From an optimization exercise on the open Yosys and OpenROAD flow, aimed at small area; shortcuts taken in it are not production practice.
Where RTL was checked, it was by simulation tests only, not by an equivalence proof against the original.
Some runs may be left out. An edit can pass the tests and still lose a function that they never use.
For run 3, only the layout was checked, not whether the RTL still works.

[flow/design.v]
module tetris_main(clk, rst, c, Btn_Left, Btn_Right, Btn_Down, Btn_Spin,
                   gs_ent, dirty, g_ps, g_q, g_p, Score);
	input clk, rst;
	input [1:0] c;
	input Btn_Left, Btn_Right, Btn_Down, Btn_Spin;
	output [49:0] gs_ent;      
	output reg dirty;          
	output [4:0] g_ps;         
	output [4:0] g_q;          
	output [3:0] g_p;          
	output reg [15:0] Score;   
	localparam S_Start = 4'd0, S_Initialize = 4'd1, S_GenerateNewPiece = 4'd2, S_Idle = 4'd3,
	           S_MoveLeft = 4'd4, S_MoveRight = 4'd5, S_Spin = 4'd6, S_SpinCorrection = 4'd7,
	           S_Wait = 4'd8, S_Tick = 4'd9, S_CleanFullRows = 4'd10, S_CleanEmptyRows = 4'd11,
	           S_CheckLoss = 4'd12, S_GameOver = 4'd13;
	localparam OP_NONE = 3'd0, OP_CLR = 3'd1, OP_SETTLE = 3'd2, OP_CLRROW = 3'd3, OP_SHIFT = 3'd4;
	wire ce = (c == 2'd1);
	wire [1:0] ge = c ^ 2'd2;    
	reg [3:0] Game_State;
	reg [6:0] Game_State_Counter;
	reg [2:0] Row_Elim_Counter;
	reg [11:0] Game_Clock_Counter;
	reg [2:0] Random_Counter;
	reg [4:0] PS, PS_d2;
	reg [4:0] SA_q, SAd_q;
	reg [3:0] SA_p, SAd_p;
	reg [2:0] op_r;
	reg accL, accR, accT, accS, accF, accE;
	reg [49:0] gW, gA, gB, gC;
	assign gs_ent = gC;
	assign g_ps = PS_d2;
	assign g_q = SAd_q;
	assign g_p = SAd_p;
	wire [15:0] psd;
	assign psd[0] = 1'b0;
	assign psd[1] = 1'b0;
	assign psd[2] = (PS_d2 == 5'd2);
	assign psd[3] = 1'b0;
	assign psd[4] = 1'b0;
	assign psd[5] = (PS_d2 == 5'd5) | (PS_d2 == 5'd6) | (PS_d2 == 5'd8) | (PS_d2 == 5'd10) | (PS_d2 == 5'd15);
	assign psd[6] = (PS_d2 == 5'd2) | (PS_d2 == 5'd4) | (PS_d2 == 5'd6) | (PS_d2 == 5'd8) | (PS_d2 == 5'd12) | (PS_d2 == 5'd14) | (PS_d2 == 5'd17) | (PS_d2 == 5'd18) | (PS_d2 == 5'd19);
	assign psd[7] = (PS_d2 == 5'd4) | (PS_d2 == 5'd7) | (PS_d2 == 5'd9) | (PS_d2 == 5'd12);
	assign psd[8] = (PS_d2 == 5'd3);
	assign psd[9] = (PS_d2 == 5'd1) | (PS_d2 == 5'd3) | (PS_d2 == 5'd4) | (PS_d2 == 5'd5) | (PS_d2 == 5'd9) | (PS_d2 == 5'd10) | (PS_d2 == 5'd11) | (PS_d2 == 5'd13) | (PS_d2 == 5'd15) | (PS_d2 == 5'd16) | (PS_d2 == 5'd18) | (PS_d2 == 5'd19);
	assign psd[10] = (PS_d2 == 5'd1) | (PS_d2 == 5'd2) | (PS_d2 == 5'd3) | (PS_d2 == 5'd4) | (PS_d2 == 5'd5) | (PS_d2 == 5'd6) | (PS_d2 == 5'd7) | (PS_d2 == 5'd8) | (PS_d2 == 5'd9) | (PS_d2 == 5'd11) | (PS_d2 == 5'd12) | (PS_d2 == 5'd13) | (PS_d2 == 5'd14) | (PS_d2 == 5'd15) | (PS_d2 == 5'd16) | (PS_d2 == 5'd17) | (PS_d2 == 5'd18) | (PS_d2 == 5'd19);
	assign psd[11] = (PS_d2 == 5'd3) | (PS_d2 == 5'd6) | (PS_d2 == 5'd7) | (PS_d2 == 5'd9) | (PS_d2 == 5'd11) | (PS_d2 == 5'd13) | (PS_d2 == 5'd15) | (PS_d2 == 5'd16) | (PS_d2 == 5'd17) | (PS_d2 == 5'd18);
	assign psd[12] = 1'b0;
	assign psd[13] = (PS_d2 == 5'd1) | (PS_d2 == 5'd10) | (PS_d2 == 5'd11) | (PS_d2 == 5'd14);
	assign psd[14] = (PS_d2 == 5'd1) | (PS_d2 == 5'd2) | (PS_d2 == 5'd5) | (PS_d2 == 5'd7) | (PS_d2 == 5'd8) | (PS_d2 == 5'd10) | (PS_d2 == 5'd12) | (PS_d2 == 5'd14) | (PS_d2 == 5'd16) | (PS_d2 == 5'd17) | (PS_d2 == 5'd19);
	assign psd[15] = (PS_d2 == 5'd13);
	wire [4:0] ps_spin;
	assign ps_spin[0] = (PS == 5'd1) | (PS == 5'd2) | (PS == 5'd4) | (PS == 5'd6) | (PS == 5'd8) | (PS == 5'd10) | (PS == 5'd12) | (PS == 5'd14) | (PS == 5'd16) | (PS == 5'd18);
	assign ps_spin[1] = (PS == 5'd2) | (PS == 5'd3) | (PS == 5'd6) | (PS == 5'd7) | (PS == 5'd9) | (PS == 5'd10) | (PS == 5'd13) | (PS == 5'd14) | (PS == 5'd17) | (PS == 5'd18);
	assign ps_spin[2] = (PS == 5'd4) | (PS == 5'd5) | (PS == 5'd6) | (PS == 5'd7) | (PS == 5'd12) | (PS == 5'd13) | (PS == 5'd14) | (PS == 5'd15);
	assign ps_spin[3] = (PS == 5'd8) | (PS == 5'd9) | (PS == 5'd10) | (PS == 5'd11) | (PS == 5'd12) | (PS == 5'd13) | (PS == 5'd14) | (PS == 5'd15);
	assign ps_spin[4] = (PS == 5'd16) | (PS == 5'd17) | (PS == 5'd18) | (PS == 5'd19);
	wire [4:0] ps_new;
	assign ps_new[0] = (Random_Counter == 3'd0);
	assign ps_new[1] = (Random_Counter == 3'd1) || (Random_Counter == 3'd3);
	assign ps_new[2] = (Random_Counter == 3'd2) || (Random_Counter == 3'd3) || (Random_Counter == 3'd5);
	assign ps_new[3] = (Random_Counter == 3'd4) || (Random_Counter == 3'd5);
	assign ps_new[4] = (Random_Counter == 3'd6) || (Random_Counter == 3'd7);
	reg [8:0] tdec;
	always @(*) begin : tdecode
		integer i;
		for (i = -4; i <= 4; i = i + 1)
			tdec[i + 4] = (ge == 2'd0 && SAd_q == 3 - i) || (ge == 2'd1 && SAd_q == 8 - i) ||
			              (ge == 2'd2 && SAd_q == 13 - i) || (ge == 2'd3 && SAd_q == 18 - i);
	end
	reg [9:0] pdec;
	always @(*) begin : pdecode
		integer i;
		for (i = 0; i < 10; i = i + 1) pdec[i] = (SAd_p == i);
	end
	reg [3:0] N [0:5];
	always @(*) begin : nibsel
		integer w, m;
		for (w = -1; w <= 4; w = w + 1) begin
			N[w + 1] = 4'b0;
			for (m = 0; m < 4; m = m + 1)
				if (tdec[m - w + 4]) N[w + 1] = N[w + 1] | psd[4 * m +: 4];
		end
	end
	reg [9:0] M [0:4];
	always @(*) begin : geom
		integer w, col, j;
		for (w = 0; w < 5; w = w + 1)
			for (col = 0; col < 10; col = col + 1) begin
				M[w][col] = 1'b0;
				for (j = 0; j < 4; j = j + 1) begin
					if (col - j >= 0) M[w][col] = M[w][col] | (N[w + 1][j] & pdec[col - j]);
					if (col + 10 - j <= 9) M[w][col] = M[w][col] | (N[w][j] & pdec[col + 10 - j]);
				end
			end
	end
	reg [3:0] ok1, ok2;
	always @(*) begin : colprof
		integer m, j;
		for (j = 0; j < 4; j = j + 1) begin
			ok1[j] = 1'b0; ok2[j] = 1'b0;
			for (m = 0; m < 4; m = m + 1) begin
				if (SAd_q <= 22 - m) ok1[j] = ok1[j] | psd[4 * m + j];
				if (SAd_q <= 21 - m) ok2[j] = ok2[j] | psd[4 * m + j];
			end
		end
	end
	wire colL  = (ok1[0] & pdec[9]) | (ok1[1] & pdec[8]) | (ok1[2] & pdec[7]) | (ok1[3] & pdec[6]);
	wire colL2 = (ok1[0] & pdec[8]) | (ok1[1] & pdec[7]) | (ok1[2] & pdec[6]) | (ok1[3] & pdec[5]);
	wire colR  = (ok1[0] & pdec[0]) | (ok2[1] & pdec[9]) | (ok2[2] & pdec[8]) | (ok2[3] & pdec[7]);
	wire colR2 = (ok1[0] & pdec[1]) | (ok1[1] & pdec[0]) | (ok2[2] & pdec[9]) | (ok2[3] & pdec[8]);
	reg [4:0] bsel;
	always @(*) begin
		case (Game_State)
			S_CleanFullRows:  bsel = 5'd21 - Game_State_Counter[4:0];
			S_CleanEmptyRows: bsel = 5'd19 - Game_State_Counter[4:0];
			default:          bsel = 5'd0;
		endcase
	end
	reg [1:0] bg; reg [2:0] bw;
	always @(*) begin
		if (bsel >= 20) begin bg = 2'd0; bw = 3'd5; end    
		else if (bsel >= 15) begin bg = 2'd3; bw = bsel - 5'd15; end
		else if (bsel >= 10) begin bg = 2'd2; bw = bsel - 5'd10; end
		else if (bsel >= 5) begin bg = 2'd1; bw = bsel - 5'd5; end
		else begin bg = 2'd0; bw = bsel[2:0]; end
	end
	wire bsel_top = (bsel >= 20);
	reg [4:0] r_eq, r_ge, r_chk;
	always @(*) begin : rowcmp
		integer w;
		for (w = 0; w < 5; w = w + 1) begin
			r_eq[w] = !bsel_top && (ge == bg) && (bw == w);
			r_ge[w] = !bsel_top && ((ge > bg) || ((ge == bg) && (w >= bw)));
			if (w < 4) r_chk[w] = !bsel_top && (ge == bg) && (bw == w + 1);
			else r_chk[w] = (bsel_top && bsel == 5'd20 && ge == 2'd3) || (!bsel_top && (bg == ge + 2'd1) && (ge != 2'd3) && (bw == 3'd0));
		end
	end
	wire clr_all = rst | dirty | (op_r == OP_CLR);
	wire op_set = !clr_all && (op_r == OP_SETTLE);
	wire op_crow = !clr_all && (op_r == OP_CLRROW);
	wire op_shf = !clr_all && (op_r == OP_SHIFT);
	reg [49:0] T;
	always @(*) begin : xform
		integer w;
		reg [9:0] above;
		reg keep, sh;
		for (w = 0; w < 5; w = w + 1) begin
			if (w < 4) above = gC[10 * (w + 1) +: 10];
			else above = (ge == 2'd3) ? 10'b0 : gB[9:0];
			sh = op_shf & r_ge[w];
			keep = !clr_all & !(op_crow & r_eq[w]) & !sh;
			T[10 * w +: 10] = (gC[10 * w +: 10] & {10{keep}}) | (above & {10{sh}}) | (M[w] & {10{op_set}});
		end
	end
	reg hitL, hitR, hitT, hitS, hitF, hitE;
	always @(*) begin : checks
		integer w;
		reg [9:0] below, tr, pr;
		hitL = 1'b0; hitR = 1'b0; hitT = 1'b0; hitS = 1'b0; hitF = 1'b0; hitE = 1'b0;
		for (w = 0; w < 5; w = w + 1) begin
			tr = T[10 * w +: 10];
			pr = M[w];
			if (w > 0) below = T[10 * (w - 1) +: 10];
			else below = (ge == 2'd0) ? 10'h3ff : gW[49:40];
			hitS = hitS | (|(tr & pr));
			hitT = hitT | (|(below & pr));
			hitL = hitL | (|(tr[9:1] & pr[8:0]));
			hitR = hitR | (|(tr[8:0] & pr[9:1]));
			hitF = hitF | (r_chk[w] & (&tr));
			hitE = hitE | (r_chk[w] & ~(|tr));
		end
	end
	wire row19_ne = |T[49:40];    
	wire fL = accL | hitL, fR = accR | hitR, fT = accT | hitT, fS = accS | hitS;
	wire fF = accF | hitF, fE = accE | hitE;
	always @(posedge clk) begin
		accL <= ((c == 2'd2) ? 1'b0 : accL) | hitL;
		accR <= ((c == 2'd2) ? 1'b0 : accR) | hitR;
		accT <= ((c == 2'd2) ? 1'b0 : accT) | hitT;
		accS <= ((c == 2'd2) ? 1'b0 : accS) | hitS;
		accF <= ((c == 2'd2) ? 1'b0 : accF) | hitF;
		accE <= ((c == 2'd2) ? 1'b0 : accE) | hitE;
	end
	always @(posedge clk) begin
		gW <= T;
		gA <= gW;
		gB <= gA;
		gC <= gB;
	end
	always @(posedge clk)
		if (rst) dirty <= 1'b1;
		else if (c == 2'd2) dirty <= 1'b0;
	reg [15:0] score_next;
	always @(*) begin : bcd
		reg [3:0] o, t, h, th, o2, t2;
		reg c0, c1, c2, wrap;
		reg [4:0] ts;
		reg [2:0] d;
		o = Score[3:0]; t = Score[7:4]; h = Score[11:8]; th = Score[15:12];
		c0 = 1'b0;
		if (Row_Elim_Counter == 3'd1 || Row_Elim_Counter == 3'd2 || Row_Elim_Counter == 3'd3) begin
			c0 = (o >= 4'd5);
			o = c0 ? o - 4'd5 : o + 4'd5;
		end
		d[0] = (Row_Elim_Counter == 3'd2);
		d[1] = (Row_Elim_Counter == 3'd3);
		d[2] = (Row_Elim_Counter == 3'd4);
		ts = t + d + c0;
		c1 = (ts >= 5'd10);
		t = c1 ? ts - 5'd10 : ts[3:0];
		c2 = c1 && (h == 4'd9);
		h = c1 ? ((h == 4'd9) ? 4'd0 : h + 4'd1) : h;
		th = th + c2;
		wrap = (th == 4'd8) && (h[1] || (h[0] && t == 4'd9 && o >= 4'd2));
		if (wrap) begin
			o2 = (o >= 4'd2) ? o - 4'd2 : o + 4'd8;
			t2 = (o >= 4'd2) ? ((t == 4'd9) ? 4'd0 : t + 4'd1) : t;
			score_next = {8'd0, t2, o2};
		end
		else score_next = {th, h, t, o};
	end
	reg [2:0] sa_op;
	reg [3:0] pn; reg [1:0] qop; reg [4:0] qc;
	always @(*) begin
		pn = SA_p; qop = 2'd0; qc = 5'd0;
		case (sa_op)
			3'd1: begin pn = 4'd3; qop = 2'd3; qc = 5'd21; end
			3'd2: if (SA_p == 4'd9) begin pn = 4'd0; qop = 2'd1; end
			      else if (SA_q == 5'd25 && SA_p == 4'd5) begin pn = 4'd0; qop = 2'd3; qc = 5'd0; end
			      else pn = SA_p + 4'd1;
			3'd3: if (SA_p == 4'd0) begin
			          if (SA_q == 5'd0) begin pn = 4'd5; qop = 2'd3; qc = 5'd25; end
			          else begin pn = 4'd9; qop = 2'd2; end
			      end
			      else pn = SA_p - 4'd1;
			3'd4: if (SA_p >= 4'd8) begin pn = SA_p - 4'd8; qop = 2'd1; end
			      else pn = SA_p + 4'd2;
			3'd5: qop = 2'd1;
			3'd6: if (SA_q == 5'd0) begin
			          qop = 2'd3;
			          if (SA_p <= 4'd3) begin pn = SA_p + 4'd6; qc = 5'd24; end
			          else begin pn = SA_p - 4'd4; qc = 5'd25; end
			      end
			      else qop = 2'd2;
			default: ;
		endcase
	end
	reg [2:0] op_n;
	wire ps_hold = ((Game_State == S_GenerateNewPiece) || (Game_State == S_Spin)) && (Game_State_Counter == 7'd1);
	always @(*) begin
		sa_op = 3'd0;
		case (Game_State)
			S_GenerateNewPiece: if (Game_State_Counter == 0) sa_op = 3'd1;
			S_MoveLeft: sa_op = 3'd2;
			S_MoveRight: sa_op = 3'd3;
			S_SpinCorrection:
				if (Game_State_Counter[0] == 0) begin
					if (colL && colR) begin
						if (colL2 && colR2) sa_op = 3'd4;
						else if (!colL2) sa_op = 3'd2;
						else if (!colR2) sa_op = 3'd3;
					end
					else if (fS) sa_op = 3'd5;
				end
			S_Tick: if (!fT) sa_op = 3'd6;
			default: ;
		endcase
	end
	always @(posedge clk) begin
		if (ce) begin
			SA_p <= pn;
			case (qop)
				2'd1: SA_q <= SA_q + 5'd1;
				2'd2: SA_q <= SA_q - 5'd1;
				2'd3: SA_q <= qc;
				default: ;
			endcase
			SAd_q <= SA_q; SAd_p <= SA_p;
			if (!ps_hold) PS_d2 <= PS;
		end
	end
	always @(posedge clk) begin
		if (rst) begin
			Game_State <= S_Start;
			Score <= 16'd0;
			PS <= 5'd0;
			Random_Counter <= 3'd0;
			Game_Clock_Counter <= 12'd0;
		end
		else if (ce) begin
			Random_Counter <= (Random_Counter == 3'b110) ? 3'b0 : Random_Counter + 1'b1;
			if (Game_State == S_Idle)
				Game_Clock_Counter <= Game_Clock_Counter[10:0] + 12'd5;
			else if (Game_State == S_Spin)
				Game_Clock_Counter <= 12'd0;
			case (Game_State)
				S_Start: begin
					if (Btn_Spin) Game_State <= S_Initialize;
				end
				S_Initialize: begin
					Score <= 16'd0;
					Game_State <= S_GenerateNewPiece;
				end
				S_GenerateNewPiece: begin
					if (Game_State_Counter == 0) PS <= ps_new;
					if (Game_State_Counter >= 2) Game_State <= S_Idle;
				end
				S_Idle: begin
					if (Btn_Spin) Game_State <= S_Spin;
					else if (Btn_Left) begin
						if (!colL && !fL) Game_State <= S_MoveLeft;
					end
					else if (Btn_Right) begin
						if (!colR && !fR) Game_State <= S_MoveRight;
					end
					else if (Game_Clock_Counter[11] || Btn_Down) Game_State <= S_Tick;
				end
				S_MoveLeft: Game_State <= S_Wait;
				S_MoveRight: Game_State <= S_Wait;
				S_Spin: begin
					if (Game_State_Counter == 0) PS <= ps_spin;
					if (Game_State_Counter >= 3) Game_State <= S_SpinCorrection;
				end
				S_SpinCorrection: begin
					if (Game_State_Counter[0] == 0 && !(colL && colR) && !fS) Game_State <= S_Wait;
				end
				S_Wait: begin
					if (Game_State_Counter == 0) Game_State <= S_Idle;
				end
				S_Tick: begin
					if (fT) Game_State <= S_CleanFullRows;
					else Game_State <= S_Wait;
				end
				S_CleanFullRows: begin
					if (Game_State_Counter > 21) begin
						Score <= score_next;
						Game_State <= S_CleanEmptyRows;
					end
				end
				S_CleanEmptyRows: begin
					if (Game_State_Counter >= 18) Game_State <= S_CheckLoss;
				end
				S_CheckLoss: begin
					if (row19_ne) Game_State <= S_GameOver;
					else Game_State <= S_GenerateNewPiece;
				end
				S_GameOver: begin
					if (Game_State_Counter == 0 && Btn_Spin) Game_State <= S_Initialize;
				end
				default: Game_State <= S_Start;
			endcase
		end
	end
	always @(posedge clk) begin
		if (ce) begin
			op_n = OP_NONE;
			case (Game_State)
				S_Start: begin
					op_n = OP_CLR;
					if (Btn_Spin) Game_State_Counter <= 7'd0;
				end
				S_Initialize: begin
					op_n = OP_CLR;
					Game_State_Counter <= 7'd0;
				end
				S_GenerateNewPiece: begin
					if (Game_State_Counter < 2) Game_State_Counter <= Game_State_Counter + 1'b1;
					else Game_State_Counter <= 7'd0;
				end
				S_Idle: begin
					if (Btn_Spin || (!Btn_Left && !Btn_Right && (Game_Clock_Counter[11] || Btn_Down)))
						Game_State_Counter <= 7'd0;
				end
				S_MoveLeft, S_MoveRight: Game_State_Counter <= 7'd1;
				S_Spin: begin
					if (Game_State_Counter < 3) Game_State_Counter <= Game_State_Counter + 1'b1;
					else Game_State_Counter <= 7'd0;
				end
				S_SpinCorrection: begin
					if (Game_State_Counter[0] == 0 && !(colL && colR) && !fS) Game_State_Counter <= 7'd1;
					else Game_State_Counter <= Game_State_Counter + 1'b1;
				end
				S_Wait: begin
					if (Game_State_Counter != 0) Game_State_Counter <= Game_State_Counter + 1'b1;
				end
				S_Tick: begin
					if (fT) begin
						op_n = OP_SETTLE;
						Game_State_Counter <= 7'd0;
					end
					else Game_State_Counter <= 7'd1;
				end
				S_CleanFullRows: begin
					if (Game_State_Counter == 0)
						Row_Elim_Counter <= 3'd0;
					else if (Game_State_Counter <= 20 && fF) begin
						op_n = OP_CLRROW;
						Row_Elim_Counter <= Row_Elim_Counter + 1'b1;
					end
					if (Game_State_Counter > 21) Game_State_Counter <= 7'd0;
					else Game_State_Counter <= Game_State_Counter + 1'b1;
				end
				S_CleanEmptyRows: begin
					if (Game_State_Counter <= 18 && fE) op_n = OP_SHIFT;
					if (Game_State_Counter < 18) Game_State_Counter <= Game_State_Counter + 1'b1;
					else Game_State_Counter <= 7'd0;
				end
				S_CheckLoss: begin
					if (!row19_ne) Game_State_Counter <= 7'd0;
				end
				S_GameOver: begin
					if (Game_State_Counter != 0) Game_State_Counter <= Game_State_Counter + 1'b1;
				end
				default: ;
			endcase
			op_r <= op_n;
		end
	end
endmodule
`timescale 1ns / 1ps
module tetris_vga2(
	clk, rst, c, dirty,
	gs_ent, g_ps, g_q, g_p,
	HSync, VSync,
	R, G, B
    );
	input clk;
	input rst;
	input [1:0] c;
	input dirty;
	input [49:0] gs_ent;
	input [4:0] g_ps;
	input [4:0] g_q;
	input [3:0] g_p;
	output reg HSync;
	output reg VSync;
	output wire [2:0] R;
	output wire [2:0] G;
	output wire [1:0] B;
	reg r2, r1, g2, g0;
	assign R = {r2, r1, r1};
	assign G = {g2, g2, g0};
	assign B = {g0, g0};
	reg [9:0] HorizontalCounter;
	reg [9:0] VerticalCounter;
	wire pxl_ce = (c == 2'd1);
	wire hsync_fall = pxl_ce && (HorizontalCounter < 96) && HSync;
	wire frame_start = hsync_fall && (VerticalCounter == 0);
	always @(posedge clk) begin
		if (rst)
			HorizontalCounter <= 0;
		else if (pxl_ce) begin
			if (HorizontalCounter < 799)
				HorizontalCounter <= HorizontalCounter + 1'b1;
			else
				HorizontalCounter <= 0;
		end
	end
	always @(posedge clk) begin
		if (rst)
			HSync <= 1'b1;
		else if (pxl_ce)
			HSync <= !(HorizontalCounter < 96);
	end
	always @(posedge clk) begin
		if (rst)
			VerticalCounter <= 0;
		else if (hsync_fall) begin
			if (VerticalCounter < 524)
				VerticalCounter <= VerticalCounter + 1'b1;
			else
				VerticalCounter <= 0;
		end
	end
	always @(posedge clk) begin
		if (rst)
			VSync <= 1'b0;
		else if (pxl_ce)
			VSync <= !(VerticalCounter < 2);
	end
	reg [49:0] vW, vA, vB, vC;
	reg ld;
	reg blank;
	reg [4:0] s_ps;
	reg [4:0] s_q;
	reg [3:0] s_p;
	always @(posedge clk) begin
		vW <= ld ? gs_ent : vC;
		vA <= vW;
		vB <= vA;
		vC <= vB;
	end
	always @(posedge clk)
		if (pxl_ce) ld <= frame_start;
	always @(posedge clk) begin
		if (rst) blank <= 1'b1;
		else if (frame_start && !dirty) blank <= 1'b0;
	end
	always @(posedge clk)
		if (frame_start) begin
			s_ps <= g_ps;
			s_q <= g_q;
			s_p <= g_p;
		end
	wire [9:0] H = HorizontalCounter;
	wire [9:0] V = VerticalCounter;
	wire [4:0] vq = V[8:4] + (V[3:0] >= 4'd13);
	wire [4:0] drow = (V <= 10'd108) ? 5'd19 : 5'd25 - vq;
	reg [1:0] dgrp; reg [2:0] dw;
	always @(*) begin
		if (drow >= 15) begin dgrp = 2'd3; dw = drow - 5'd15; end
		else if (drow >= 10) begin dgrp = 2'd2; dw = drow - 5'd10; end
		else if (drow >= 5) begin dgrp = 2'd1; dw = drow - 5'd5; end
		else begin dgrp = 2'd0; dw = drow[2:0]; end
	end
	wire [3:0] dcol = ~H[7:4];    
	wire [1:0] wgrp = (c - 2'd1) ^ 2'd2;    
	reg [9:0] vrow;
	always @(*)
		case (dw)
			3'd0: vrow = vW[9:0];
			3'd1: vrow = vW[19:10];
			3'd2: vrow = vW[29:20];
			3'd3: vrow = vW[39:30];
			default: vrow = vW[49:40];
		endcase
	wire vbit = vrow[dcol];
	reg cap;
	always @(posedge clk)
		if (wgrp == dgrp) cap <= vbit;
	wire abit = ((dgrp == 2'd2) ? vbit : cap) & !blank;
	wire [15:0] sd;
	assign sd[0] = 1'b0;
	assign sd[1] = 1'b0;
	assign sd[2] = (s_ps == 5'd2);
	assign sd[3] = 1'b0;
	assign sd[4] = 1'b0;
	assign sd[5] = (s_ps == 5'd5) | (s_ps == 5'd6) | (s_ps == 5'd8) | (s_ps == 5'd10) | (s_ps == 5'd15);
	assign sd[6] = (s_ps == 5'd2) | (s_ps == 5'd4) | (s_ps == 5'd6) | (s_ps == 5'd8) | (s_ps == 5'd12) | (s_ps == 5'd14) | (s_ps == 5'd17) | (s_ps == 5'd18) | (s_ps == 5'd19);
	assign sd[7] = (s_ps == 5'd4) | (s_ps == 5'd7) | (s_ps == 5'd9) | (s_ps == 5'd12);
	assign sd[8] = (s_ps == 5'd3);
	assign sd[9] = (s_ps == 5'd1) | (s_ps == 5'd3) | (s_ps == 5'd4) | (s_ps == 5'd5) | (s_ps == 5'd9) | (s_ps == 5'd10) | (s_ps == 5'd11) | (s_ps == 5'd13) | (s_ps == 5'd15) | (s_ps == 5'd16) | (s_ps == 5'd18) | (s_ps == 5'd19);
	assign sd[10] = (s_ps == 5'd1) | (s_ps == 5'd2) | (s_ps == 5'd3) | (s_ps == 5'd4) | (s_ps == 5'd5) | (s_ps == 5'd6) | (s_ps == 5'd7) | (s_ps == 5'd8) | (s_ps == 5'd9) | (s_ps == 5'd11) | (s_ps == 5'd12) | (s_ps == 5'd13) | (s_ps == 5'd14) | (s_ps == 5'd15) | (s_ps == 5'd16) | (s_ps == 5'd17) | (s_ps == 5'd18) | (s_ps == 5'd19);
	assign sd[11] = (s_ps == 5'd3) | (s_ps == 5'd6) | (s_ps == 5'd7) | (s_ps == 5'd9) | (s_ps == 5'd11) | (s_ps == 5'd13) | (s_ps == 5'd15) | (s_ps == 5'd16) | (s_ps == 5'd17) | (s_ps == 5'd18);
	assign sd[12] = 1'b0;
	assign sd[13] = (s_ps == 5'd1) | (s_ps == 5'd10) | (s_ps == 5'd11) | (s_ps == 5'd14);
	assign sd[14] = (s_ps == 5'd1) | (s_ps == 5'd2) | (s_ps == 5'd5) | (s_ps == 5'd7) | (s_ps == 5'd8) | (s_ps == 5'd10) | (s_ps == 5'd12) | (s_ps == 5'd14) | (s_ps == 5'd16) | (s_ps == 5'd17) | (s_ps == 5'd19);
	assign sd[15] = (s_ps == 5'd13);
	wire [5:0] k = {1'b0, drow} + 6'd3 - {1'b0, s_q};
	reg [3:0] nmain, nwrap;
	always @(*) begin
		case (k)
			6'd0: begin nmain = sd[3:0]; nwrap = 4'b0; end
			6'd1: begin nmain = sd[7:4]; nwrap = sd[3:0]; end
			6'd2: begin nmain = sd[11:8]; nwrap = sd[7:4]; end
			6'd3: begin nmain = sd[15:12]; nwrap = sd[11:8]; end
			6'd4: begin nmain = 4'b0; nwrap = sd[15:12]; end
			default: begin nmain = 4'b0; nwrap = 4'b0; end
		endcase
	end
	wire [4:0] jd = {1'b0, dcol} - {1'b0, s_p};    
	reg bbit0;
	wire bbit = bbit0 & !blank;
	always @(*) begin
		case (jd)
			5'd0: bbit0 = nmain[0];
			5'd1: bbit0 = nmain[1];
			5'd2: bbit0 = nmain[2];
			5'd3: bbit0 = nmain[3];
			5'd22: bbit0 = nwrap[0];    
			5'd23: bbit0 = nwrap[1];    
			5'd24: bbit0 = nwrap[2];    
			5'd25: bbit0 = nwrap[3];    
			default: bbit0 = 1'b0;
		endcase
	end
	always @(posedge clk) begin
		if (rst) begin
			r2 <= 1'b0; r1 <= 1'b0; g2 <= 1'b0; g0 <= 1'b0;
		end
		else if (pxl_ce) begin
			if (V < 76) begin
				r2 <= 1'b0; r1 <= 1'b0; g2 <= 1'b0; g0 <= 1'b0;
			end
			else if (V < 92 || (V >= 412 && V < 428)) begin
				if (H >= 336 && H < 528) begin
					r2 <= 1'b1; r1 <= 1'b1; g2 <= 1'b1; g0 <= 1'b1;
				end
				else begin
					r2 <= 1'b0; r1 <= 1'b0; g2 <= 1'b0; g0 <= 1'b0;
				end
			end
			else if (V < 412) begin
				if (H < 336 || H >= 528) begin
					r2 <= 1'b0; r1 <= 1'b0; g2 <= 1'b0; g0 <= 1'b0;
				end
				else if (H < 352 || H >= 512) begin
					r2 <= 1'b1; r1 <= 1'b1; g2 <= 1'b1; g0 <= 1'b1;
				end
				else begin
					r2 <= abit & bbit;
					r1 <= bbit;
					g2 <= abit & !bbit;
					g0 <= abit ^ bbit;
				end
			end
			else begin
				r2 <= 1'b0; r1 <= 1'b0; g2 <= 1'b0; g0 <= 1'b0;
			end
		end
	end
endmodule
`timescale 1ns / 1ps
module tetris_seg(clk, rst, num, c, seg, an);
	input clk, rst;
	input [15:0] num;        
	output [1:0] c;          
	output [7:0] seg;
	output reg [3:0] an;
	reg [12:0] divider;
	assign c = divider[1:0];
	wire scan_ce = (divider == 13'h0FFF);
	reg [3:0] dec_bcd;
	reg [3:0] pend;
	always @(posedge clk)
		if (rst) divider <= 13'd0;
		else divider <= divider + 1'b1;
	wire [3:0] an_next = {an[2:0], an[3] & ~(&an[2:0])};
	reg [3:0] digit;
	always @(*)
		case (an_next)
			4'b1110: digit = num[7:4];
			4'b1101: digit = num[11:8];
			4'b1011: digit = num[15:12];
			default: digit = num[3:0];
		endcase
	always @(posedge clk) begin
		if (rst) begin
			an <= 4'b1111;
			dec_bcd <= 4'd0;
			pend <= 4'd0;
		end
		else if (scan_ce) begin
			an <= an_next;
			dec_bcd <= pend;
			pend <= digit;
		end
	end
	assign seg[7] = 1'b1;
	assign seg[0] = !((dec_bcd == 4'd0) | (dec_bcd == 4'd2) | (dec_bcd == 4'd3) | (dec_bcd == 4'd5) | (dec_bcd == 4'd6) | (dec_bcd == 4'd7) | (dec_bcd == 4'd8) | (dec_bcd == 4'd9));
	assign seg[1] = !((dec_bcd == 4'd0) | (dec_bcd == 4'd1) | (dec_bcd == 4'd2) | (dec_bcd == 4'd3) | (dec_bcd == 4'd4) | (dec_bcd == 4'd7) | (dec_bcd == 4'd8) | (dec_bcd == 4'd9));
	assign seg[2] = !((dec_bcd == 4'd0) | (dec_bcd == 4'd1) | (dec_bcd == 4'd3) | (dec_bcd == 4'd4) | (dec_bcd == 4'd5) | (dec_bcd == 4'd6) | (dec_bcd == 4'd7) | (dec_bcd == 4'd8) | (dec_bcd == 4'd9));
	assign seg[3] = !((dec_bcd == 4'd0) | (dec_bcd == 4'd2) | (dec_bcd == 4'd3) | (dec_bcd == 4'd5) | (dec_bcd == 4'd6) | (dec_bcd == 4'd8) | (dec_bcd == 4'd9));
	assign seg[4] = !((dec_bcd == 4'd0) | (dec_bcd == 4'd2) | (dec_bcd == 4'd6) | (dec_bcd == 4'd8));
	assign seg[5] = !((dec_bcd == 4'd0) | (dec_bcd == 4'd4) | (dec_bcd == 4'd5) | (dec_bcd == 4'd6) | (dec_bcd == 4'd8) | (dec_bcd == 4'd9));
	assign seg[6] = !((dec_bcd == 4'd2) | (dec_bcd == 4'd3) | (dec_bcd == 4'd4) | (dec_bcd == 4'd5) | (dec_bcd == 4'd6) | (dec_bcd == 4'd8) | (dec_bcd == 4'd9));
endmodule
`timescale 1ns / 1ps
module Tetris_top(
	clk,
	rst,
	btnL,
	btnR,
	btnD,
	btnS,
	HSync,
	VSync,
	R,
	G,
	B,
	Seg,
	An
    );
	input clk, rst, btnL, btnR, btnD, btnS;
	output HSync, VSync;
	output [2:0] R;
	output [2:0] G;
	output [1:0] B;
	output [7:0] Seg;
	output [3:0] An;
	wire [1:0] c;
	wire dirty;
	wire [49:0] gs_ent;
	wire [4:0] g_ps, g_q;
	wire [3:0] g_p;
	wire [15:0] score;
	tetris_main M_TET(.clk(clk), .rst(rst), .c(c), .Btn_Left(btnL), .Btn_Right(btnR), .Btn_Down(btnD),
		.Btn_Spin(btnS), .gs_ent(gs_ent), .dirty(dirty), .g_ps(g_ps), .g_q(g_q), .g_p(g_p), .Score(score));
	tetris_vga2 M_VGA(.clk(clk), .rst(rst), .c(c), .dirty(dirty), .gs_ent(gs_ent), .g_ps(g_ps), .g_q(g_q),
		.g_p(g_p), .HSync(HSync), .VSync(VSync), .R(R), .G(G), .B(B));
	tetris_seg  M_SEG(.clk(clk), .rst(rst), .num(score), .c(c), .seg(Seg), .an(An));
endmodule
[flow/run.sh]
#!/bin/bash
# synth_recipe.tcl (not shown) runs the flow's synth.tcl, then flattens the netlist and writes it again
# the make line also repeats each setting of config.mk as NAME=value (left out here)
make -C /OpenROAD-flow-scripts/flow DESIGN_CONFIG=/design/flow/config.mk WORK_HOME=/design/flow/orfs CLKGATE_MAP_FILE= SYNTH_SCRIPT=/design/flow/synth_recipe.tcl finish
[flow/config.mk]
export PLATFORM = sky130hd
export DESIGN_NAME = Tetris_top
export DESIGN_NICKNAME = Tetris_top
export VERILOG_FILES = /design/flow/design.v
export SDC_FILE = /design/flow/constraint.sdc
export NUM_CORES = 8
export LEC_CHECK = 0
export ABC_AREA = 1
export CAP_MARGIN = 20
export CORE_MARGIN = 2
export CORE_UTILIZATION = 40
export PLACE_DENSITY = 0.6
export SLEW_MARGIN = 20
[flow/constraint.sdc]
create_clock -name core_clock -period 12.0 [get_ports {clk}]
set_input_delay 2.4000 -clock core_clock [delete_from_list [all_inputs] [get_ports {clk}]]
set_output_delay 2.4000 -clock core_clock [all_outputs]
set_load 0.01 [all_outputs]
==> flow_summary_export.csv, run 1 <==
group,metric,value,unit
cts,cts_buffers,58,
finish,final_common_cell,"nand2_1",
worst_setup_path,r2r_cells,39,
cts,hold_buffers,0,
sta,setup-violations-final,0,
min_path,whs_path_depth,0,
finish,seq-cell-share,0.395,
worst_setup_path,path_buf_inv,5,
synthesis,synth_cell_type_count,74,
worst_setup_path,path_class,"flip-flop to flip-flop",
placement,port_buffers,26,
global_routing,grt_util_all_layers,0.227,
worst_setup_path,critPathTopFamily,"simple AND/OR/NAND/NOR gates",
finish,inv_count,398,
cts,clockBufferDepth,3,
placement,dpl.hpwl,58000,um
worst_setup_path,start_kind,"flip-flop",
worst_setup_path,cp-end-kind,"flip-flop",
worst_setup_path,arrival,7.97,ns
die,start_util,0.404,
sta,relSlewSlack,0.173,
route,drtIter0Drc,1916,
sta,fin_worst_skew,0.0898,ns
placement,gp_congestion,0.996,
finish,area_growth,12.3,%
finish,buf_share,0.0138,
synthesis,synth_edf_count,52,
synthesis,yosysSeqAreaShare,0.443,
status,status,"no timing/DRC/antenna violations",
finish,nFillCells,6484,
cts,clock-root-buffer,"clkbuf_16",
finish,nNetsFinal,3491,
route,drt_pass1_iterations,6,
cts,clock-sinks,551,
sta,setup_ws,4.46,ns
synthesis,yosysWarnings,5,
sta,finalCriticalPeriod,7.54,ns
global_routing,grt_pass1_wl,120000,um
die,ios,28,
worst_setup_path,cp_num_cells,39,
[run 1: worst paths after layout]
kind	startpoint	endpoint	slack (ns)
min	M_TET.gA[23]	M_TET.gB[23]	0.27
max	M_TET.Game_State[1]	M_TET.SA_q[4]	4.46
min reg2reg	M_TET.gA[23]	M_TET.gB[23]	0.27
max reg2reg	M_TET.Game_State[1]	M_TET.SA_q[4]	4.46
[run 1: cells in the mapped netlist (all sizes together) (9+ instances only)]
cell and number:
o21ai 107, mux2 50, a22oi 22, inv 393, nand2 908, buf 35, xnor2 16, a21oi 158
nand3 277, a211oi 16, nor3 70, or2 16, a22o 10, dfxtp 499, nor2 338, o22ai 13
a31oi 16, nor4 24, nand4 76, nand3b 9, ha 94, clkbuf 43, o211ai 21, xor2 18
edfxtp 52, o2111ai 12
[run 1: per-layer routing]
layer	wire [um]	track usage	share of wire	vias up
met5	9	0	0.00012	-
met3	4210	0.0285	0.055	137
met1	35900	0.320	0.46	10400
li1	-	-	-	11100
met2	34800	0.360	0.45	716
met4	2290	0.0752	0.030	2
[run 1: sequential cells by signal, summed over array words and instances (netlist names), 13 cells and up]
| signal | flops |
|---|---|
| M_TET.gB | 50 |
| M_SEG.divider | 13 |
| M_TET.gC | 50 |
| M_TET.gW | 50 |
| M_VGA.vC | 50 |
| M_TET.gA | 50 |
| M_VGA.vW | 50 |
| M_VGA.vA | 50 |
| M_TET.Score | 16 |
| M_VGA.vB | 50 |
[run 1: logic make-up (layout without fill, tap and decap cells)]
family	count (synthesis)	in the layout	share of synthesized area
AND/OR/NAND/NOR	1733	1733	0.305
flip-flops	551	551	0.443
buffers and inverters	476	553	0.0718
AO/OA/AOI/OAI	414	414	0.0983
adder cells (fa/ha/maj)	99	99	0.0490
multiplexers	50	50	0.0216
XOR/XNOR	34	34	0.0114
other	1	1	0.000144
[run 1: worst register-to-register path: cells and delay by family (launching register included)]
kind | cells | cell delay, ns
flip-flops | 1 | 0.50
AO/OA/AOI/OAI | 5 | 1.07
XOR/XNOR | 1 | 0.15
buffers and inverters | 5 | 0.67
adder cells (fa/ha/maj) | 3 | 0.97
AND/OR/NAND/NOR | 25 | 3.93
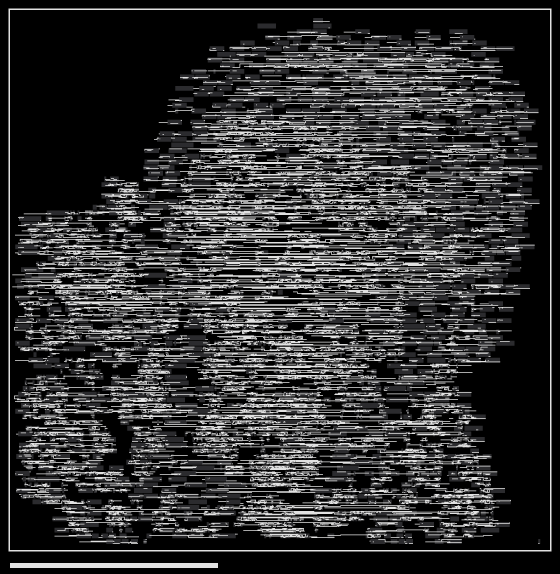
*Metal 1, run 1*
Scale bar: 100 um. Cells faint in the background.
3304 nets have wire on it. The longest straight run is 96.8 um. The layer holds 47% of the routed length. The layer carries 35.9 mm of wire. The wires run mostly horizontal.
WL final: 77100 um
Vias: 22300
met1 Use GR: 0.320

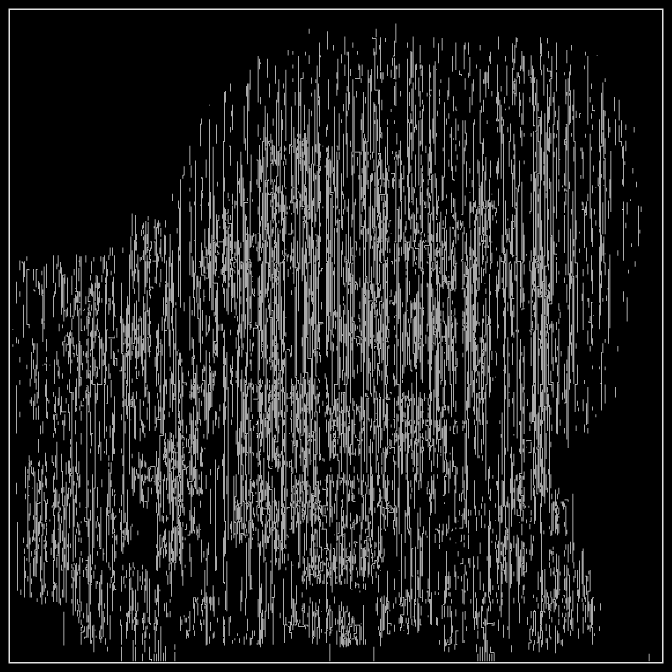
*Met2 routing, run 1*
The longest straight run is 90.4 um. The layer carries 34.8 mm of wire. The layer holds 45% of the routed length. The wires run mostly vertical. 2651 nets have wire on it.
Global Route met2 Usage: 0.360

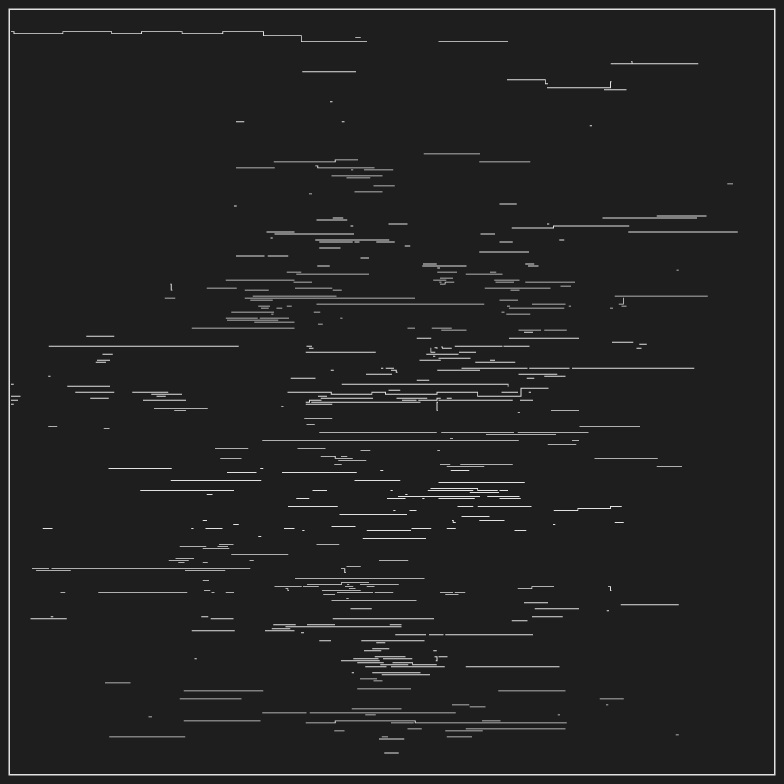
*M3 wires, run 1*
The layer carries 4210 um of wire. 264 nets have wire on it. The layer holds 5.5% of the routed length.
grt met3 use: 0.0285

--- run 2 (diff from run 1) ---
--- a/flow/config.mk
+++ b/flow/config.mk
@@ -9,5 +9,7 @@
 export CAP_MARGIN = 20
 export CORE_MARGIN = 2
 export CORE_UTILIZATION = 40
+export CTS_BUF_LIST = sky130_fd_sc_hd__clkbuf_4
+export HOLD_SLACK_MARGIN = 0
 export PLACE_DENSITY = 0.6
 export SLEW_MARGIN = 20
==> flow_summary_export.csv, run 2 <==
group,metric,value,unit
cts,worstSkewPairLatency,1.05,ns
worst_setup_path,critPathRequiredTime,12.75,ns
worst_setup_path,cp_common_cell,"nand2_1",
synthesis,synth_nets,3463,
route,route.detailed.drc,0,
sta,relSlewSlack,0.214,
global_routing,grt_pass1_wl,121000,um
placement,port_buffers,26,
route,ant_nets,0,
synthesis,synth_largest_area_cell,"dfxtp_1",
die,ios,28,
synthesis,yosysWarnings,5,
cts,cts_resized,0,
worst_setup_path,r2r_slack,4.45,ns
finish,final_common_cell,"nand2_1",
synthesis,ys_seq_elements,551,
worst_setup_path,start_kind,"flip-flop",
job,maxCapViolCount,0,
sta,rsz0062_at_grt,"false",
sta,finalSetupTns,0,ns
finish,nNetsFinal,3578,
sta,hold_viol_final,0,
synthesis,async_flop_share,0,
die,start_util,0.404,
placement,dp_cells,4181,
route,via_per_inst,5.16,
die,num_rows,93,
route,wl_per_cell,17.6,um
worst_setup_path,rr_endpoint,"M_TET.SA_q[4]",
finish,final_cell_mix,"nand2_1, dfxtp_1, inv_1",
worst_setup_path,path_class,"flip-flop to flip-flop",
sta,period_share,0.629,
synthesis,synth_common_cells,"nand2_1, dfxtp_1, inv_1, nor2_1, nand3_1",
route,drtIter0Drc,1855,
cts,clock-root-buffer,"clkbuf_4",
synthesis,syn_area_per_cell,7.76,sq um
worst_setup_path,endpoint,"M_TET.SA_q[4]",
sta,setup-violations-final,0,
placement,gp_congestion,0.996,
synthesis,synth_edf_count,52,
worst_setup_path,critPathLaunch,"M_TET.Game_State[1]",
sta,finalCriticalPeriod,7.55,ns
sta,fmax,132,MHz
sta,holdWs,0.246,ns
global_routing,grt_pass1_vias,21300,
cts,hold_buffers,0,
worst_setup_path,r2r_cells,39,
synthesis,yosysMostFrequentCell,"nand2_1",
synthesis,synth_top_area_frac,0.383,
route,drt_pass1_iterations,6,
finish,area_growth,11.5,%
die,die_y,259,um
cts,cts_buffers,145,
sta,tightest_slew,1.16,ns
worst_setup_path,critPathMaxFanout,10,
worst_setup_path,cpPeakStageDelay,0.49,ns
global_routing,grt_util_all_layers,0.233,
cts,cts_tree,"yes",
sta,drv_slew,0,
synthesis,synthFlopType,"dfxtp_1",
cts,clock-sinks,551,
cts,htreeDepth,4,
synthesis,synth_cell_type_count,74,
cts,cts_setup_buffers,0,
synthesis,synth_area,26100,sq um
sta,fin_worst_skew,0.0895,ns
worst_setup_path,worstReg2RegStart,"M_TET.Game_State[1]",
finish,nFillCells,6570,
die,design.core.area,64500,sq um
global_routing,grt_max_degree,52,
synthesis,synthesis.instances,3358,
die,dieWidth,259,um
worst_setup_path,cp-end-kind,"flip-flop",
placement,dpl.hpwl,58000,um
global_routing,grt_antenna_before_repair,4,
min_path,hold_path_class,"flip-flop to flip-flop",
global_routing,grt.overflow.total,0,
die,dieArea,67200,sq um
synthesis,synth_area_leaders,"dfxtp_1, nand2_1, edfxtp_1, inv_1, nor2_1",
finish,stdcell_count,4435,
status,status,"no timing/DRC/antenna violations",
worst_setup_path,arrival,8.30,ns
finish,drive_gt1_frac,0.141,
synthesis,yosysSeqAreaShare,0.443,
cts,clockBufferDepth,3,
cts,clk_pin_slew,0.07,ns
worst_setup_path,cp_slowest_cell,"dfxtp_1",
run 2: worst min-delay path by stage:
stage	cells after the start	slack [ns]	to	startpoint
after floorplan	0	0.31	M_TET.gA[0]	M_TET.gW[0]
after global placement	0	0.31	M_VGA.vC[5]	M_VGA.vB[5]
after detailed placement	0	0.31	M_TET.gA[10]	M_TET.gW[10]
after CTS	0	0.26	M_TET.gA[23]	M_TET.gW[23]
after global routing	0	0.27	M_TET.gA[23]	M_TET.gW[23]
final	0	0.25	M_TET.gA[23]	M_TET.gW[23]
run 2: logic make-up (layout without fill, tap and decap cells):
family | after synthesis | count (layout) | share of synthesized area
compound gates | 414 | 414 | 0.0983
simple gates | 1733 | 1733 | 0.305
xor+xnor | 34 | 34 | 0.0114
flops | 551 | 551 | 0.443
other cells | 1 | 7 | 0.000144
fa+ha+maj | 99 | 99 | 0.0490
buf+inv | 476 | 692 | 0.0718
mux | 50 | 50 | 0.0216
run 2: layout make-up:
cell class	instances	area, sq um	area share
Multi-Input combinational cell	2331	12700	0.437
Sequential cell	551	11600	0.397
Clock buffer	210	1580	0.0542
Inverter	398	1490	0.0514
Tap cell	855	1070	0.0368
Timing Repair Buffer	46	405	0.0139
Clock inverter	38	262	0.00900
Antenna cell	6	15.0	0.000517
run 2: per-layer routing:
metal  share of wire  GRT usage  vias to the layer above  routed length (um)
met5         0.00012          0                        -                   9
met4           0.032     0.0956                        2                2510
met3           0.062     0.0495                      160                4870
met2            0.45      0.361                      774               35000
met1            0.46      0.314                    10600               35600
li1                -          -                    11400                   -
run 2: stage by stage:
stage	area, sq um	setup WS, ns	utilization
2_1_floorplan	26100	6.04	-
3_3_place_gp	27200	4.05	0.422
3_5_place_dp	27200	3.92	0.422
4_1_cts	29000	4.63	0.451
5_1_grt	29100	3.88	0.451
6_report	29100	4.45	0.451
run 2: critical path: cells and delay by family (launching register included):
kind | cells | cell delay, ns
AOI/OAI and AO/OA | 5 | 1.05
xor gates and xnor gates | 1 | 0.15
adders and majority gates | 3 | 0.97
buffers and inverters | 5 | 0.67
DFF | 1 | 0.49
and+or+nand+nor | 25 | 3.97
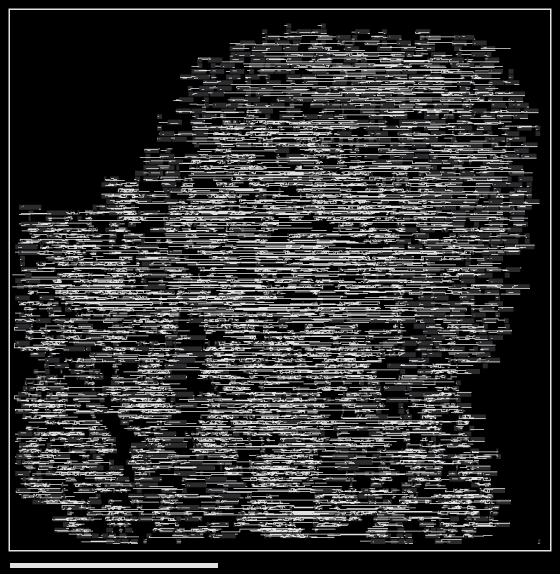
*Metal 1, run 2*
Scale bar: 100 um. Cells faint in the background.
The longest straight run is 74.1 um. The layer carries 35.6 mm of wire.

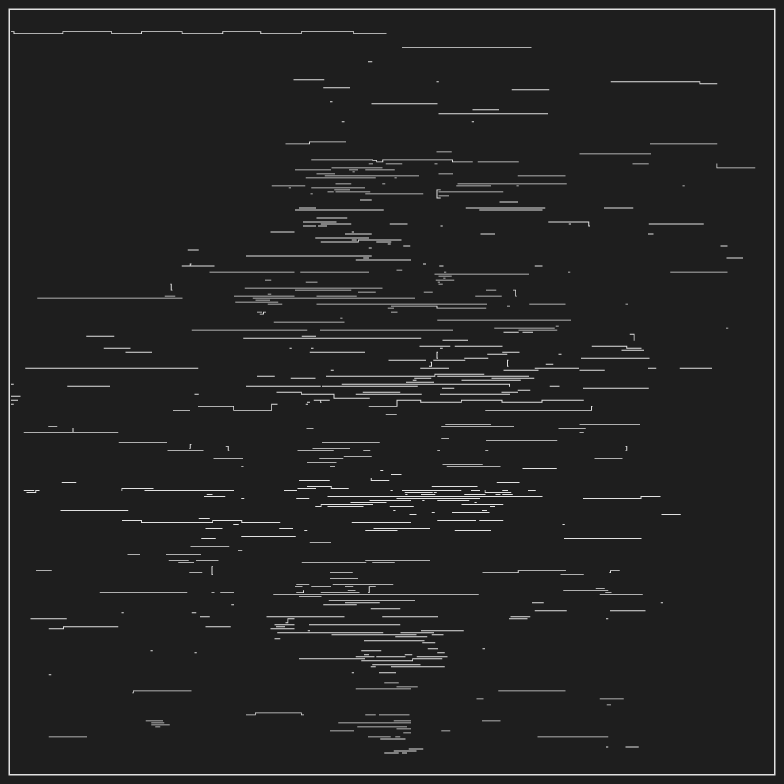
*M3 wires, run 2*
262 nets have wire on it. The layer carries 4870 um of wire. The wires run mostly horizontal.
Vias: 22900
WL final: 78000 um
grt met3 use: 0.0495

--- run 3 (diff from run 2) ---
--- a/flow/design.v
+++ b/flow/design.v
@@ -1,5 +1,5 @@
 module tetris_main(clk, rst, c, Btn_Left, Btn_Right, Btn_Down, Btn_Spin,
-                   gs_ent, dirty, g_ps, g_q, g_p, Score);
+                   gs_ent, dirty, g_ps, g_q, g_p, g_o, Score);
 	input clk, rst;
 	input [1:0] c;
 	input Btn_Left, Btn_Right, Btn_Down, Btn_Spin;
@@ -8,6 +8,7 @@
 	output [4:0] g_ps;         
 	output [4:0] g_q;          
 	output [3:0] g_p;          
+	output [3:0] g_o;          
 	output reg [15:0] Score;   
 	localparam S_Start = 4'd0, S_Initialize = 4'd1, S_GenerateNewPiece = 4'd2, S_Idle = 4'd3,
 	           S_MoveLeft = 4'd4, S_MoveRight = 4'd5, S_Spin = 4'd6, S_SpinCorrection = 4'd7,
@@ -25,6 +26,9 @@
 	reg [4:0] SA_q, SAd_q;
 	reg [3:0] SA_p, SAd_p;
 	reg [2:0] op_r;
+	reg [3:0] o;               
+	reg [1:0] dl_r;            
+	assign g_o = o;
 	reg accL, accR, accT, accS, accF, accE;
 	reg [49:0] gW, gA, gB, gC;
 	assign gs_ent = gC;
@@ -81,17 +85,13 @@
 				if (tdec[m - w + 4]) N[w + 1] = N[w + 1] | psd[4 * m +: 4];
 		end
 	end
-	reg [9:0] M [0:4];
+	wire [3:0] wr = {SAd_p >= 4'd7, SAd_p >= 4'd8, SAd_p >= 4'd9, 1'b0};
+	reg [3:0] M [0:4];
 	always @(*) begin : geom
-		integer w, col, j;
+		integer w, j;
 		for (w = 0; w < 5; w = w + 1)
-			for (col = 0; col < 10; col = col + 1) begin
-				M[w][col] = 1'b0;
-				for (j = 0; j < 4; j = j + 1) begin
-					if (col - j >= 0) M[w][col] = M[w][col] | (N[w + 1][j] & pdec[col - j]);
-					if (col + 10 - j <= 9) M[w][col] = M[w][col] | (N[w][j] & pdec[col + 10 - j]);
-				end
-			end
+			for (j = 0; j < 4; j = j + 1)
+				M[w][j] = wr[j] ? N[w][j] : N[w + 1][j];
 	end
 	reg [3:0] ok1, ok2;
 	always @(*) begin : colprof
@@ -142,30 +142,37 @@
 	reg [49:0] T;
 	always @(*) begin : xform
 		integer w;
-		reg [9:0] above;
+		reg [9:0] above, cr, rc;
 		reg keep, sh;
 		for (w = 0; w < 5; w = w + 1) begin
 			if (w < 4) above = gC[10 * (w + 1) +: 10];
 			else above = (ge == 2'd3) ? 10'b0 : gB[9:0];
+			cr = gC[10 * w +: 10];
+			case (dl_r)
+				2'b01: rc = {cr[0], cr[9:1]};
+				2'b10: rc = {cr[8:0], cr[9]};
+				default: rc = cr;
+			endcase
 			sh = op_shf & r_ge[w];
 			keep = !clr_all & !(op_crow & r_eq[w]) & !sh;
-			T[10 * w +: 10] = (gC[10 * w +: 10] & {10{keep}}) | (above & {10{sh}}) | (M[w] & {10{op_set}});
+			T[10 * w +: 10] = (rc & {10{keep}}) | (above & {10{sh}}) | ({6'b0, M[w]} & {10{op_set}});
 		end
 	end
 	reg hitL, hitR, hitT, hitS, hitF, hitE;
 	always @(*) begin : checks
 		integer w;
-		reg [9:0] below, tr, pr;
+		reg [9:0] below, tr;
+		reg [3:0] pr;
 		hitL = 1'b0; hitR = 1'b0; hitT = 1'b0; hitS = 1'b0; hitF = 1'b0; hitE = 1'b0;
 		for (w = 0; w < 5; w = w + 1) begin
 			tr = T[10 * w +: 10];
 			pr = M[w];
 			if (w > 0) below = T[10 * (w - 1) +: 10];
 			else below = (ge == 2'd0) ? 10'h3ff : gW[49:40];
-			hitS = hitS | (|(tr & pr));
-			hitT = hitT | (|(below & pr));
-			hitL = hitL | (|(tr[9:1] & pr[8:0]));
-			hitR = hitR | (|(tr[8:0] & pr[9:1]));
+			hitS = hitS | (|(tr[3:0] & pr));
+			hitT = hitT | (|(below[3:0] & pr));
+			hitL = hitL | (|(tr[4:1] & pr));
+			hitR = hitR | (|({tr[2:0], tr[9]} & pr));
 			hitF = hitF | (r_chk[w] & (&tr));
 			hitE = hitE | (r_chk[w] & ~(|tr));
 		end
@@ -414,13 +421,21 @@
 				default: ;
 			endcase
 			op_r <= op_n;
+			if (op_n == OP_CLR) begin o <= 4'd3; dl_r <= 2'b00; end
+			else if (op_n != OP_NONE) dl_r <= 2'b00;
+			else if (sa_op == 3'd3) begin dl_r <= 2'b10; o <= (o == 4'd0) ? 4'd9 : o - 4'd1; end
+			else if (sa_op == 3'd2 || sa_op == 3'd4 || rot_t != o) begin dl_r <= 2'b01; o <= (o == 4'd9) ? 4'd0 : o + 4'd1; end
+			else dl_r <= 2'b00;
 		end
 	end
+	wire post_settle = (Game_State == S_CleanFullRows) || (Game_State == S_CleanEmptyRows) ||
+	                   (Game_State == S_CheckLoss) || (Game_State == S_GameOver) || (Game_State == S_GenerateNewPiece);
+	wire [3:0] rot_t = post_settle ? 4'd3 : SA_p;
 endmodule
 `timescale 1ns / 1ps
 module tetris_vga2(
 	clk, rst, c, dirty,
-	gs_ent, g_ps, g_q, g_p,
+	gs_ent, g_ps, g_q, g_p, g_o,
 	HSync, VSync,
 	R, G, B
     );
@@ -432,6 +447,7 @@
 	input [4:0] g_ps;
 	input [4:0] g_q;
 	input [3:0] g_p;
+	input [3:0] g_o;
 	output reg HSync;
 	output reg VSync;
 	output wire [2:0] R;
@@ -484,6 +500,7 @@
 	reg [4:0] s_ps;
 	reg [4:0] s_q;
 	reg [3:0] s_p;
+	reg [3:0] s_o;
 	always @(posedge clk) begin
 		vW <= ld ? gs_ent : vC;
 		vA <= vW;
@@ -501,6 +518,7 @@
 			s_ps <= g_ps;
 			s_q <= g_q;
 			s_p <= g_p;
+			s_o <= g_o;
 		end
 	wire [9:0] H = HorizontalCounter;
 	wire [9:0] V = VerticalCounter;
@@ -524,7 +542,8 @@
 			3'd3: vrow = vW[39:30];
 			default: vrow = vW[49:40];
 		endcase
-	wire vbit = vrow[dcol];
+	wire [3:0] scol = (dcol >= s_o) ? dcol - s_o : dcol + 4'd10 - s_o;
+	wire vbit = vrow[scol];
 	reg cap;
 	always @(posedge clk)
 		if (wgrp == dgrp) cap <= vbit;
@@ -682,11 +701,11 @@
 	wire dirty;
 	wire [49:0] gs_ent;
 	wire [4:0] g_ps, g_q;
-	wire [3:0] g_p;
+	wire [3:0] g_p, g_o;
 	wire [15:0] score;
 	tetris_main M_TET(.clk(clk), .rst(rst), .c(c), .Btn_Left(btnL), .Btn_Right(btnR), .Btn_Down(btnD),
-		.Btn_Spin(btnS), .gs_ent(gs_ent), .dirty(dirty), .g_ps(g_ps), .g_q(g_q), .g_p(g_p), .Score(score));
+		.Btn_Spin(btnS), .gs_ent(gs_ent), .dirty(dirty), .g_ps(g_ps), .g_q(g_q), .g_p(g_p), .g_o(g_o), .Score(score));
 	tetris_vga2 M_VGA(.clk(clk), .rst(rst), .c(c), .dirty(dirty), .gs_ent(gs_ent), .g_ps(g_ps), .g_q(g_q),
-		.g_p(g_p), .HSync(HSync), .VSync(VSync), .R(R), .G(G), .B(B));
+		.g_p(g_p), .g_o(g_o), .HSync(HSync), .VSync(VSync), .R(R), .G(G), .B(B));
 	tetris_seg  M_SEG(.clk(clk), .rst(rst), .num(score), .c(c), .seg(Seg), .an(An));
 endmodule
--- a/flow/config.mk
+++ b/flow/config.mk
@@ -9,7 +9,9 @@
 export CAP_MARGIN = 20
 export CORE_MARGIN = 2
 export CORE_UTILIZATION = 40
-export CTS_BUF_LIST = sky130_fd_sc_hd__clkbuf_4
+export CTS_BUF_LIST = sky130_fd_sc_hd__clkbuf_8 sky130_fd_sc_hd__clkbuf_16
+export CTS_CLUSTER_DIAMETER = 100
+export CTS_CLUSTER_SIZE = 20
 export HOLD_SLACK_MARGIN = 0
 export PLACE_DENSITY = 0.6
 export SLEW_MARGIN = 20
==> flow_summary_export.csv, run 3 <==
group,metric,value,unit
worst_setup_path,arrival,7.83,ns
synthesis,synth_compound_area_frac,0.132,
die,start_util,0.406,
sta,finalCriticalPeriod,7.48,ns
worst_setup_path,start_kind,"flip-flop",
global_routing,grt_pass1_vias,18900,
synthesis,synth_area,25100,sq um
synthesis,yosysSeqAreaShare,0.472,
synthesis,ys_seq_elements,561,
synthesis,synth_common_cells,"nand2_1, dfxtp_1, inv_1, nor2_1, a21oi_1",
sta,finalSetupTns,0,ns
placement,dp_cells,3967,
worst_setup_path,cpPeakStageDelay,0.51,ns
cts,cts_tree,"yes",
sta,drv_slew,0,
synthesis,synth_nets,3280,
route,via_per_inst,5.13,
placement,port_buffers,26,
sta,setup-violations-final,0,
die,die_y,255,um
global_routing,grt_antenna_before_repair,1,
worst_setup_path,cp_slowest_cell,"dfxtp_1",
sta,fmax,134,MHz
route,ant_nets,0,
finish,stdcell_count,4019,
synthesis,async_flop_share,0,
synthesis,synth_top_area_frac,0.398,
finish,nNetsFinal,3283,
min_path,hold_path_class,"flip-flop to flip-flop",
sta,fin_worst_skew,0.0332,ns
cts,clock-sinks,561,
status,status,"no timing/DRC/antenna violations",
sta,setup_ws,4.52,ns
synthesis,synth_largest_area_cell,"dfxtp_1",
cts,htreeDepth,2,
finish,fin_util,0.440,
finish,final_common_cell,"nand2_1",
job,maxCapViolCount,0,
finish,final_cell_mix,"nand2_1, dfxtp_1, inv_1",
synthesis,yosys.area_share.simple,0.243,
cts,clockBufferDepth,3,
worst_setup_path,cp_common_cell,"nand2_1",
synthesis,synth_cell_type_count,67,
sta,tightest_slew,1.10,ns
cts,clock-root-buffer,"clkbuf_16",
worst_setup_path,path_class,"flip-flop to flip-flop",
global_routing,grt_pass1_wl,105000,um
route,wl,66800,um
synthesis,synth_area_leaders,"dfxtp_1, nand2_1, edfxtp_1, inv_1, ha_1",
synthesis,synth_edf_count,62,
synthesis,synthesis.instances,3165,
sta,period_share,0.623,
sta,rsz0062_at_grt,"false",
worst_setup_path,r2r_slack,4.52,ns
synthesis,synth_xor_area_frac,0.0167,
sta,hold_viol_final,0,
worst_setup_path,cp-end-kind,"flip-flop",
synthesis,synth_top_family_by_area,"simple AND/OR/NAND/NOR gates",
worst_setup_path,critPathMaxFanout,14,
route,drt_pass1_iterations,8,
cts,clk_pin_slew,0.08,ns
cts,worstSkewPairLatency,0.59,ns
route,route.detailed.drc,0,
sta,relSlewSlack,0.258,
die,dieWidth,255,um
synthesis,synthFlopType,"dfxtp_1",
route,vias,20600,
finish,area_growth,8.53,%
die,ios,28,
finish,drive_gt1_frac,0.0512,
worst_setup_path,critPathRequiredTime,12.35,ns
placement,dpl.hpwl,50200,um
synthesis,synth-adder-area-share,0.0567,
synthesis,yosysMostFrequentCell,"nand2_1",
synthesis,synth.area.mux_share,0,
route,drtIter0Drc,1850,
cts,cts_resized,0,
die,num_rows,91,
route,wl_per_cell,16.6,um
placement,dp_slack,4.35,ns
finish,antenna_cells,0,
cts,cts_setup_buffers,0,
synthesis,yosysWarnings,5,
global_routing,grt.overflow.total,0,
die,dieArea,64800,sq um
cts,cts_buffers,36,
synthesis,syn_area_per_cell,7.94,sq um
die,design.core.area,61900,sq um
global_routing,grt_util_all_layers,0.205,
==> run 3: path summary, 6_finish.rpt <==
check | from | cells after the start | endpoint
worst max-delay path | M_TET.Game_State[1] | 45 | M_TET.SA_q[4]
worst min-delay path | M_TET.gB[14] | 0 | M_TET.gC[14]
worst max register to register | M_TET.Game_State[1] | 45 | M_TET.SA_q[4]
worst min register to register | M_TET.gB[14] | 0 | M_TET.gC[14]
==> run 3: kinds of logic after synthesis <==
| kind of cell | count (synthesis) |
|---|---|
| AND/OR/NAND/NOR | 1369 |
| AO/OA/AOI/OAI | 562 |
| flip-flops | 561 |
| buffers and inverters | 515 |
| adder cells (fa/ha/maj) | 109 |
| XOR/XNOR | 48 |
| other | 1 |
==> run 3: cell type report <==
class	instances	area, sq um
Fill cell	6283	34700
Clock buffer	37	915
Timing Repair Buffer	41	368
Multi-Input combinational cell	2089	11300
Sequential cell	561	11900
Clock inverter	15	165
Inverter	439	1650
Tap cell	837	1050
==> run 3: layer usage <==
metal  global-route usage  share of wire
met2                0.316           0.43
met5                    0        0.00016
met3               0.0301          0.060
met1                0.290           0.47
met4               0.0774          0.036
==> run 3: per-stage QoR <==
stage	hold WS, ns	instance area [sq um]
after floorplan	0.310	25100
after global placement	0.310	26200
after detailed placement	0.312	26200
after CTS	0.307	27300
after global routing	0.318	27300
final	0.304	27300
==> run 3: critical path: cells and delay by family (launching register included) <==
family,cells,cell delay (ns)
DFF,1,0.51
xor gates and xnor gates,1,0.14
adders and majority gates,3,0.86
buffers and inverters,8,1.24
AOI/OAI and AO/OA,6,0.81
and+or+nand+nor,27,3.62
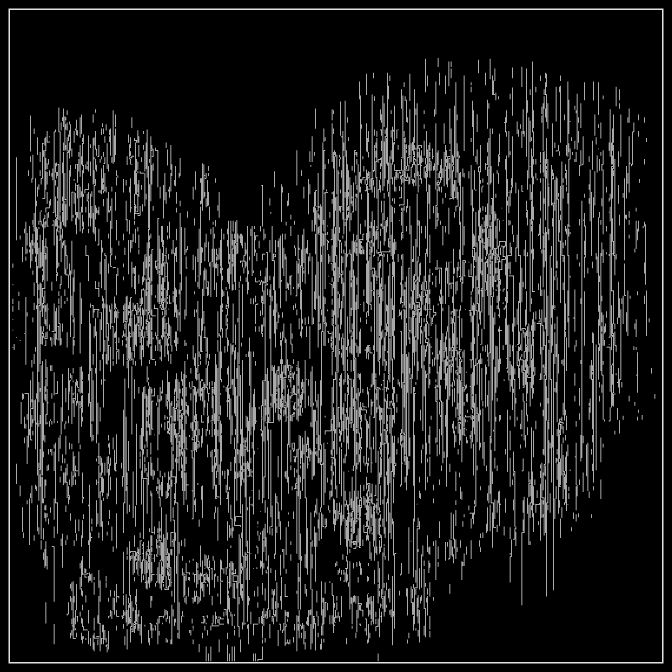
*Met2 routing, run 3*
The longest straight run is 100 um. 2486 nets have wire on it. The layer carries 28.9 mm of wire.

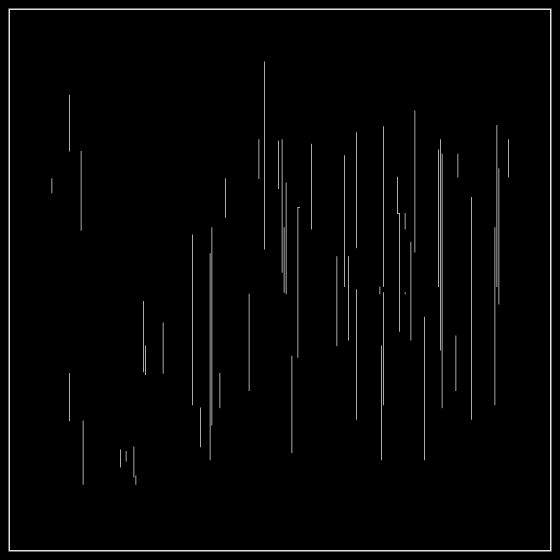
*Signal wires on met4, run 3*
The wires run mostly vertical. 39 nets have wire on it. The layer holds 3.6% of the routed length. The layer carries 2400 um of wire.

--- run 4 (diff from run 3) ---
--- a/flow/design.v
+++ b/flow/design.v
@@ -29,7 +29,7 @@
 	reg [3:0] o;               
 	reg [1:0] dl_r;            
 	assign g_o = o;
-	reg accL, accR, accT, accS, accF, accE;
+	reg acc1, acc2;
 	reg [49:0] gW, gA, gB, gC;
 	assign gs_ent = gC;
 	assign g_ps = PS_d2;
@@ -178,15 +178,14 @@
 		end
 	end
 	wire row19_ne = |T[49:40];    
-	wire fL = accL | hitL, fR = accR | hitR, fT = accT | hitT, fS = accS | hitS;
-	wire fF = accF | hitF, fE = accE | hitE;
+	wire hit1 = (Game_State == S_SpinCorrection) ? hitS : (Game_State == S_Tick) ? hitT :
+	            (Game_State == S_CleanFullRows) ? hitF : hitL;
+	wire hit2 = (Game_State == S_CleanEmptyRows) ? hitE : hitR;
+	wire f1 = acc1 | hit1, f2 = acc2 | hit2;
+	wire fL = f1, fS = f1, fT = f1, fF = f1, fR = f2, fE = f2;
 	always @(posedge clk) begin
-		accL <= ((c == 2'd2) ? 1'b0 : accL) | hitL;
-		accR <= ((c == 2'd2) ? 1'b0 : accR) | hitR;
-		accT <= ((c == 2'd2) ? 1'b0 : accT) | hitT;
-		accS <= ((c == 2'd2) ? 1'b0 : accS) | hitS;
-		accF <= ((c == 2'd2) ? 1'b0 : accF) | hitF;
-		accE <= ((c == 2'd2) ? 1'b0 : accE) | hitE;
+		acc1 <= ((c == 2'd2) ? 1'b0 : acc1) | hit1;
+		acc2 <= ((c == 2'd2) ? 1'b0 : acc2) | hit2;
 	end
 	always @(posedge clk) begin
 		gW <= T;
@@ -352,7 +351,7 @@
 					else Game_State <= S_GenerateNewPiece;
 				end
 				S_GameOver: begin
-					if (Game_State_Counter == 0 && Btn_Spin) Game_State <= S_Initialize;
+					if (Btn_Spin) Game_State <= S_Initialize;
 				end
 				default: Game_State <= S_Start;
 			endcase
@@ -415,9 +414,6 @@
 				S_CheckLoss: begin
 					if (!row19_ne) Game_State_Counter <= 7'd0;
 				end
-				S_GameOver: begin
-					if (Game_State_Counter != 0) Game_State_Counter <= Game_State_Counter + 1'b1;
-				end
 				default: ;
 			endcase
 			op_r <= op_n;
==> flow/config.mk (replaced) <==
export PLATFORM = sky130hd
export DESIGN_NAME = Tetris_top
export DESIGN_NICKNAME = Tetris_top
export VERILOG_FILES = /design/flow/design.v
export SDC_FILE = /design/flow/constraint.sdc
export NUM_CORES = 8
export LEC_CHECK = 0
export ABC_AREA = 1
export CAP_MARGIN = 20
export CORE_MARGIN = 2
export CORE_UTILIZATION = 55
export CTS_BUF_LIST = sky130_fd_sc_hd__clkbuf_8
export CTS_CLUSTER_DIAMETER = 80
export CTS_CLUSTER_SIZE = 16
export HOLD_SLACK_MARGIN = 0
export PLACE_DENSITY = 0.7
export SLEW_MARGIN = 20
==> flow_summary_export.csv, run 4 <==
group,metric,value,unit
status,status,"no timing/DRC/antenna violations",
synthesis,synth_area,25000,sq um
cts,cts_tree,"yes",
sta,setup_ws,3.88,ns
cts,cts_buffers,42,
synthesis,synth_largest_area_cell,"dfxtp_1",
finish,final_common_cell,"nand2_1",
job,maxCapViolCount,0,
synthesis,async_flop_share,0,
sta,hold_viol_final,0,
die,num_rows,78,
finish,drive_gt1_frac,0.0523,
sta,relSlewSlack,0.326,
synthesis,synth_cell_type_count,67,
die,dieArea,47100,sq um
placement,gp_congestion,1.00,
cts,cts_resized,0,
worst_setup_path,path_class,"flip-flop to flip-flop",
synthesis,yosysSeqAreaShare,0.472,
route,drt_pass1_iterations,6,
worst_setup_path,cp-end-kind,"flip-flop",
sta,period_share,0.677,
cts,clock-root-buffer,"clkbuf_8",
global_routing,grt_antenna_before_repair,0,
die,die_y,217,um
route,via_per_inst,5.62,
finish,final_cell_mix,"nand2_1, dfxtp_1, inv_1",
global_routing,grt_pass1_vias,20100,
die,dieWidth,217,um
sta,holdWs,0.327,ns
route,ant_nets,0,
sta,fin_worst_skew,0.0525,ns
sta,rsz0062_at_grt,"false",
global_routing,grt.overflow.total,0,
cts,clk_pin_slew,0.12,ns
synthesis,synthFlopType,"dfxtp_1",
finish,area_growth,5.82,%
worst_setup_path,cp_common_cell,"nand2_1",
global_routing,grt_max_degree,101,
sta,fmax,123,MHz
min_path,hold_path_class,"flip-flop to flip-flop",
route,route.detailed.drc,0,
cts,clockBufferDepth,3,
worst_setup_path,critPathTopFamily,"simple AND/OR/NAND/NOR gates",
synthesis,ys_seq_elements,557,
synthesis,synth_area_leaders,"dfxtp_1, nand2_1, edfxtp_1, inv_1, ha_1",
sta,finalCriticalPeriod,8.12,ns
placement,port_buffers,26,
synthesis,synthesis.instances,3155,
sta,drv_slew,0,
sta,tightest_slew,1.01,ns
synthesis,synth_nets,3271,
synthesis,synth_top_area_frac,0.397,
worst_setup_path,start_kind,"flip-flop",
worst_setup_path,path_buf_inv,5,
sta,finalSetupTns,0,ns
worst_setup_path,critPathRequiredTime,12.42,ns
cts,hold_buffers,0,
worst_setup_path,cp_slowest_cell,"dfxtp_1",
cts,clock-sinks,557,
worst_setup_path,cpPeakStageDelay,0.65,ns
die,start_util,0.554,
global_routing,grt_util_all_layers,0.291,
route,wl_per_cell,18.5,um
synthesis,yosysMostFrequentCell,"nand2_1",
placement,dp_slack,3.69,ns
worst_setup_path,critPathMaxFanout,18,
synthesis,yosysWarnings,5,
sta,setup-violations-final,0,
placement,dpl.hpwl,52700,um
synthesis,syn_area_per_cell,7.91,sq um
worst_setup_path,arrival,8.55,ns
die,design.core.area,45100,sq um
finish,antenna_cells,0,
cts,cts_setup_buffers,0,
synthesis,synth_common_cells,"nand2_1, dfxtp_1, inv_1, nor2_1, a21oi_1",
global_routing,grt_pass1_wl,108000,um
die,ios,28,
## run 4: through the flow
step	area (sq um)	utilization	std cells
floorplan	25000	-	3155
detailed placement	25700	0.571	3718
CTS	26400	0.586	3777
global route	26400	0.586	3777
finish	26400	0.586	3777
global placement	25700	0.570	3718
## run 4: worst paths after layout
kind	from	endpoint	slack, ns	cells past startpoint
max reg2reg	M_TET.Game_State[1]	M_TET.SA_q[4]	3.88	45
min	M_VGA.vB[31]	M_VGA.vC[31]	0.33	0
max	M_TET.Game_State[1]	M_TET.SA_q[4]	3.88	45
min reg2reg	M_VGA.vB[31]	M_VGA.vC[31]	0.33	0
## run 4: logic make-up (layout without fill, tap and decap cells)
logic type,Yosys count,in the layout,share of synthesized area
adder cells (fa/ha/maj),110,110,0.0575
AND/OR/NAND/NOR,1358,1358,0.240
other,1,1,0.000150
flip-flops,557,557,0.472
buffers and inverters,514,536,0.0803
multiplexers,1,1,0.000401
XOR/XNOR,43,43,0.0151
AO/OA/AOI/OAI,571,571,0.135
## run 4: layout make-up
cell class	instances	area (sq um)
tap	600	751
timing repair buffer	40	365
fill	4138	18700
clock buffer	43	592
clock inverter	16	95.1
inverter	437	1650
sequential	557	11800
multi-input combinational	2084	11200
## run 4: metal layers
metal | routed length, um | track usage
met5 | 0 | 0
met4 | 3770 | 0.147
met3 | 3940 | 0.0354
met2 | 32800 | 0.488
met1 | 29200 | 0.370
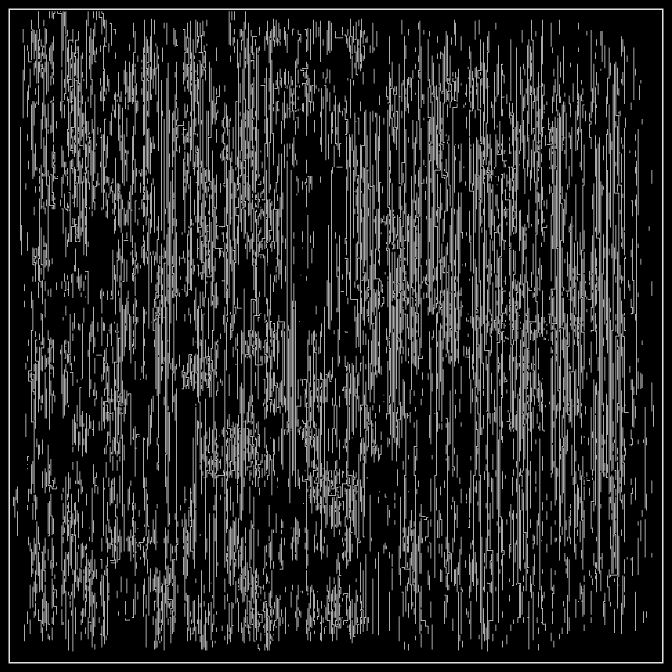
*Met2 routing, run 4*
The wires run mostly vertical. 2619 nets have wire on it. The longest straight run is 120 um. The layer carries 32.8 mm of wire.
Global Route met2 Usage: 0.488
Vias: 21200
WL final: 69700 um

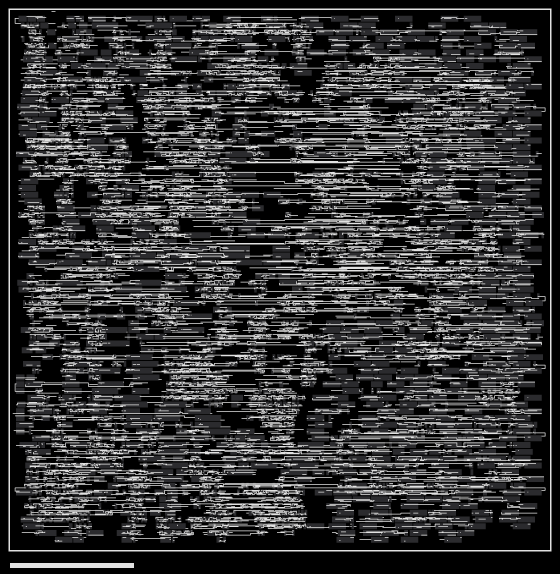
*Metal 1, run 4*
Scale bar: 50 um. Cells faint in the background.
The longest straight run is 46.5 um. The layer carries 29.2 mm of wire. The layer holds 42% of the routed length.

--- run 5 (diff from run 4) ---
==> flow/flow/run.sh (new file) <==
#!/bin/bash
# Layout flow: the standard flow, with one extra step after the standard
# synthesis.  The combinational logic of the synthesized netlist is mapped a
# second time with a stronger ABC script (flow/remap.tcl, flow/remap.abc);
# the registers of the standard synthesis are kept as they are (same cells,
# same names).  Then the standard flow continues from that netlist.
# Each tool's output goes to a log file of its own in this folder.
set -euo pipefail
HERE=$PWD
RES=$HERE/orfs/results/$FLOW_PLATFORM/Tetris_top/base

# 1. standard synthesis
bash standard.sh "$RES/1_2_yosys.v" > 1_synth_standard.log 2>&1
cp "$RES/1_2_yosys.v" "$HERE/1_2_yosys_standard.v"

# 2. second mapping of the combinational logic
export REMAP_LIB=$FLOW_HOME/platforms/$FLOW_PLATFORM/lib/sky130_fd_sc_hd__tt_025C_1v80.lib
export REMAP_IN=$HERE/1_2_yosys_standard.v
export REMAP_OUT=$HERE/1_2_yosys_remap.v
export REMAP_SCRIPT=$HERE/flow/remap.abc
export REMAP_CONSTR=$HERE/flow/remap.constr
export REMAP_PERIOD_PS=$(awk "BEGIN{print int($FLOW_PERIOD_NS*1000)}")
export REMAP_STAT=$HERE/remap_stat.txt
yosys -c flow/remap.tcl > 2_remap.log 2>&1
cp "$REMAP_OUT" "$RES/1_2_yosys.v"
touch "$RES/1_2_yosys.v"

# 3. the rest of the standard flow, from the re-mapped netlist
bash standard.sh > 3_layout_standard.log 2>&1
==> flow/flow/remap.abc (new file) <==
strash
dc2
dch -f
&get -n
&nf -R 1000
&put
mfs
strash
dch -f
&get -n
&nf -R 1000
&put
mfs
strash
dch -f
&get -n
&nf -R 1000
&put
topo
==> flow/flow/remap.constr (new file) <==
set_driving_cell sky130_fd_sc_hd__buf_1
set_load 5
==> flow/flow/remap.tcl (new file) <==
# Second mapping of the combinational logic of the standard synthesis netlist
# with a stronger ABC script.  The sequential cells (their instances and
# names) are kept as they are; only the logic between them is re-mapped.
yosys -import
set lib $::env(REMAP_LIB)
read_liberty -ignore_miss_func $lib
read_verilog $::env(REMAP_IN)
hierarchy -top Tetris_top
# keep the sequential cells
foreach m [split [string trim [tee -q -s result.string select -list-mod =sky130_fd_sc_hd__*df* =sky130_fd_sc_hd__*dl*]] "\n"] {
  setattr -mod -set keep_hierarchy 1 $m
}
flatten
opt_clean -purge
techmap
opt -fast -purge
# the platform's don't-use cells (platforms/sky130hd/config.mk)
set dont_use {}
foreach c {sky130_fd_sc_hd__probe_p_8 sky130_fd_sc_hd__probec_p_8 sky130_fd_sc_hd__lpflow_bleeder_1
           sky130_fd_sc_hd__lpflow_clkbufkapwr_1 sky130_fd_sc_hd__lpflow_clkbufkapwr_16 sky130_fd_sc_hd__lpflow_clkbufkapwr_2
           sky130_fd_sc_hd__lpflow_clkbufkapwr_4 sky130_fd_sc_hd__lpflow_clkbufkapwr_8 sky130_fd_sc_hd__lpflow_clkinvkapwr_1
           sky130_fd_sc_hd__lpflow_clkinvkapwr_16 sky130_fd_sc_hd__lpflow_clkinvkapwr_2 sky130_fd_sc_hd__lpflow_clkinvkapwr_4
           sky130_fd_sc_hd__lpflow_clkinvkapwr_8 sky130_fd_sc_hd__lpflow_decapkapwr_12 sky130_fd_sc_hd__lpflow_decapkapwr_3
           sky130_fd_sc_hd__lpflow_decapkapwr_4 sky130_fd_sc_hd__lpflow_decapkapwr_6 sky130_fd_sc_hd__lpflow_decapkapwr_8
           sky130_fd_sc_hd__lpflow_inputiso0n_1 sky130_fd_sc_hd__lpflow_inputiso0p_1 sky130_fd_sc_hd__lpflow_inputiso1n_1
           sky130_fd_sc_hd__lpflow_inputiso1p_1 sky130_fd_sc_hd__lpflow_inputisolatch_1 sky130_fd_sc_hd__lpflow_isobufsrc_1
           sky130_fd_sc_hd__lpflow_isobufsrc_16 sky130_fd_sc_hd__lpflow_isobufsrc_2 sky130_fd_sc_hd__lpflow_isobufsrc_4
           sky130_fd_sc_hd__lpflow_isobufsrc_8 sky130_fd_sc_hd__lpflow_isobufsrckapwr_16 sky130_fd_sc_hd__lpflow_lsbuf_lh_hl_isowell_tap_1
           sky130_fd_sc_hd__lpflow_lsbuf_lh_hl_isowell_tap_2 sky130_fd_sc_hd__lpflow_lsbuf_lh_hl_isowell_tap_4
           sky130_fd_sc_hd__lpflow_lsbuf_lh_isowell_4 sky130_fd_sc_hd__lpflow_lsbuf_lh_isowell_tap_1
           sky130_fd_sc_hd__lpflow_lsbuf_lh_isowell_tap_2 sky130_fd_sc_hd__lpflow_lsbuf_lh_isowell_tap_4} {
  lappend dont_use -dont_use $c
}
abc -script $::env(REMAP_SCRIPT) -liberty $lib {*}$dont_use -constr $::env(REMAP_CONSTR) -D $::env(REMAP_PERIOD_PS)
opt_clean -purge
hilomap -singleton -hicell sky130_fd_sc_hd__conb_1 HI -locell sky130_fd_sc_hd__conb_1 LO
insbuf -buf sky130_fd_sc_hd__buf_4 A X
splitnets
opt_clean -purge
foreach m [split [string trim [tee -q -s result.string select -list-mod =sky130_fd_sc_hd__*]] "\n"] {
  blackbox $m
}
tee -o $::env(REMAP_STAT) stat -liberty $lib
write_verilog -noattr -nohex -nodec $::env(REMAP_OUT)
==> flow/standard.sh (new file) <==
#!/bin/bash
# synth_recipe.tcl (not shown) runs the flow's synth.tcl, then flattens the netlist and writes it again
# the make line also repeats each setting of config.mk as NAME=value (left out here)
make -C /OpenROAD-flow-scripts/flow DESIGN_CONFIG=/design/flow/config.mk WORK_HOME=/design/flow/orfs CLKGATE_MAP_FILE= SYNTH_SCRIPT=/design/flow/synth_recipe.tcl "${@:-finish}"
removed: flow/run.sh
==> flow_summary_export.csv, run 5 <==
group,metric,value,unit
status,status,"no timing/DRC/antenna violations",
worst_setup_path,arrival,10.51,ns
finish,design_area,23100,sq um
route,met3WireLength,4090,um
worst_setup_path,cp_slowest_cell,"a21oi_1",
worst_setup_path,cpPeakStageDelay,0.74,ns
synthesis,yosysWarnings,5,
finish,nNetsFinal,2277,
sta,setup-violations-final,0,
die,dieArea,40400,sq um
placement,port_buffers,26,
synthesis,synth_area,21300,sq um
worst_setup_path,critPathRequiredTime,12.40,ns
die,num_rows,72,
cts,clock-root-buffer,"clkbuf_8",
sta,holdWs,0.311,ns
route,ant_nets,0,
cts,hold_buffers,0,
route,met2_length,25600,um
global_routing,grt_pass1_wl,90800,um
global_routing,grt_util_all_layers,0.284,
die,dieWidth,201,um
min_path,hold_path_class,"flip-flop to flip-flop",
cts,cts_tree,"yes",
worst_setup_path,critPathLaunch,"M_TET.Game_State[3]",
sta,finalSetupTns,0,ns
placement,place_area,22300,sq um
worst_setup_path,start_kind,"flip-flop",
cts,cts_setup_buffers,0,
placement,dpl.hpwl,42500,um
die,die_y,201,um
route,route.detailed.drc,0,
worst_setup_path,path_buf_inv,0,
synthesis,synth_nets,2199,
finish,antenna_cells,0,
route,drtIter0Drc,1834,
finish,area_growth,7.98,%
min_path,whs_path_depth,0,
global_routing,grt_pass1_vias,16200,
sta,rsz0062_at_grt,"false",
worst_setup_path,path_class,"flip-flop to flip-flop",
cts,htreeDepth,2,
finish,final_cell_mix,"dfxtp_1, nor2_1, nand2_1",
die,ios,28,
route,wl_per_cell,20.5,um
sta,fin_worst_skew,0.0279,ns
sta,fmax,98.9,MHz
worst_setup_path,cp_common_cell,"a21oi_1",
synthesis,synthesis.instances,2193,
global_routing,grt_max_degree,57,
sta,period_share,0.843,
cts,clock-sinks,557,
worst_setup_path,cp_num_cells,31,
sta,hold_viol_final,0,
placement,gp_congestion,1.00,
route,top_layer,"met4",
die,design.core.area,38500,sq um
sta,drv_slew,0,
cts,clockBufferDepth,3,
min_path,hp-start,"M_TET.gB[20]",
sta,finalCriticalPeriod,10.11,ns
worst_setup_path,worstReg2RegStart,"M_TET.Game_State[3]",
finish,drive_gt1_frac,0.0346,
worst_setup_path,r2r_cells,31,
route,m1WireLength,26000,um
cts,worstSkewPairLatency,0.65,ns
cts,cts_resized,0,
global_routing,grt_antenna_before_repair,2,
sta,relSlewSlack,0.256,
finish,final_common_cell,"dfxtp_1",
synthesis,syn_area_per_cell,9.73,sq um
route,via_per_inst,6.10,
route,drt_pass1_iterations,7,
cts,clk_pin_slew,0.11,ns
cts,cts_buffers,42,
worst_setup_path,cp-end-kind,"flip-flop",
die,start_util,0.555,
job,maxCapViolCount,0,
worst_setup_path,critPathMaxFanout,14,
global_routing,grt.overflow.total,0,
sta,tightest_slew,1.09,ns
worst_setup_path,critPathTopFamily,"simple AND/OR/NAND/NOR gates",
## run 5: changes by cell type in the layout (fill, tap and decap cells not counted), moves of 43 or more
cell      before  now
ha_1         101    0
nor2_1       339  259
nand2_1      633  205
o22ai_1       72   28
nand3_1      165   47
inv_1        420    7
nand2b_1       0   43
mux2_1         0   52
## run 5: routing by layer
| layer | GRT usage | vias up |
|---|---|---|
| li1 | - | 8270 |
| met1 | 0.396 | 8010 |
| met2 | 0.448 | 677 |
| met3 | 0.0503 | 129 |
| met4 | 0.0921 | 0 |
| met5 | 0 | - |
## run 5: worst paths after layout
check	endpoint	slack, ns
worst max register to register	M_TET.SA_q[3]	1.89
worst min register to register	M_TET.gC[20]	0.31
worst max-delay path	M_TET.SA_q[3]	1.89
worst min-delay path	M_TET.gC[20]	0.31
## run 5: stage by stage
step / worst slack, ns / std cells / util
3_5_place_dp: 2.09 / 2745 / 0.581
4_1_cts: 2.04 / 2803 / 0.599
2_1_floorplan: 3.70 / 2193 / -
5_1_grt: 0.906 / 2803 / 0.599
3_3_place_gp: 2.32 / 2745 / 0.581
6_report: 1.89 / 2803 / 0.599
## run 5: layout make-up
type                       instances  area [sq um]
clock buffer                      44           606
clock inverter                    14           110
fill                            3276         15400
inverter                          36           135
multi-input combinational       1587          9370
sequential                       557         11800
tap                              518           648
timing repair buffer              47           413
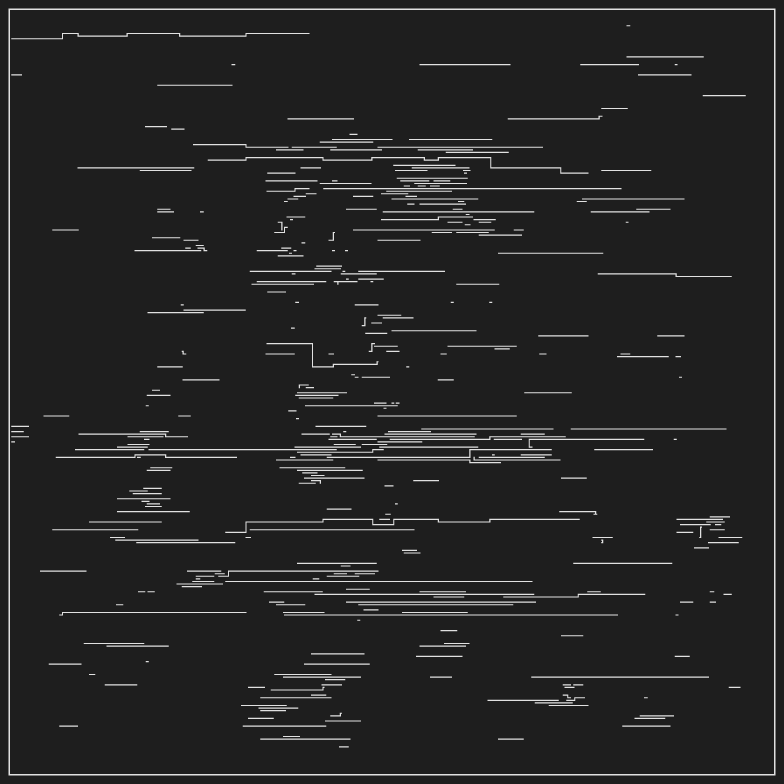
*M3 wires, run 5*
The layer carries 4090 um of wire. 221 nets have wire on it. The wires run mostly horizontal. The layer holds 7.1% of the routed length.
WL final: 57500 um
Vias: 17100
grt met3 use: 0.0503

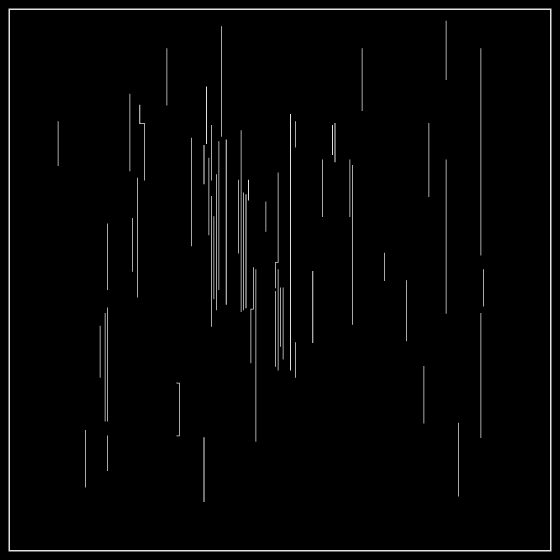
*Signal wires on met4, run 5*
The layer carries 1850 um of wire. The longest straight run is 95.2 um. The wires run mostly vertical. 42 nets have wire on it.

--- run 6 (diff from run 5) ---
--- a/flow/design.v
+++ b/flow/design.v
@@ -22,9 +22,9 @@
 	reg [2:0] Row_Elim_Counter;
 	reg [11:0] Game_Clock_Counter;
 	reg [2:0] Random_Counter;
-	reg [4:0] PS, PS_d2;
-	reg [4:0] SA_q, SAd_q;
-	reg [3:0] SA_p, SAd_p;
+	reg [4:0] PS;
+	reg [4:0] SA_q;
+	reg [3:0] SA_p;
 	reg [2:0] op_r;
 	reg [3:0] o;               
 	reg [1:0] dl_r;            
@@ -32,26 +32,26 @@
 	reg acc1, acc2;
 	reg [49:0] gW, gA, gB, gC;
 	assign gs_ent = gC;
-	assign g_ps = PS_d2;
-	assign g_q = SAd_q;
-	assign g_p = SAd_p;
+	assign g_ps = PS;
+	assign g_q = SA_q;
+	assign g_p = SA_p;
 	wire [15:0] psd;
 	assign psd[0] = 1'b0;
 	assign psd[1] = 1'b0;
-	assign psd[2] = (PS_d2 == 5'd2);
+	assign psd[2] = (PS == 5'd2);
 	assign psd[3] = 1'b0;
 	assign psd[4] = 1'b0;
-	assign psd[5] = (PS_d2 == 5'd5) | (PS_d2 == 5'd6) | (PS_d2 == 5'd8) | (PS_d2 == 5'd10) | (PS_d2 == 5'd15);
-	assign psd[6] = (PS_d2 == 5'd2) | (PS_d2 == 5'd4) | (PS_d2 == 5'd6) | (PS_d2 == 5'd8) | (PS_d2 == 5'd12) | (PS_d2 == 5'd14) | (PS_d2 == 5'd17) | (PS_d2 == 5'd18) | (PS_d2 == 5'd19);
-	assign psd[7] = (PS_d2 == 5'd4) | (PS_d2 == 5'd7) | (PS_d2 == 5'd9) | (PS_d2 == 5'd12);
-	assign psd[8] = (PS_d2 == 5'd3);
-	assign psd[9] = (PS_d2 == 5'd1) | (PS_d2 == 5'd3) | (PS_d2 == 5'd4) | (PS_d2 == 5'd5) | (PS_d2 == 5'd9) | (PS_d2 == 5'd10) | (PS_d2 == 5'd11) | (PS_d2 == 5'd13) | (PS_d2 == 5'd15) | (PS_d2 == 5'd16) | (PS_d2 == 5'd18) | (PS_d2 == 5'd19);
-	assign psd[10] = (PS_d2 == 5'd1) | (PS_d2 == 5'd2) | (PS_d2 == 5'd3) | (PS_d2 == 5'd4) | (PS_d2 == 5'd5) | (PS_d2 == 5'd6) | (PS_d2 == 5'd7) | (PS_d2 == 5'd8) | (PS_d2 == 5'd9) | (PS_d2 == 5'd11) | (PS_d2 == 5'd12) | (PS_d2 == 5'd13) | (PS_d2 == 5'd14) | (PS_d2 == 5'd15) | (PS_d2 == 5'd16) | (PS_d2 == 5'd17) | (PS_d2 == 5'd18) | (PS_d2 == 5'd19);
-	assign psd[11] = (PS_d2 == 5'd3) | (PS_d2 == 5'd6) | (PS_d2 == 5'd7) | (PS_d2 == 5'd9) | (PS_d2 == 5'd11) | (PS_d2 == 5'd13) | (PS_d2 == 5'd15) | (PS_d2 == 5'd16) | (PS_d2 == 5'd17) | (PS_d2 == 5'd18);
+	assign psd[5] = (PS == 5'd5) | (PS == 5'd6) | (PS == 5'd8) | (PS == 5'd10) | (PS == 5'd15);
+	assign psd[6] = (PS == 5'd2) | (PS == 5'd4) | (PS == 5'd6) | (PS == 5'd8) | (PS == 5'd12) | (PS == 5'd14) | (PS == 5'd17) | (PS == 5'd18) | (PS == 5'd19);
+	assign psd[7] = (PS == 5'd4) | (PS == 5'd7) | (PS == 5'd9) | (PS == 5'd12);
+	assign psd[8] = (PS == 5'd3);
+	assign psd[9] = (PS == 5'd1) | (PS == 5'd3) | (PS == 5'd4) | (PS == 5'd5) | (PS == 5'd9) | (PS == 5'd10) | (PS == 5'd11) | (PS == 5'd13) | (PS == 5'd15) | (PS == 5'd16) | (PS == 5'd18) | (PS == 5'd19);
+	assign psd[10] = (PS == 5'd1) | (PS == 5'd2) | (PS == 5'd3) | (PS == 5'd4) | (PS == 5'd5) | (PS == 5'd6) | (PS == 5'd7) | (PS == 5'd8) | (PS == 5'd9) | (PS == 5'd11) | (PS == 5'd12) | (PS == 5'd13) | (PS == 5'd14) | (PS == 5'd15) | (PS == 5'd16) | (PS == 5'd17) | (PS == 5'd18) | (PS == 5'd19);
+	assign psd[11] = (PS == 5'd3) | (PS == 5'd6) | (PS == 5'd7) | (PS == 5'd9) | (PS == 5'd11) | (PS == 5'd13) | (PS == 5'd15) | (PS == 5'd16) | (PS == 5'd17) | (PS == 5'd18);
 	assign psd[12] = 1'b0;
-	assign psd[13] = (PS_d2 == 5'd1) | (PS_d2 == 5'd10) | (PS_d2 == 5'd11) | (PS_d2 == 5'd14);
-	assign psd[14] = (PS_d2 == 5'd1) | (PS_d2 == 5'd2) | (PS_d2 == 5'd5) | (PS_d2 == 5'd7) | (PS_d2 == 5'd8) | (PS_d2 == 5'd10) | (PS_d2 == 5'd12) | (PS_d2 == 5'd14) | (PS_d2 == 5'd16) | (PS_d2 == 5'd17) | (PS_d2 == 5'd19);
-	assign psd[15] = (PS_d2 == 5'd13);
+	assign psd[13] = (PS == 5'd1) | (PS == 5'd10) | (PS == 5'd11) | (PS == 5'd14);
+	assign psd[14] = (PS == 5'd1) | (PS == 5'd2) | (PS == 5'd5) | (PS == 5'd7) | (PS == 5'd8) | (PS == 5'd10) | (PS == 5'd12) | (PS == 5'd14) | (PS == 5'd16) | (PS == 5'd17) | (PS == 5'd19);
+	assign psd[15] = (PS == 5'd13);
 	wire [4:0] ps_spin;
 	assign ps_spin[0] = (PS == 5'd1) | (PS == 5'd2) | (PS == 5'd4) | (PS == 5'd6) | (PS == 5'd8) | (PS == 5'd10) | (PS == 5'd12) | (PS == 5'd14) | (PS == 5'd16) | (PS == 5'd18);
 	assign ps_spin[1] = (PS == 5'd2) | (PS == 5'd3) | (PS == 5'd6) | (PS == 5'd7) | (PS == 5'd9) | (PS == 5'd10) | (PS == 5'd13) | (PS == 5'd14) | (PS == 5'd17) | (PS == 5'd18);
@@ -68,13 +68,13 @@
 	always @(*) begin : tdecode
 		integer i;
 		for (i = -4; i <= 4; i = i + 1)
-			tdec[i + 4] = (ge == 2'd0 && SAd_q == 3 - i) || (ge == 2'd1 && SAd_q == 8 - i) ||
-			              (ge == 2'd2 && SAd_q == 13 - i) || (ge == 2'd3 && SAd_q == 18 - i);
+			tdec[i + 4] = (ge == 2'd0 && SA_q == 3 - i) || (ge == 2'd1 && SA_q == 8 - i) ||
+			              (ge == 2'd2 && SA_q == 13 - i) || (ge == 2'd3 && SA_q == 18 - i);
 	end
 	reg [9:0] pdec;
 	always @(*) begin : pdecode
 		integer i;
-		for (i = 0; i < 10; i = i + 1) pdec[i] = (SAd_p == i);
+		for (i = 0; i < 10; i = i + 1) pdec[i] = (SA_p == i);
 	end
 	reg [3:0] N [0:5];
 	always @(*) begin : nibsel
@@ -85,7 +85,7 @@
 				if (tdec[m - w + 4]) N[w + 1] = N[w + 1] | psd[4 * m +: 4];
 		end
 	end
-	wire [3:0] wr = {SAd_p >= 4'd7, SAd_p >= 4'd8, SAd_p >= 4'd9, 1'b0};
+	wire [3:0] wr = {SA_p >= 4'd7, SA_p >= 4'd8, SA_p >= 4'd9, 1'b0};
 	reg [3:0] M [0:4];
 	always @(*) begin : geom
 		integer w, j;
@@ -99,8 +99,8 @@
 		for (j = 0; j < 4; j = j + 1) begin
 			ok1[j] = 1'b0; ok2[j] = 1'b0;
 			for (m = 0; m < 4; m = m + 1) begin
-				if (SAd_q <= 22 - m) ok1[j] = ok1[j] | psd[4 * m + j];
-				if (SAd_q <= 21 - m) ok2[j] = ok2[j] | psd[4 * m + j];
+				if (SA_q <= 22 - m) ok1[j] = ok1[j] | psd[4 * m + j];
+				if (SA_q <= 21 - m) ok2[j] = ok2[j] | psd[4 * m + j];
 			end
 		end
 	end
@@ -252,7 +252,6 @@
 		endcase
 	end
 	reg [2:0] op_n;
-	wire ps_hold = ((Game_State == S_GenerateNewPiece) || (Game_State == S_Spin)) && (Game_State_Counter == 7'd1);
 	always @(*) begin
 		sa_op = 3'd0;
 		case (Game_State)
@@ -281,8 +280,6 @@
 				2'd3: SA_q <= qc;
 				default: ;
 			endcase
-			SAd_q <= SA_q; SAd_p <= SA_p;
-			if (!ps_hold) PS_d2 <= PS;
 		end
 	end
 	always @(posedge clk) begin
@@ -509,13 +506,16 @@
 		if (rst) blank <= 1'b1;
 		else if (frame_start && !dirty) blank <= 1'b0;
 	end
-	always @(posedge clk)
-		if (frame_start) begin
-			s_ps <= g_ps;
+	wire pre2 = pxl_ce && (VerticalCounter == 10'd0) && (HorizontalCounter == 10'd798);
+	wire pre1 = pxl_ce && (VerticalCounter == 10'd0) && (HorizontalCounter == 10'd799);
+	always @(posedge clk) begin
+		if (pre2) s_ps <= g_ps;
+		if (pre1) begin
 			s_q <= g_q;
 			s_p <= g_p;
-			s_o <= g_o;
 		end
+		if (frame_start) s_o <= g_o;
+	end
 	wire [9:0] H = HorizontalCounter;
 	wire [9:0] V = VerticalCounter;
 	wire [4:0] vq = V[8:4] + (V[3:0] >= 4'd13);
--- a/flow/flow/run.sh
+++ b/flow/flow/run.sh
@@ -25,5 +25,9 @@
 cp "$REMAP_OUT" "$RES/1_2_yosys.v"
 touch "$RES/1_2_yosys.v"
 
-# 3. the rest of the standard flow, from the re-mapped netlist
+# 3. the rest of the standard flow, from the re-mapped netlist (with the
+#    clock tree options of flow/cts_args.txt, if there is one)
+if [[ -f flow/cts_args.txt ]]; then
+  export CTS_ARGS="$(cat flow/cts_args.txt)"
+fi
 bash standard.sh > 3_layout_standard.log 2>&1
==> flow/flow/cts_args.txt (new file) <==
-sink_clustering_enable -repair_clock_nets -sink_clustering_size 30 -sink_clustering_max_diameter 100 -buf_list sky130_fd_sc_hd__clkbuf_16 -dont_use_dummy_load
==> flow_summary_export.csv, run 6 <==
group,metric,value,unit
sta,fin_worst_skew,0.0395,ns
global_routing,grt_antenna_before_repair,2,
cts,hold_buffers,0,
job,maxCapViolCount,0,
cts,clock-root-buffer,"clkbuf_16",
die,dieWidth,199,um
cts,cts_buffers,22,
synthesis,synthesis.instances,2188,
finish,nNetsFinal,2252,
cts,cts_tree,"yes",
sta,tightest_slew,1.06,ns
worst_setup_path,critPathMaxFanout,19,
placement,gp_congestion,1.03,
worst_setup_path,arrival,9.51,ns
finish,antenna_cells,0,
global_routing,grt_max_degree,51,
synthesis,synth_area,20900,sq um
worst_setup_path,cp_common_cell,"nand2_1",
cts,cts_resized,0,
cts,clockBufferDepth,3,
sta,finalSetupTns,0,ns
finish,final_common_cell,"dfxtp_1",
worst_setup_path,cp_slowest_cell,"a211oi_1",
synthesis,synth_nets,2194,
finish,final_cell_mix,"dfxtp_1, nor2_1, nand2_1",
die,dieArea,39600,sq um
finish,nFillCells,3263,
route,drtIter0Drc,1748,
worst_setup_path,start_kind,"flip-flop",
worst_setup_path,path_class,"flip-flop to flip-flop",
cts,worstSkewPairLatency,0.59,ns
route,via_per_inst,6.21,
route,drt_pass1_iterations,6,
global_routing,grt_pass1_vias,15700,
cts,clk_pin_slew,0.12,ns
route,ant_nets,0,
worst_setup_path,critPathRequiredTime,12.35,ns
sta,drv_slew,0,
finish,area_growth,7.22,%
worst_setup_path,rr_endpoint,"M_TET.SA_q[3]",
worst_setup_path,r2r_cells,36,
die,start_util,0.556,
min_path,hold_path_class,"flip-flop to flip-flop",
route,route.detailed.drc,0,
cts,htreeDepth,1,
status,status,"no timing/DRC/antenna violations",
global_routing,grt.overflow.total,0,
finish,multi_input_area,9250,sq um
finish,regArea,11400,sq um
global_routing,grt_util_all_layers,0.291,
worst_setup_path,worstReg2RegStart,"M_TET.Game_State[2]",
placement,port_buffers,26,
sta,hold_viol_final,0,
sta,fmax,109,MHz
sta,finalCriticalPeriod,9.17,ns
worst_setup_path,critPathLaunch,"M_TET.Game_State[2]",
worst_setup_path,r2r_slack,2.83,ns
cts,cts_setup_buffers,0,
die,ios,28,
global_routing,grt_pass1_wl,88900,um
finish,fin_util,0.596,
worst_setup_path,cp-end-kind,"flip-flop",
synthesis,yosysWarnings,5,
sta,rsz0062_at_grt,"false",
die,design.core.area,37600,sq um
sta,relSlewSlack,0.285,
die,die_y,199,um
synthesis,syn_area_per_cell,9.55,sq um
sta,setup-violations-final,0,
cts,clock-sinks,543,
die,num_rows,71,
placement,dpl.hpwl,43400,um
worst_setup_path,cpPeakStageDelay,0.84,ns
worst_setup_path,endpoint,"M_TET.SA_q[3]",
sta,period_share,0.764,
finish,drive_gt1_frac,0.0209,
## run 6: worst min-delay path by stage
stage                 startpoint           end  slack [ns]  cells past startpoint
floorplan            M_TET.gW[0]   M_TET.gA[0]        0.31                      0
global placement    M_TET.gA[26]  M_TET.gB[26]        0.31                      0
detailed placement   M_VGA.vB[1]   M_VGA.vC[1]        0.31                      0
CTS                 M_TET.gB[33]  M_TET.gC[33]        0.31                      0
global route        M_TET.gB[33]  M_TET.gC[33]        0.32                      0
finish              M_TET.gB[33]  M_TET.gC[33]        0.31                      0
## run 6: metrics by stage
step                      hold WS [ns]  area [sq um]  instances  worst slack (ns)
after floorplan                  0.310         20900       2188              4.41
after global placement           0.309         21900       2732              2.96
after detailed placement         0.312         21900       2732              2.68
after CTS                        0.309         22400       2754              3.05
after global routing             0.316         22400       2755              1.93
final                            0.310         22400       2755              2.83
## run 6: final cells by class
| cell class | count | share of cell area |
|---|---|---|
| timing repair buffer | 47 | 0.0183 |
| tap | 511 | 0.0285 |
| inverter | 56 | 0.00938 |
| clock buffer | 22 | 0.0246 |
| sequential | 543 | 0.506 |
| multi-input combinational | 1576 | 0.413 |
## run 6: worst max-delay path: cells and delay by family, from the launching register on
kind	cells	cell delay, ns
flip-flops	1	0.80
buffers and inverters	1	0.10
AO/OA/AOI/OAI	14	3.46
AND/OR/NAND/NOR	20	4.35
XOR/XNOR	1	0.19
## run 6: metal layers
| layer | global-route usage | part of all wire |
|---|---|---|
| met4 | 0.0873 | 0.029 |
| met5 | 0 | 0.00022 |
| met2 | 0.460 | 0.44 |
| met1 | 0.408 | 0.44 |
| met3 | 0.0495 | 0.082 |
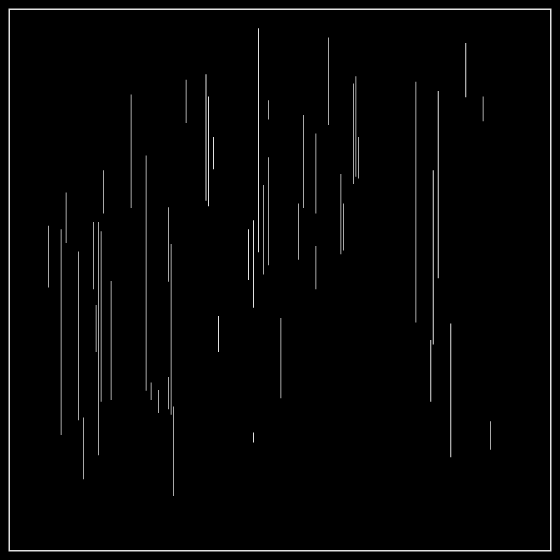
*Signal wires on met4, run 6*
The layer holds 2.9% of the routed length. The longest straight run is 88.4 um. The layer carries 1690 um of wire. The wires run mostly vertical. 40 nets have wire on it.
Vias: 17100
WL final: 58000 um

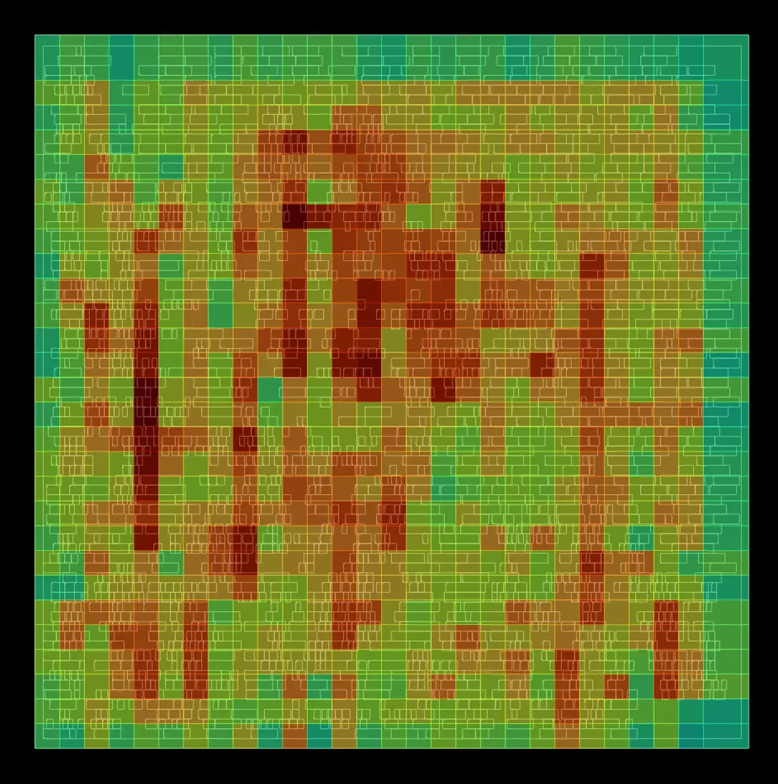
*Routing congestion, run 6*
met1 Use GR: 0.408
drt wl/cell: 21.0 um

--- run 7 (diff from run 6) ---
==> flow/flow/cts_args.txt (replaced) <==
-sink_clustering_enable -repair_clock_nets -sink_clustering_size 16 -sink_clustering_max_diameter 80 -buf_list sky130_fd_sc_hd__clkbuf_8 -dont_use_dummy_load
==> flow_summary_export.csv, run 7 <==
group,metric,value,unit
route,met3WireLength,4650,um
global_routing,grt_pass1_wl,89600,um
worst_setup_path,cpPeakStageDelay,0.87,ns
worst_setup_path,rr_endpoint,"M_TET.SA_q[3]",
sta,relSlewSlack,0.272,
finish,final_common_cell,"dfxtp_1",
worst_setup_path,path_class,"flip-flop to flip-flop",
synthesis,synth_area,20900,sq um
cts,hold_buffers,0,
worst_setup_path,start_kind,"flip-flop",
min_path,hold_path_class,"flip-flop to flip-flop",
sta,period_share,0.762,
placement,port_buffers,26,
worst_setup_path,r2r_cells,36,
route,m1WireLength,26200,um
global_routing,grt_pass1_vias,15900,
placement,gp_congestion,1.03,
synthesis,syn_area_per_cell,9.55,sq um
route,top_layer,"met4",
worst_setup_path,worstReg2RegStart,"M_TET.Game_State[2]",
synthesis,synth_nets,2194,
worst_setup_path,r2r_slack,2.86,ns
min_path,holdPathEnd,"M_TET.gA[15]",
route,met2_length,25700,um
die,die_y,199,um
global_routing,grt_antenna_before_repair,1,
finish,fin_util,0.597,
worst_setup_path,critPathRequiredTime,12.43,ns
die,num_rows,71,
route,route.detailed.drc,0,
sta,hold_viol_final,0,
route,drtIter0Drc,1692,
die,dieWidth,199,um
route,wl_per_cell,21.0,um
placement,dpl.hpwl,43400,um
sta,setup_ws,2.86,ns
sta,drv_slew,0,
min_path,hp-start,"M_TET.gW[15]",
cts,clock-root-buffer,"clkbuf_8",
worst_setup_path,cp-end-kind,"flip-flop",
min_path,whs_path_depth,0,
sta,tightest_slew,1.08,ns
sta,finalCriticalPeriod,9.14,ns
global_routing,grt_util_all_layers,0.295,
status,status,"no timing/DRC/antenna violations",
finish,area_growth,7.30,%
sta,finalSetupTns,0,ns
worst_setup_path,arrival,9.57,ns
cts,clock-sinks,543,
die,ios,28,
worst_setup_path,critPathMaxFanout,19,
finish,drive_gt1_frac,0.0292,
cts,cts_resized,0,
cts,clockBufferDepth,3,
## run 7: metal layers
layer,vias up,track usage
met5,-,0
met4,0,0.0929
met3,123,0.0558
met2,746,0.460
met1,8158,0.413
li1,8172,-
## run 7: through the flow
stage	instances	hold slack [ns]	instance area [sq um]
6_report	2775	0.293	22400
5_1_grt	2774	0.295	22400
4_1_cts	2773	0.291	22400
3_5_place_dp	2732	0.312	21900
3_3_place_gp	2732	0.309	21900
2_1_floorplan	2188	0.310	20900
## run 7: worst max path at each step
stage                                   start       endpoint
final                     M_TET.Game_State[2]  M_TET.SA_q[3]
after global routing      M_TET.Game_State[2]     M_TET.o[0]
after CTS                 M_TET.Game_State[2]  M_TET.SA_q[3]
after detailed placement                  rst  M_TET.SA_q[3]
after global placement                    rst     M_TET.o[0]
after floorplan                           rst  M_TET.SA_q[3]
## run 7: layout make-up
type,count,area (sq um)
multi-input cells,1576,9250
clock buffers,41,564
inverters,56,210
diodes,1,2.50
fillers,3247,15100
flip-flops and latches,543,11400
repair buffers,47,410
well taps,511,639
## run 7: critical path, delay by kind of cell, from the launching register on
family,cells,cell delay [ns]
AO/OA/AOI/OAI,14,3.49
XOR/XNOR,1,0.19
buffers and inverters,1,0.10
flip-flops,1,0.79
AND/OR/NAND/NOR,20,4.36
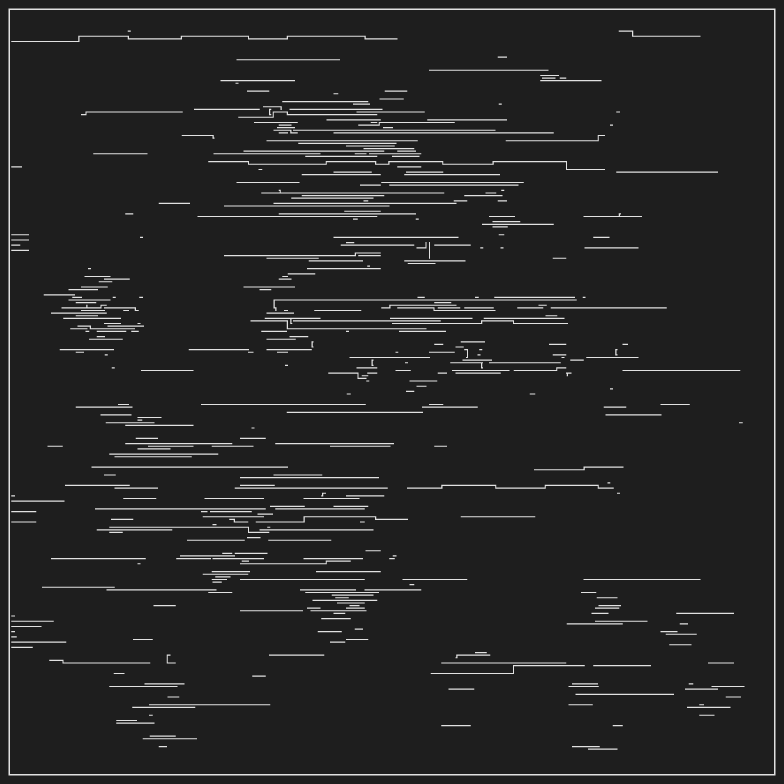
*M3 wires, run 7*
The longest straight run is 78.7 um. 267 nets have wire on it.
grt met3 use: 0.0558
Vias: 17200
WL final: 58200 um

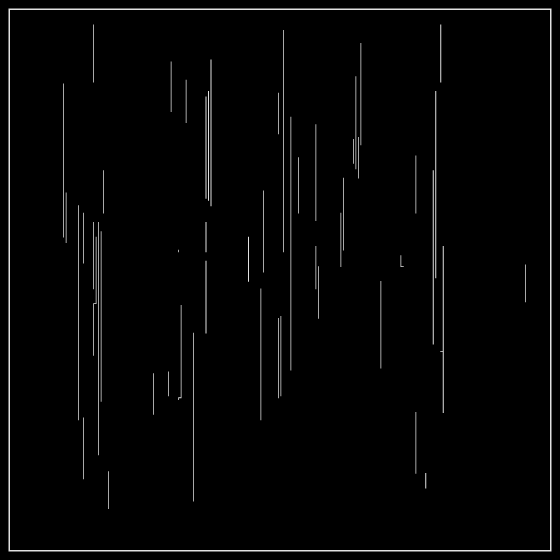
*Signal wires on met4, run 7*
The layer holds 2.9% of the routed length. The longest straight run is 93.2 um. The wires run mostly vertical.

--- run 8 (diff from run 7) ---
--- a/flow/flow/run.sh
+++ b/flow/flow/run.sh
@@ -25,9 +25,5 @@
 cp "$REMAP_OUT" "$RES/1_2_yosys.v"
 touch "$RES/1_2_yosys.v"
 
-# 3. the rest of the standard flow, from the re-mapped netlist (with the
-#    clock tree options of flow/cts_args.txt, if there is one)
-if [[ -f flow/cts_args.txt ]]; then
-  export CTS_ARGS="$(cat flow/cts_args.txt)"
-fi
+# 3. the rest of the standard flow, from the re-mapped netlist
 bash standard.sh > 3_layout_standard.log 2>&1
removed: flow/flow/cts_args.txt
==> flow_summary_export.csv, run 8 <==
group,metric,value,unit
cts,clock-sinks,543,
cts,hold_buffers,0,
sta,finalCriticalPeriod,9.22,ns
finish,multi_input_area,9260,sq um
finish,area_growth,7.98,%
sta,fin_worst_skew,0.0413,ns
route,vias,17300,
worst_setup_path,cp_slowest_cell,"a211oi_1",
cts,clk_pin_slew,0.11,ns
finish,final_cell_mix,"dfxtp_1, nor2_1, nand2_1",
min_path,holdPathEnd,"M_TET.gA[6]",
sta,fmax,108,MHz
min_path,whs_path_depth,0,
sta,rsz0062_at_grt,"false",
placement,dpl.hpwl,43400,um
worst_setup_path,critPathRequiredTime,12.47,ns
die,num_rows,71,
worst_setup_path,worstReg2RegStart,"M_TET.Game_State[2]",
placement,dp_slack,2.68,ns
worst_setup_path,critPathLaunch,"M_TET.Game_State[2]",
die,design.core.area,37600,sq um
worst_setup_path,cpPeakStageDelay,0.89,ns
cts,clock-root-buffer,"clkbuf_8",
route,ant_nets,0,
finish,regArea,11400,sq um
route,drtIter0Drc,1724,
sta,tightest_slew,1.08,ns
cts,cts_setup_buffers,0,
die,dieWidth,199,um
route,via_per_inst,6.21,
sta,setup_ws,2.78,ns
min_path,hp-start,"M_TET.gW[6]",
worst_setup_path,r2r_cells,36,
sta,setup-violations-final,0,
worst_setup_path,r2r_slack,2.78,ns
synthesis,synthesis.instances,2188,
worst_setup_path,cp-end-kind,"flip-flop",
sta,drv_slew,0,
worst_setup_path,rr_endpoint,"M_TET.SA_q[3]",
synthesis,syn_area_per_cell,9.55,sq um
job,maxCapViolCount,0,
global_routing,grt_pass1_vias,15900,
status,status,"no timing/DRC/antenna violations",
finish,nNetsFinal,2270,
die,ios,28,
global_routing,grt_pass1_wl,89600,um
global_routing,grt.overflow.total,0,
worst_setup_path,start_kind,"flip-flop",
finish,fin_util,0.601,
sta,finalSetupTns,0,ns
die,start_util,0.556,
min_path,hold_path_class,"flip-flop to flip-flop",
cts,clockBufferDepth,3,
route,route.detailed.drc,0,
cts,cts_resized,0,
worst_setup_path,cp_common_cell,"nand2_1",
[run 8: per-layer routing]
layer,part of all wire,global-route usage
met2,0.44,0.460
met4,0.032,0.0989
met1,0.44,0.413
met3,0.086,0.0553
met5,0,0
[run 8: cell type report]
| cell class | count | area share |
|---|---|---|
| Timing Repair Buffer | 46 | 0.0180 |
| Antenna cell | 1 | 0.000111 |
| Tap cell | 511 | 0.0283 |
| Inverter | 56 | 0.00931 |
| Sequential cell | 543 | 0.503 |
| Clock buffer | 44 | 0.0268 |
| Multi-Input combinational cell | 1576 | 0.410 |
| Clock inverter | 12 | 0.00443 |
[run 8: stage by stage]
| stage | instances | hold WS (ns) | area [sq um] |
|---|---|---|---|
| final | 2789 | 0.324 | 22600 |
| after global routing | 2788 | 0.334 | 22600 |
| after CTS | 2788 | 0.317 | 22600 |
| after detailed placement | 2732 | 0.312 | 21900 |
| after global placement | 2732 | 0.309 | 21900 |
| after floorplan | 2188 | 0.310 | 20900 |
[run 8: worst max path at each step]
stage	end
2_1_floorplan	M_TET.SA_q[3]
3_3_place_gp	M_TET.o[0]
3_5_place_dp	M_TET.SA_q[3]
4_1_cts	M_TET.SA_q[3]
5_1_grt	M_TET.o[0]
6_report	M_TET.SA_q[3]
[run 8: worst max-delay path, delay by kind of cell, from the launching register on]
family	cells	cell delay, ns
buffers and inverters	1	0.10
AOI/OAI and AO/OA	14	3.54
xor gates and xnor gates	1	0.19
and+or+nand+nor	20	4.40
DFF	1	0.80
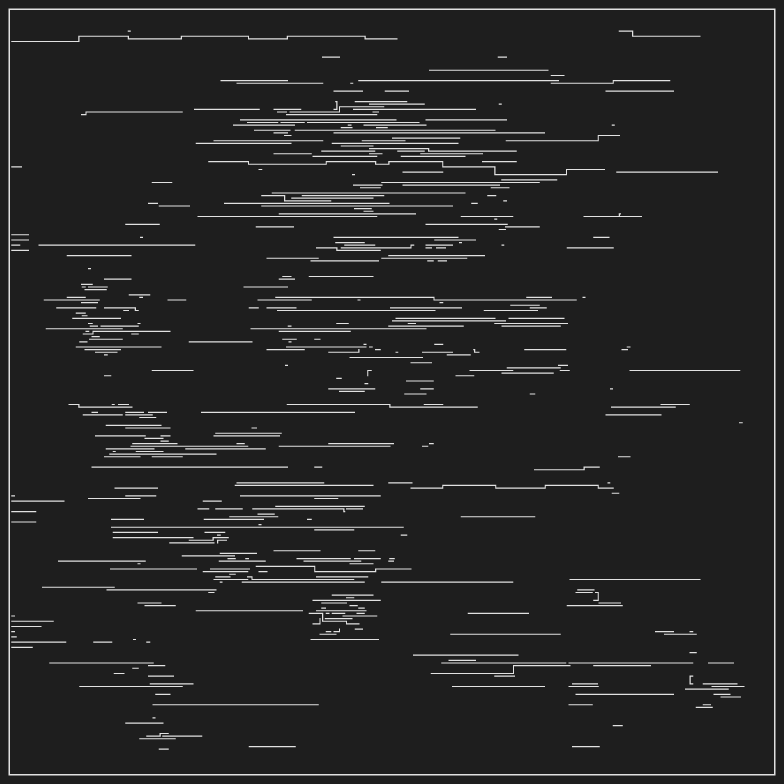
*M3 wires, run 8*
The layer carries 5000 um of wire. 270 nets have wire on it. The layer holds 8.6% of the routed length. The longest straight run is 75.9 um. The wires run mostly horizontal.

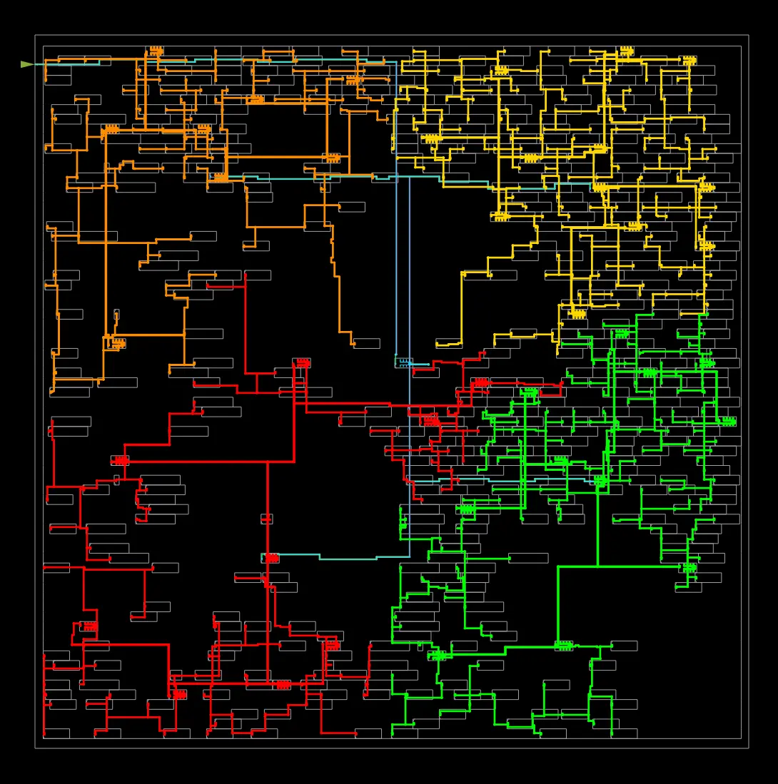
*Clock tree after CTS, run 8*
CTS Buf Count: 41
Seq cells: 543
number of H-tree levels: 2


==> gallery <==
Met2 routing.
picture 1
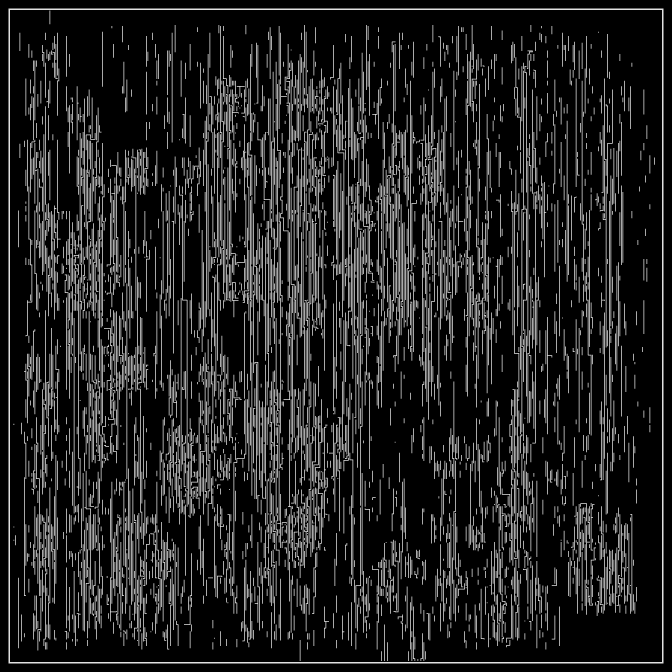
picture 2
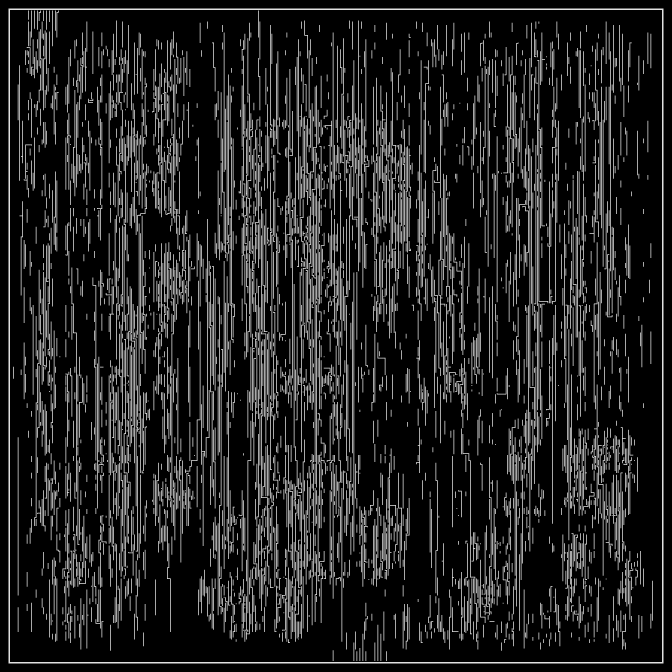
| from | picture |
|---|---|
| run 5 | picture 2 |
| run 8 | picture 1 |

Key to picture 2:
The longest straight run is 85.8 um. The wires run mostly vertical. 1878 nets have wire on it.


==> gallery <==
Routing congestion.
panel A
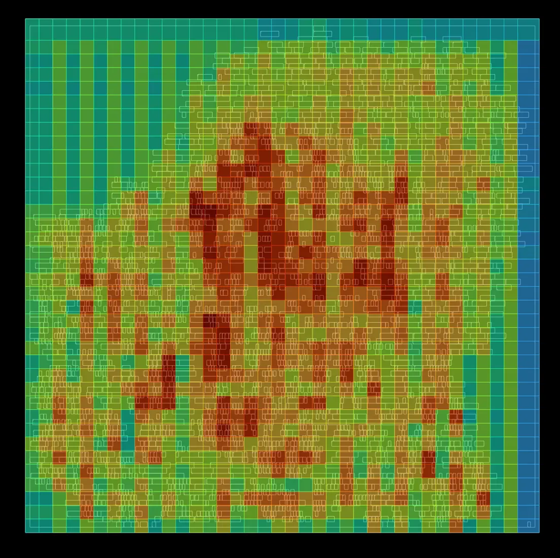
panel B
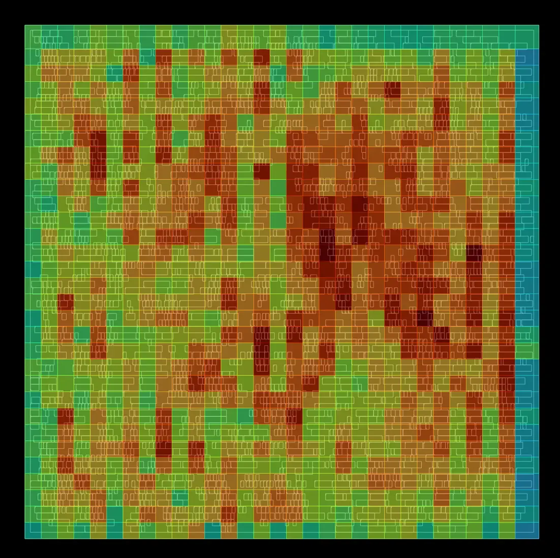
panel C
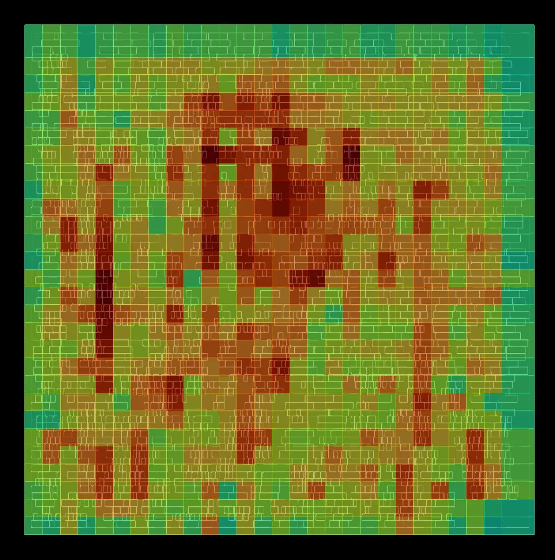
panel D
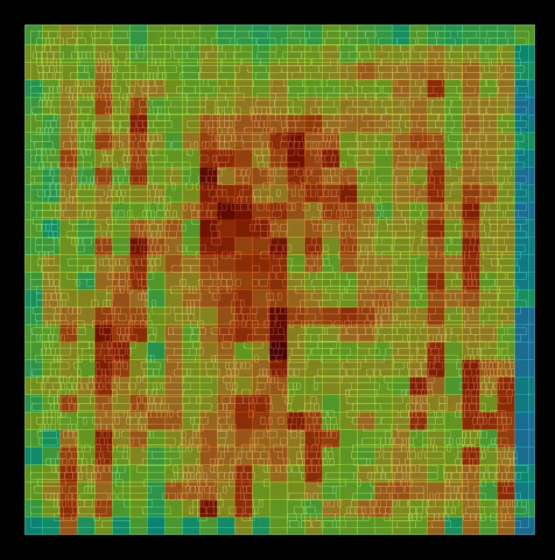
panel E
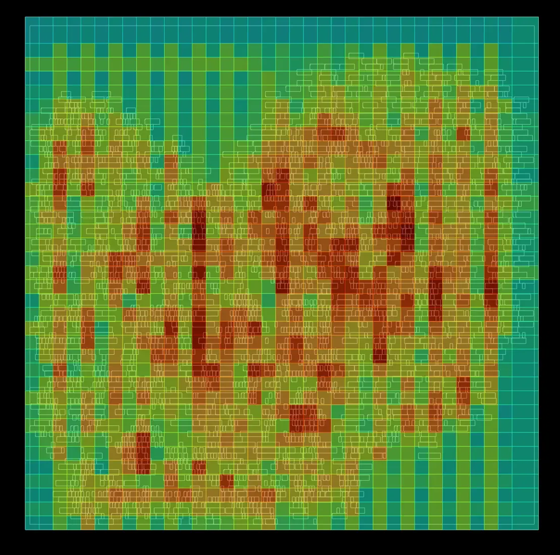
For run 3, see panel E.
For run 1, see panel A.
For run 4, see panel B.
For run 7, see panel C.
For run 5, see panel D.

==> static timing again, ports no longer ideal <==
In the flow no input, the clock included, has a driving cell. The finished layouts below were timed again as built, in two steps. Step 1 sets driving cells, clkbuf_16 on the clock port and buf_2 on the other inputs (assumed; they add their load-dependent delay and slew). Step 2 moves the port delays by t, midway between the first and last clock arrival at a register: inputs arrive t later, outputs are due t later. That takes back most of the time a late clock gives input paths. Three values: ideal, step 1, step 2; two values: the first two.
| run | t (ns) | setup slack, ns | worst data-port slew with drivers (ns) | cell pins on the clock port's net |
|---|---|---|---|---|
| run 1 | 0.698 | 4.462 / 4.462 / 3.840 | 0.03 | 1 |
| run 2 | 1.062 | 4.452 / 4.452 / 3.777 | 0.03 | 1 |
| run 3 | 0.627 | 4.525 / 4.525 / 4.277 | 0.04 | 1 |
| run 4 | 0.697 | 3.876 / 3.876 / 3.571 | 0.03 | 1 |
| run 5 | 0.694 | 1.890 / 1.890 / 1.890 | 0.04 | 1 |
| run 6 | 0.626 | 2.832 / 2.832 / 2.438 | 0.03 | 1 |
| run 7 | 0.663 | 2.859 / 2.859 / 2.394 | 0.03 | 1 |
| run 8 | 0.698 | 2.776 / 2.776 / 2.343 | 0.03 | 1 |
After both steps setup and hold are still met in every run listed. For run 2, which loses most, drivers alone change the setup slack by 0.000 ns; drivers and shift together by -0.675 ns.
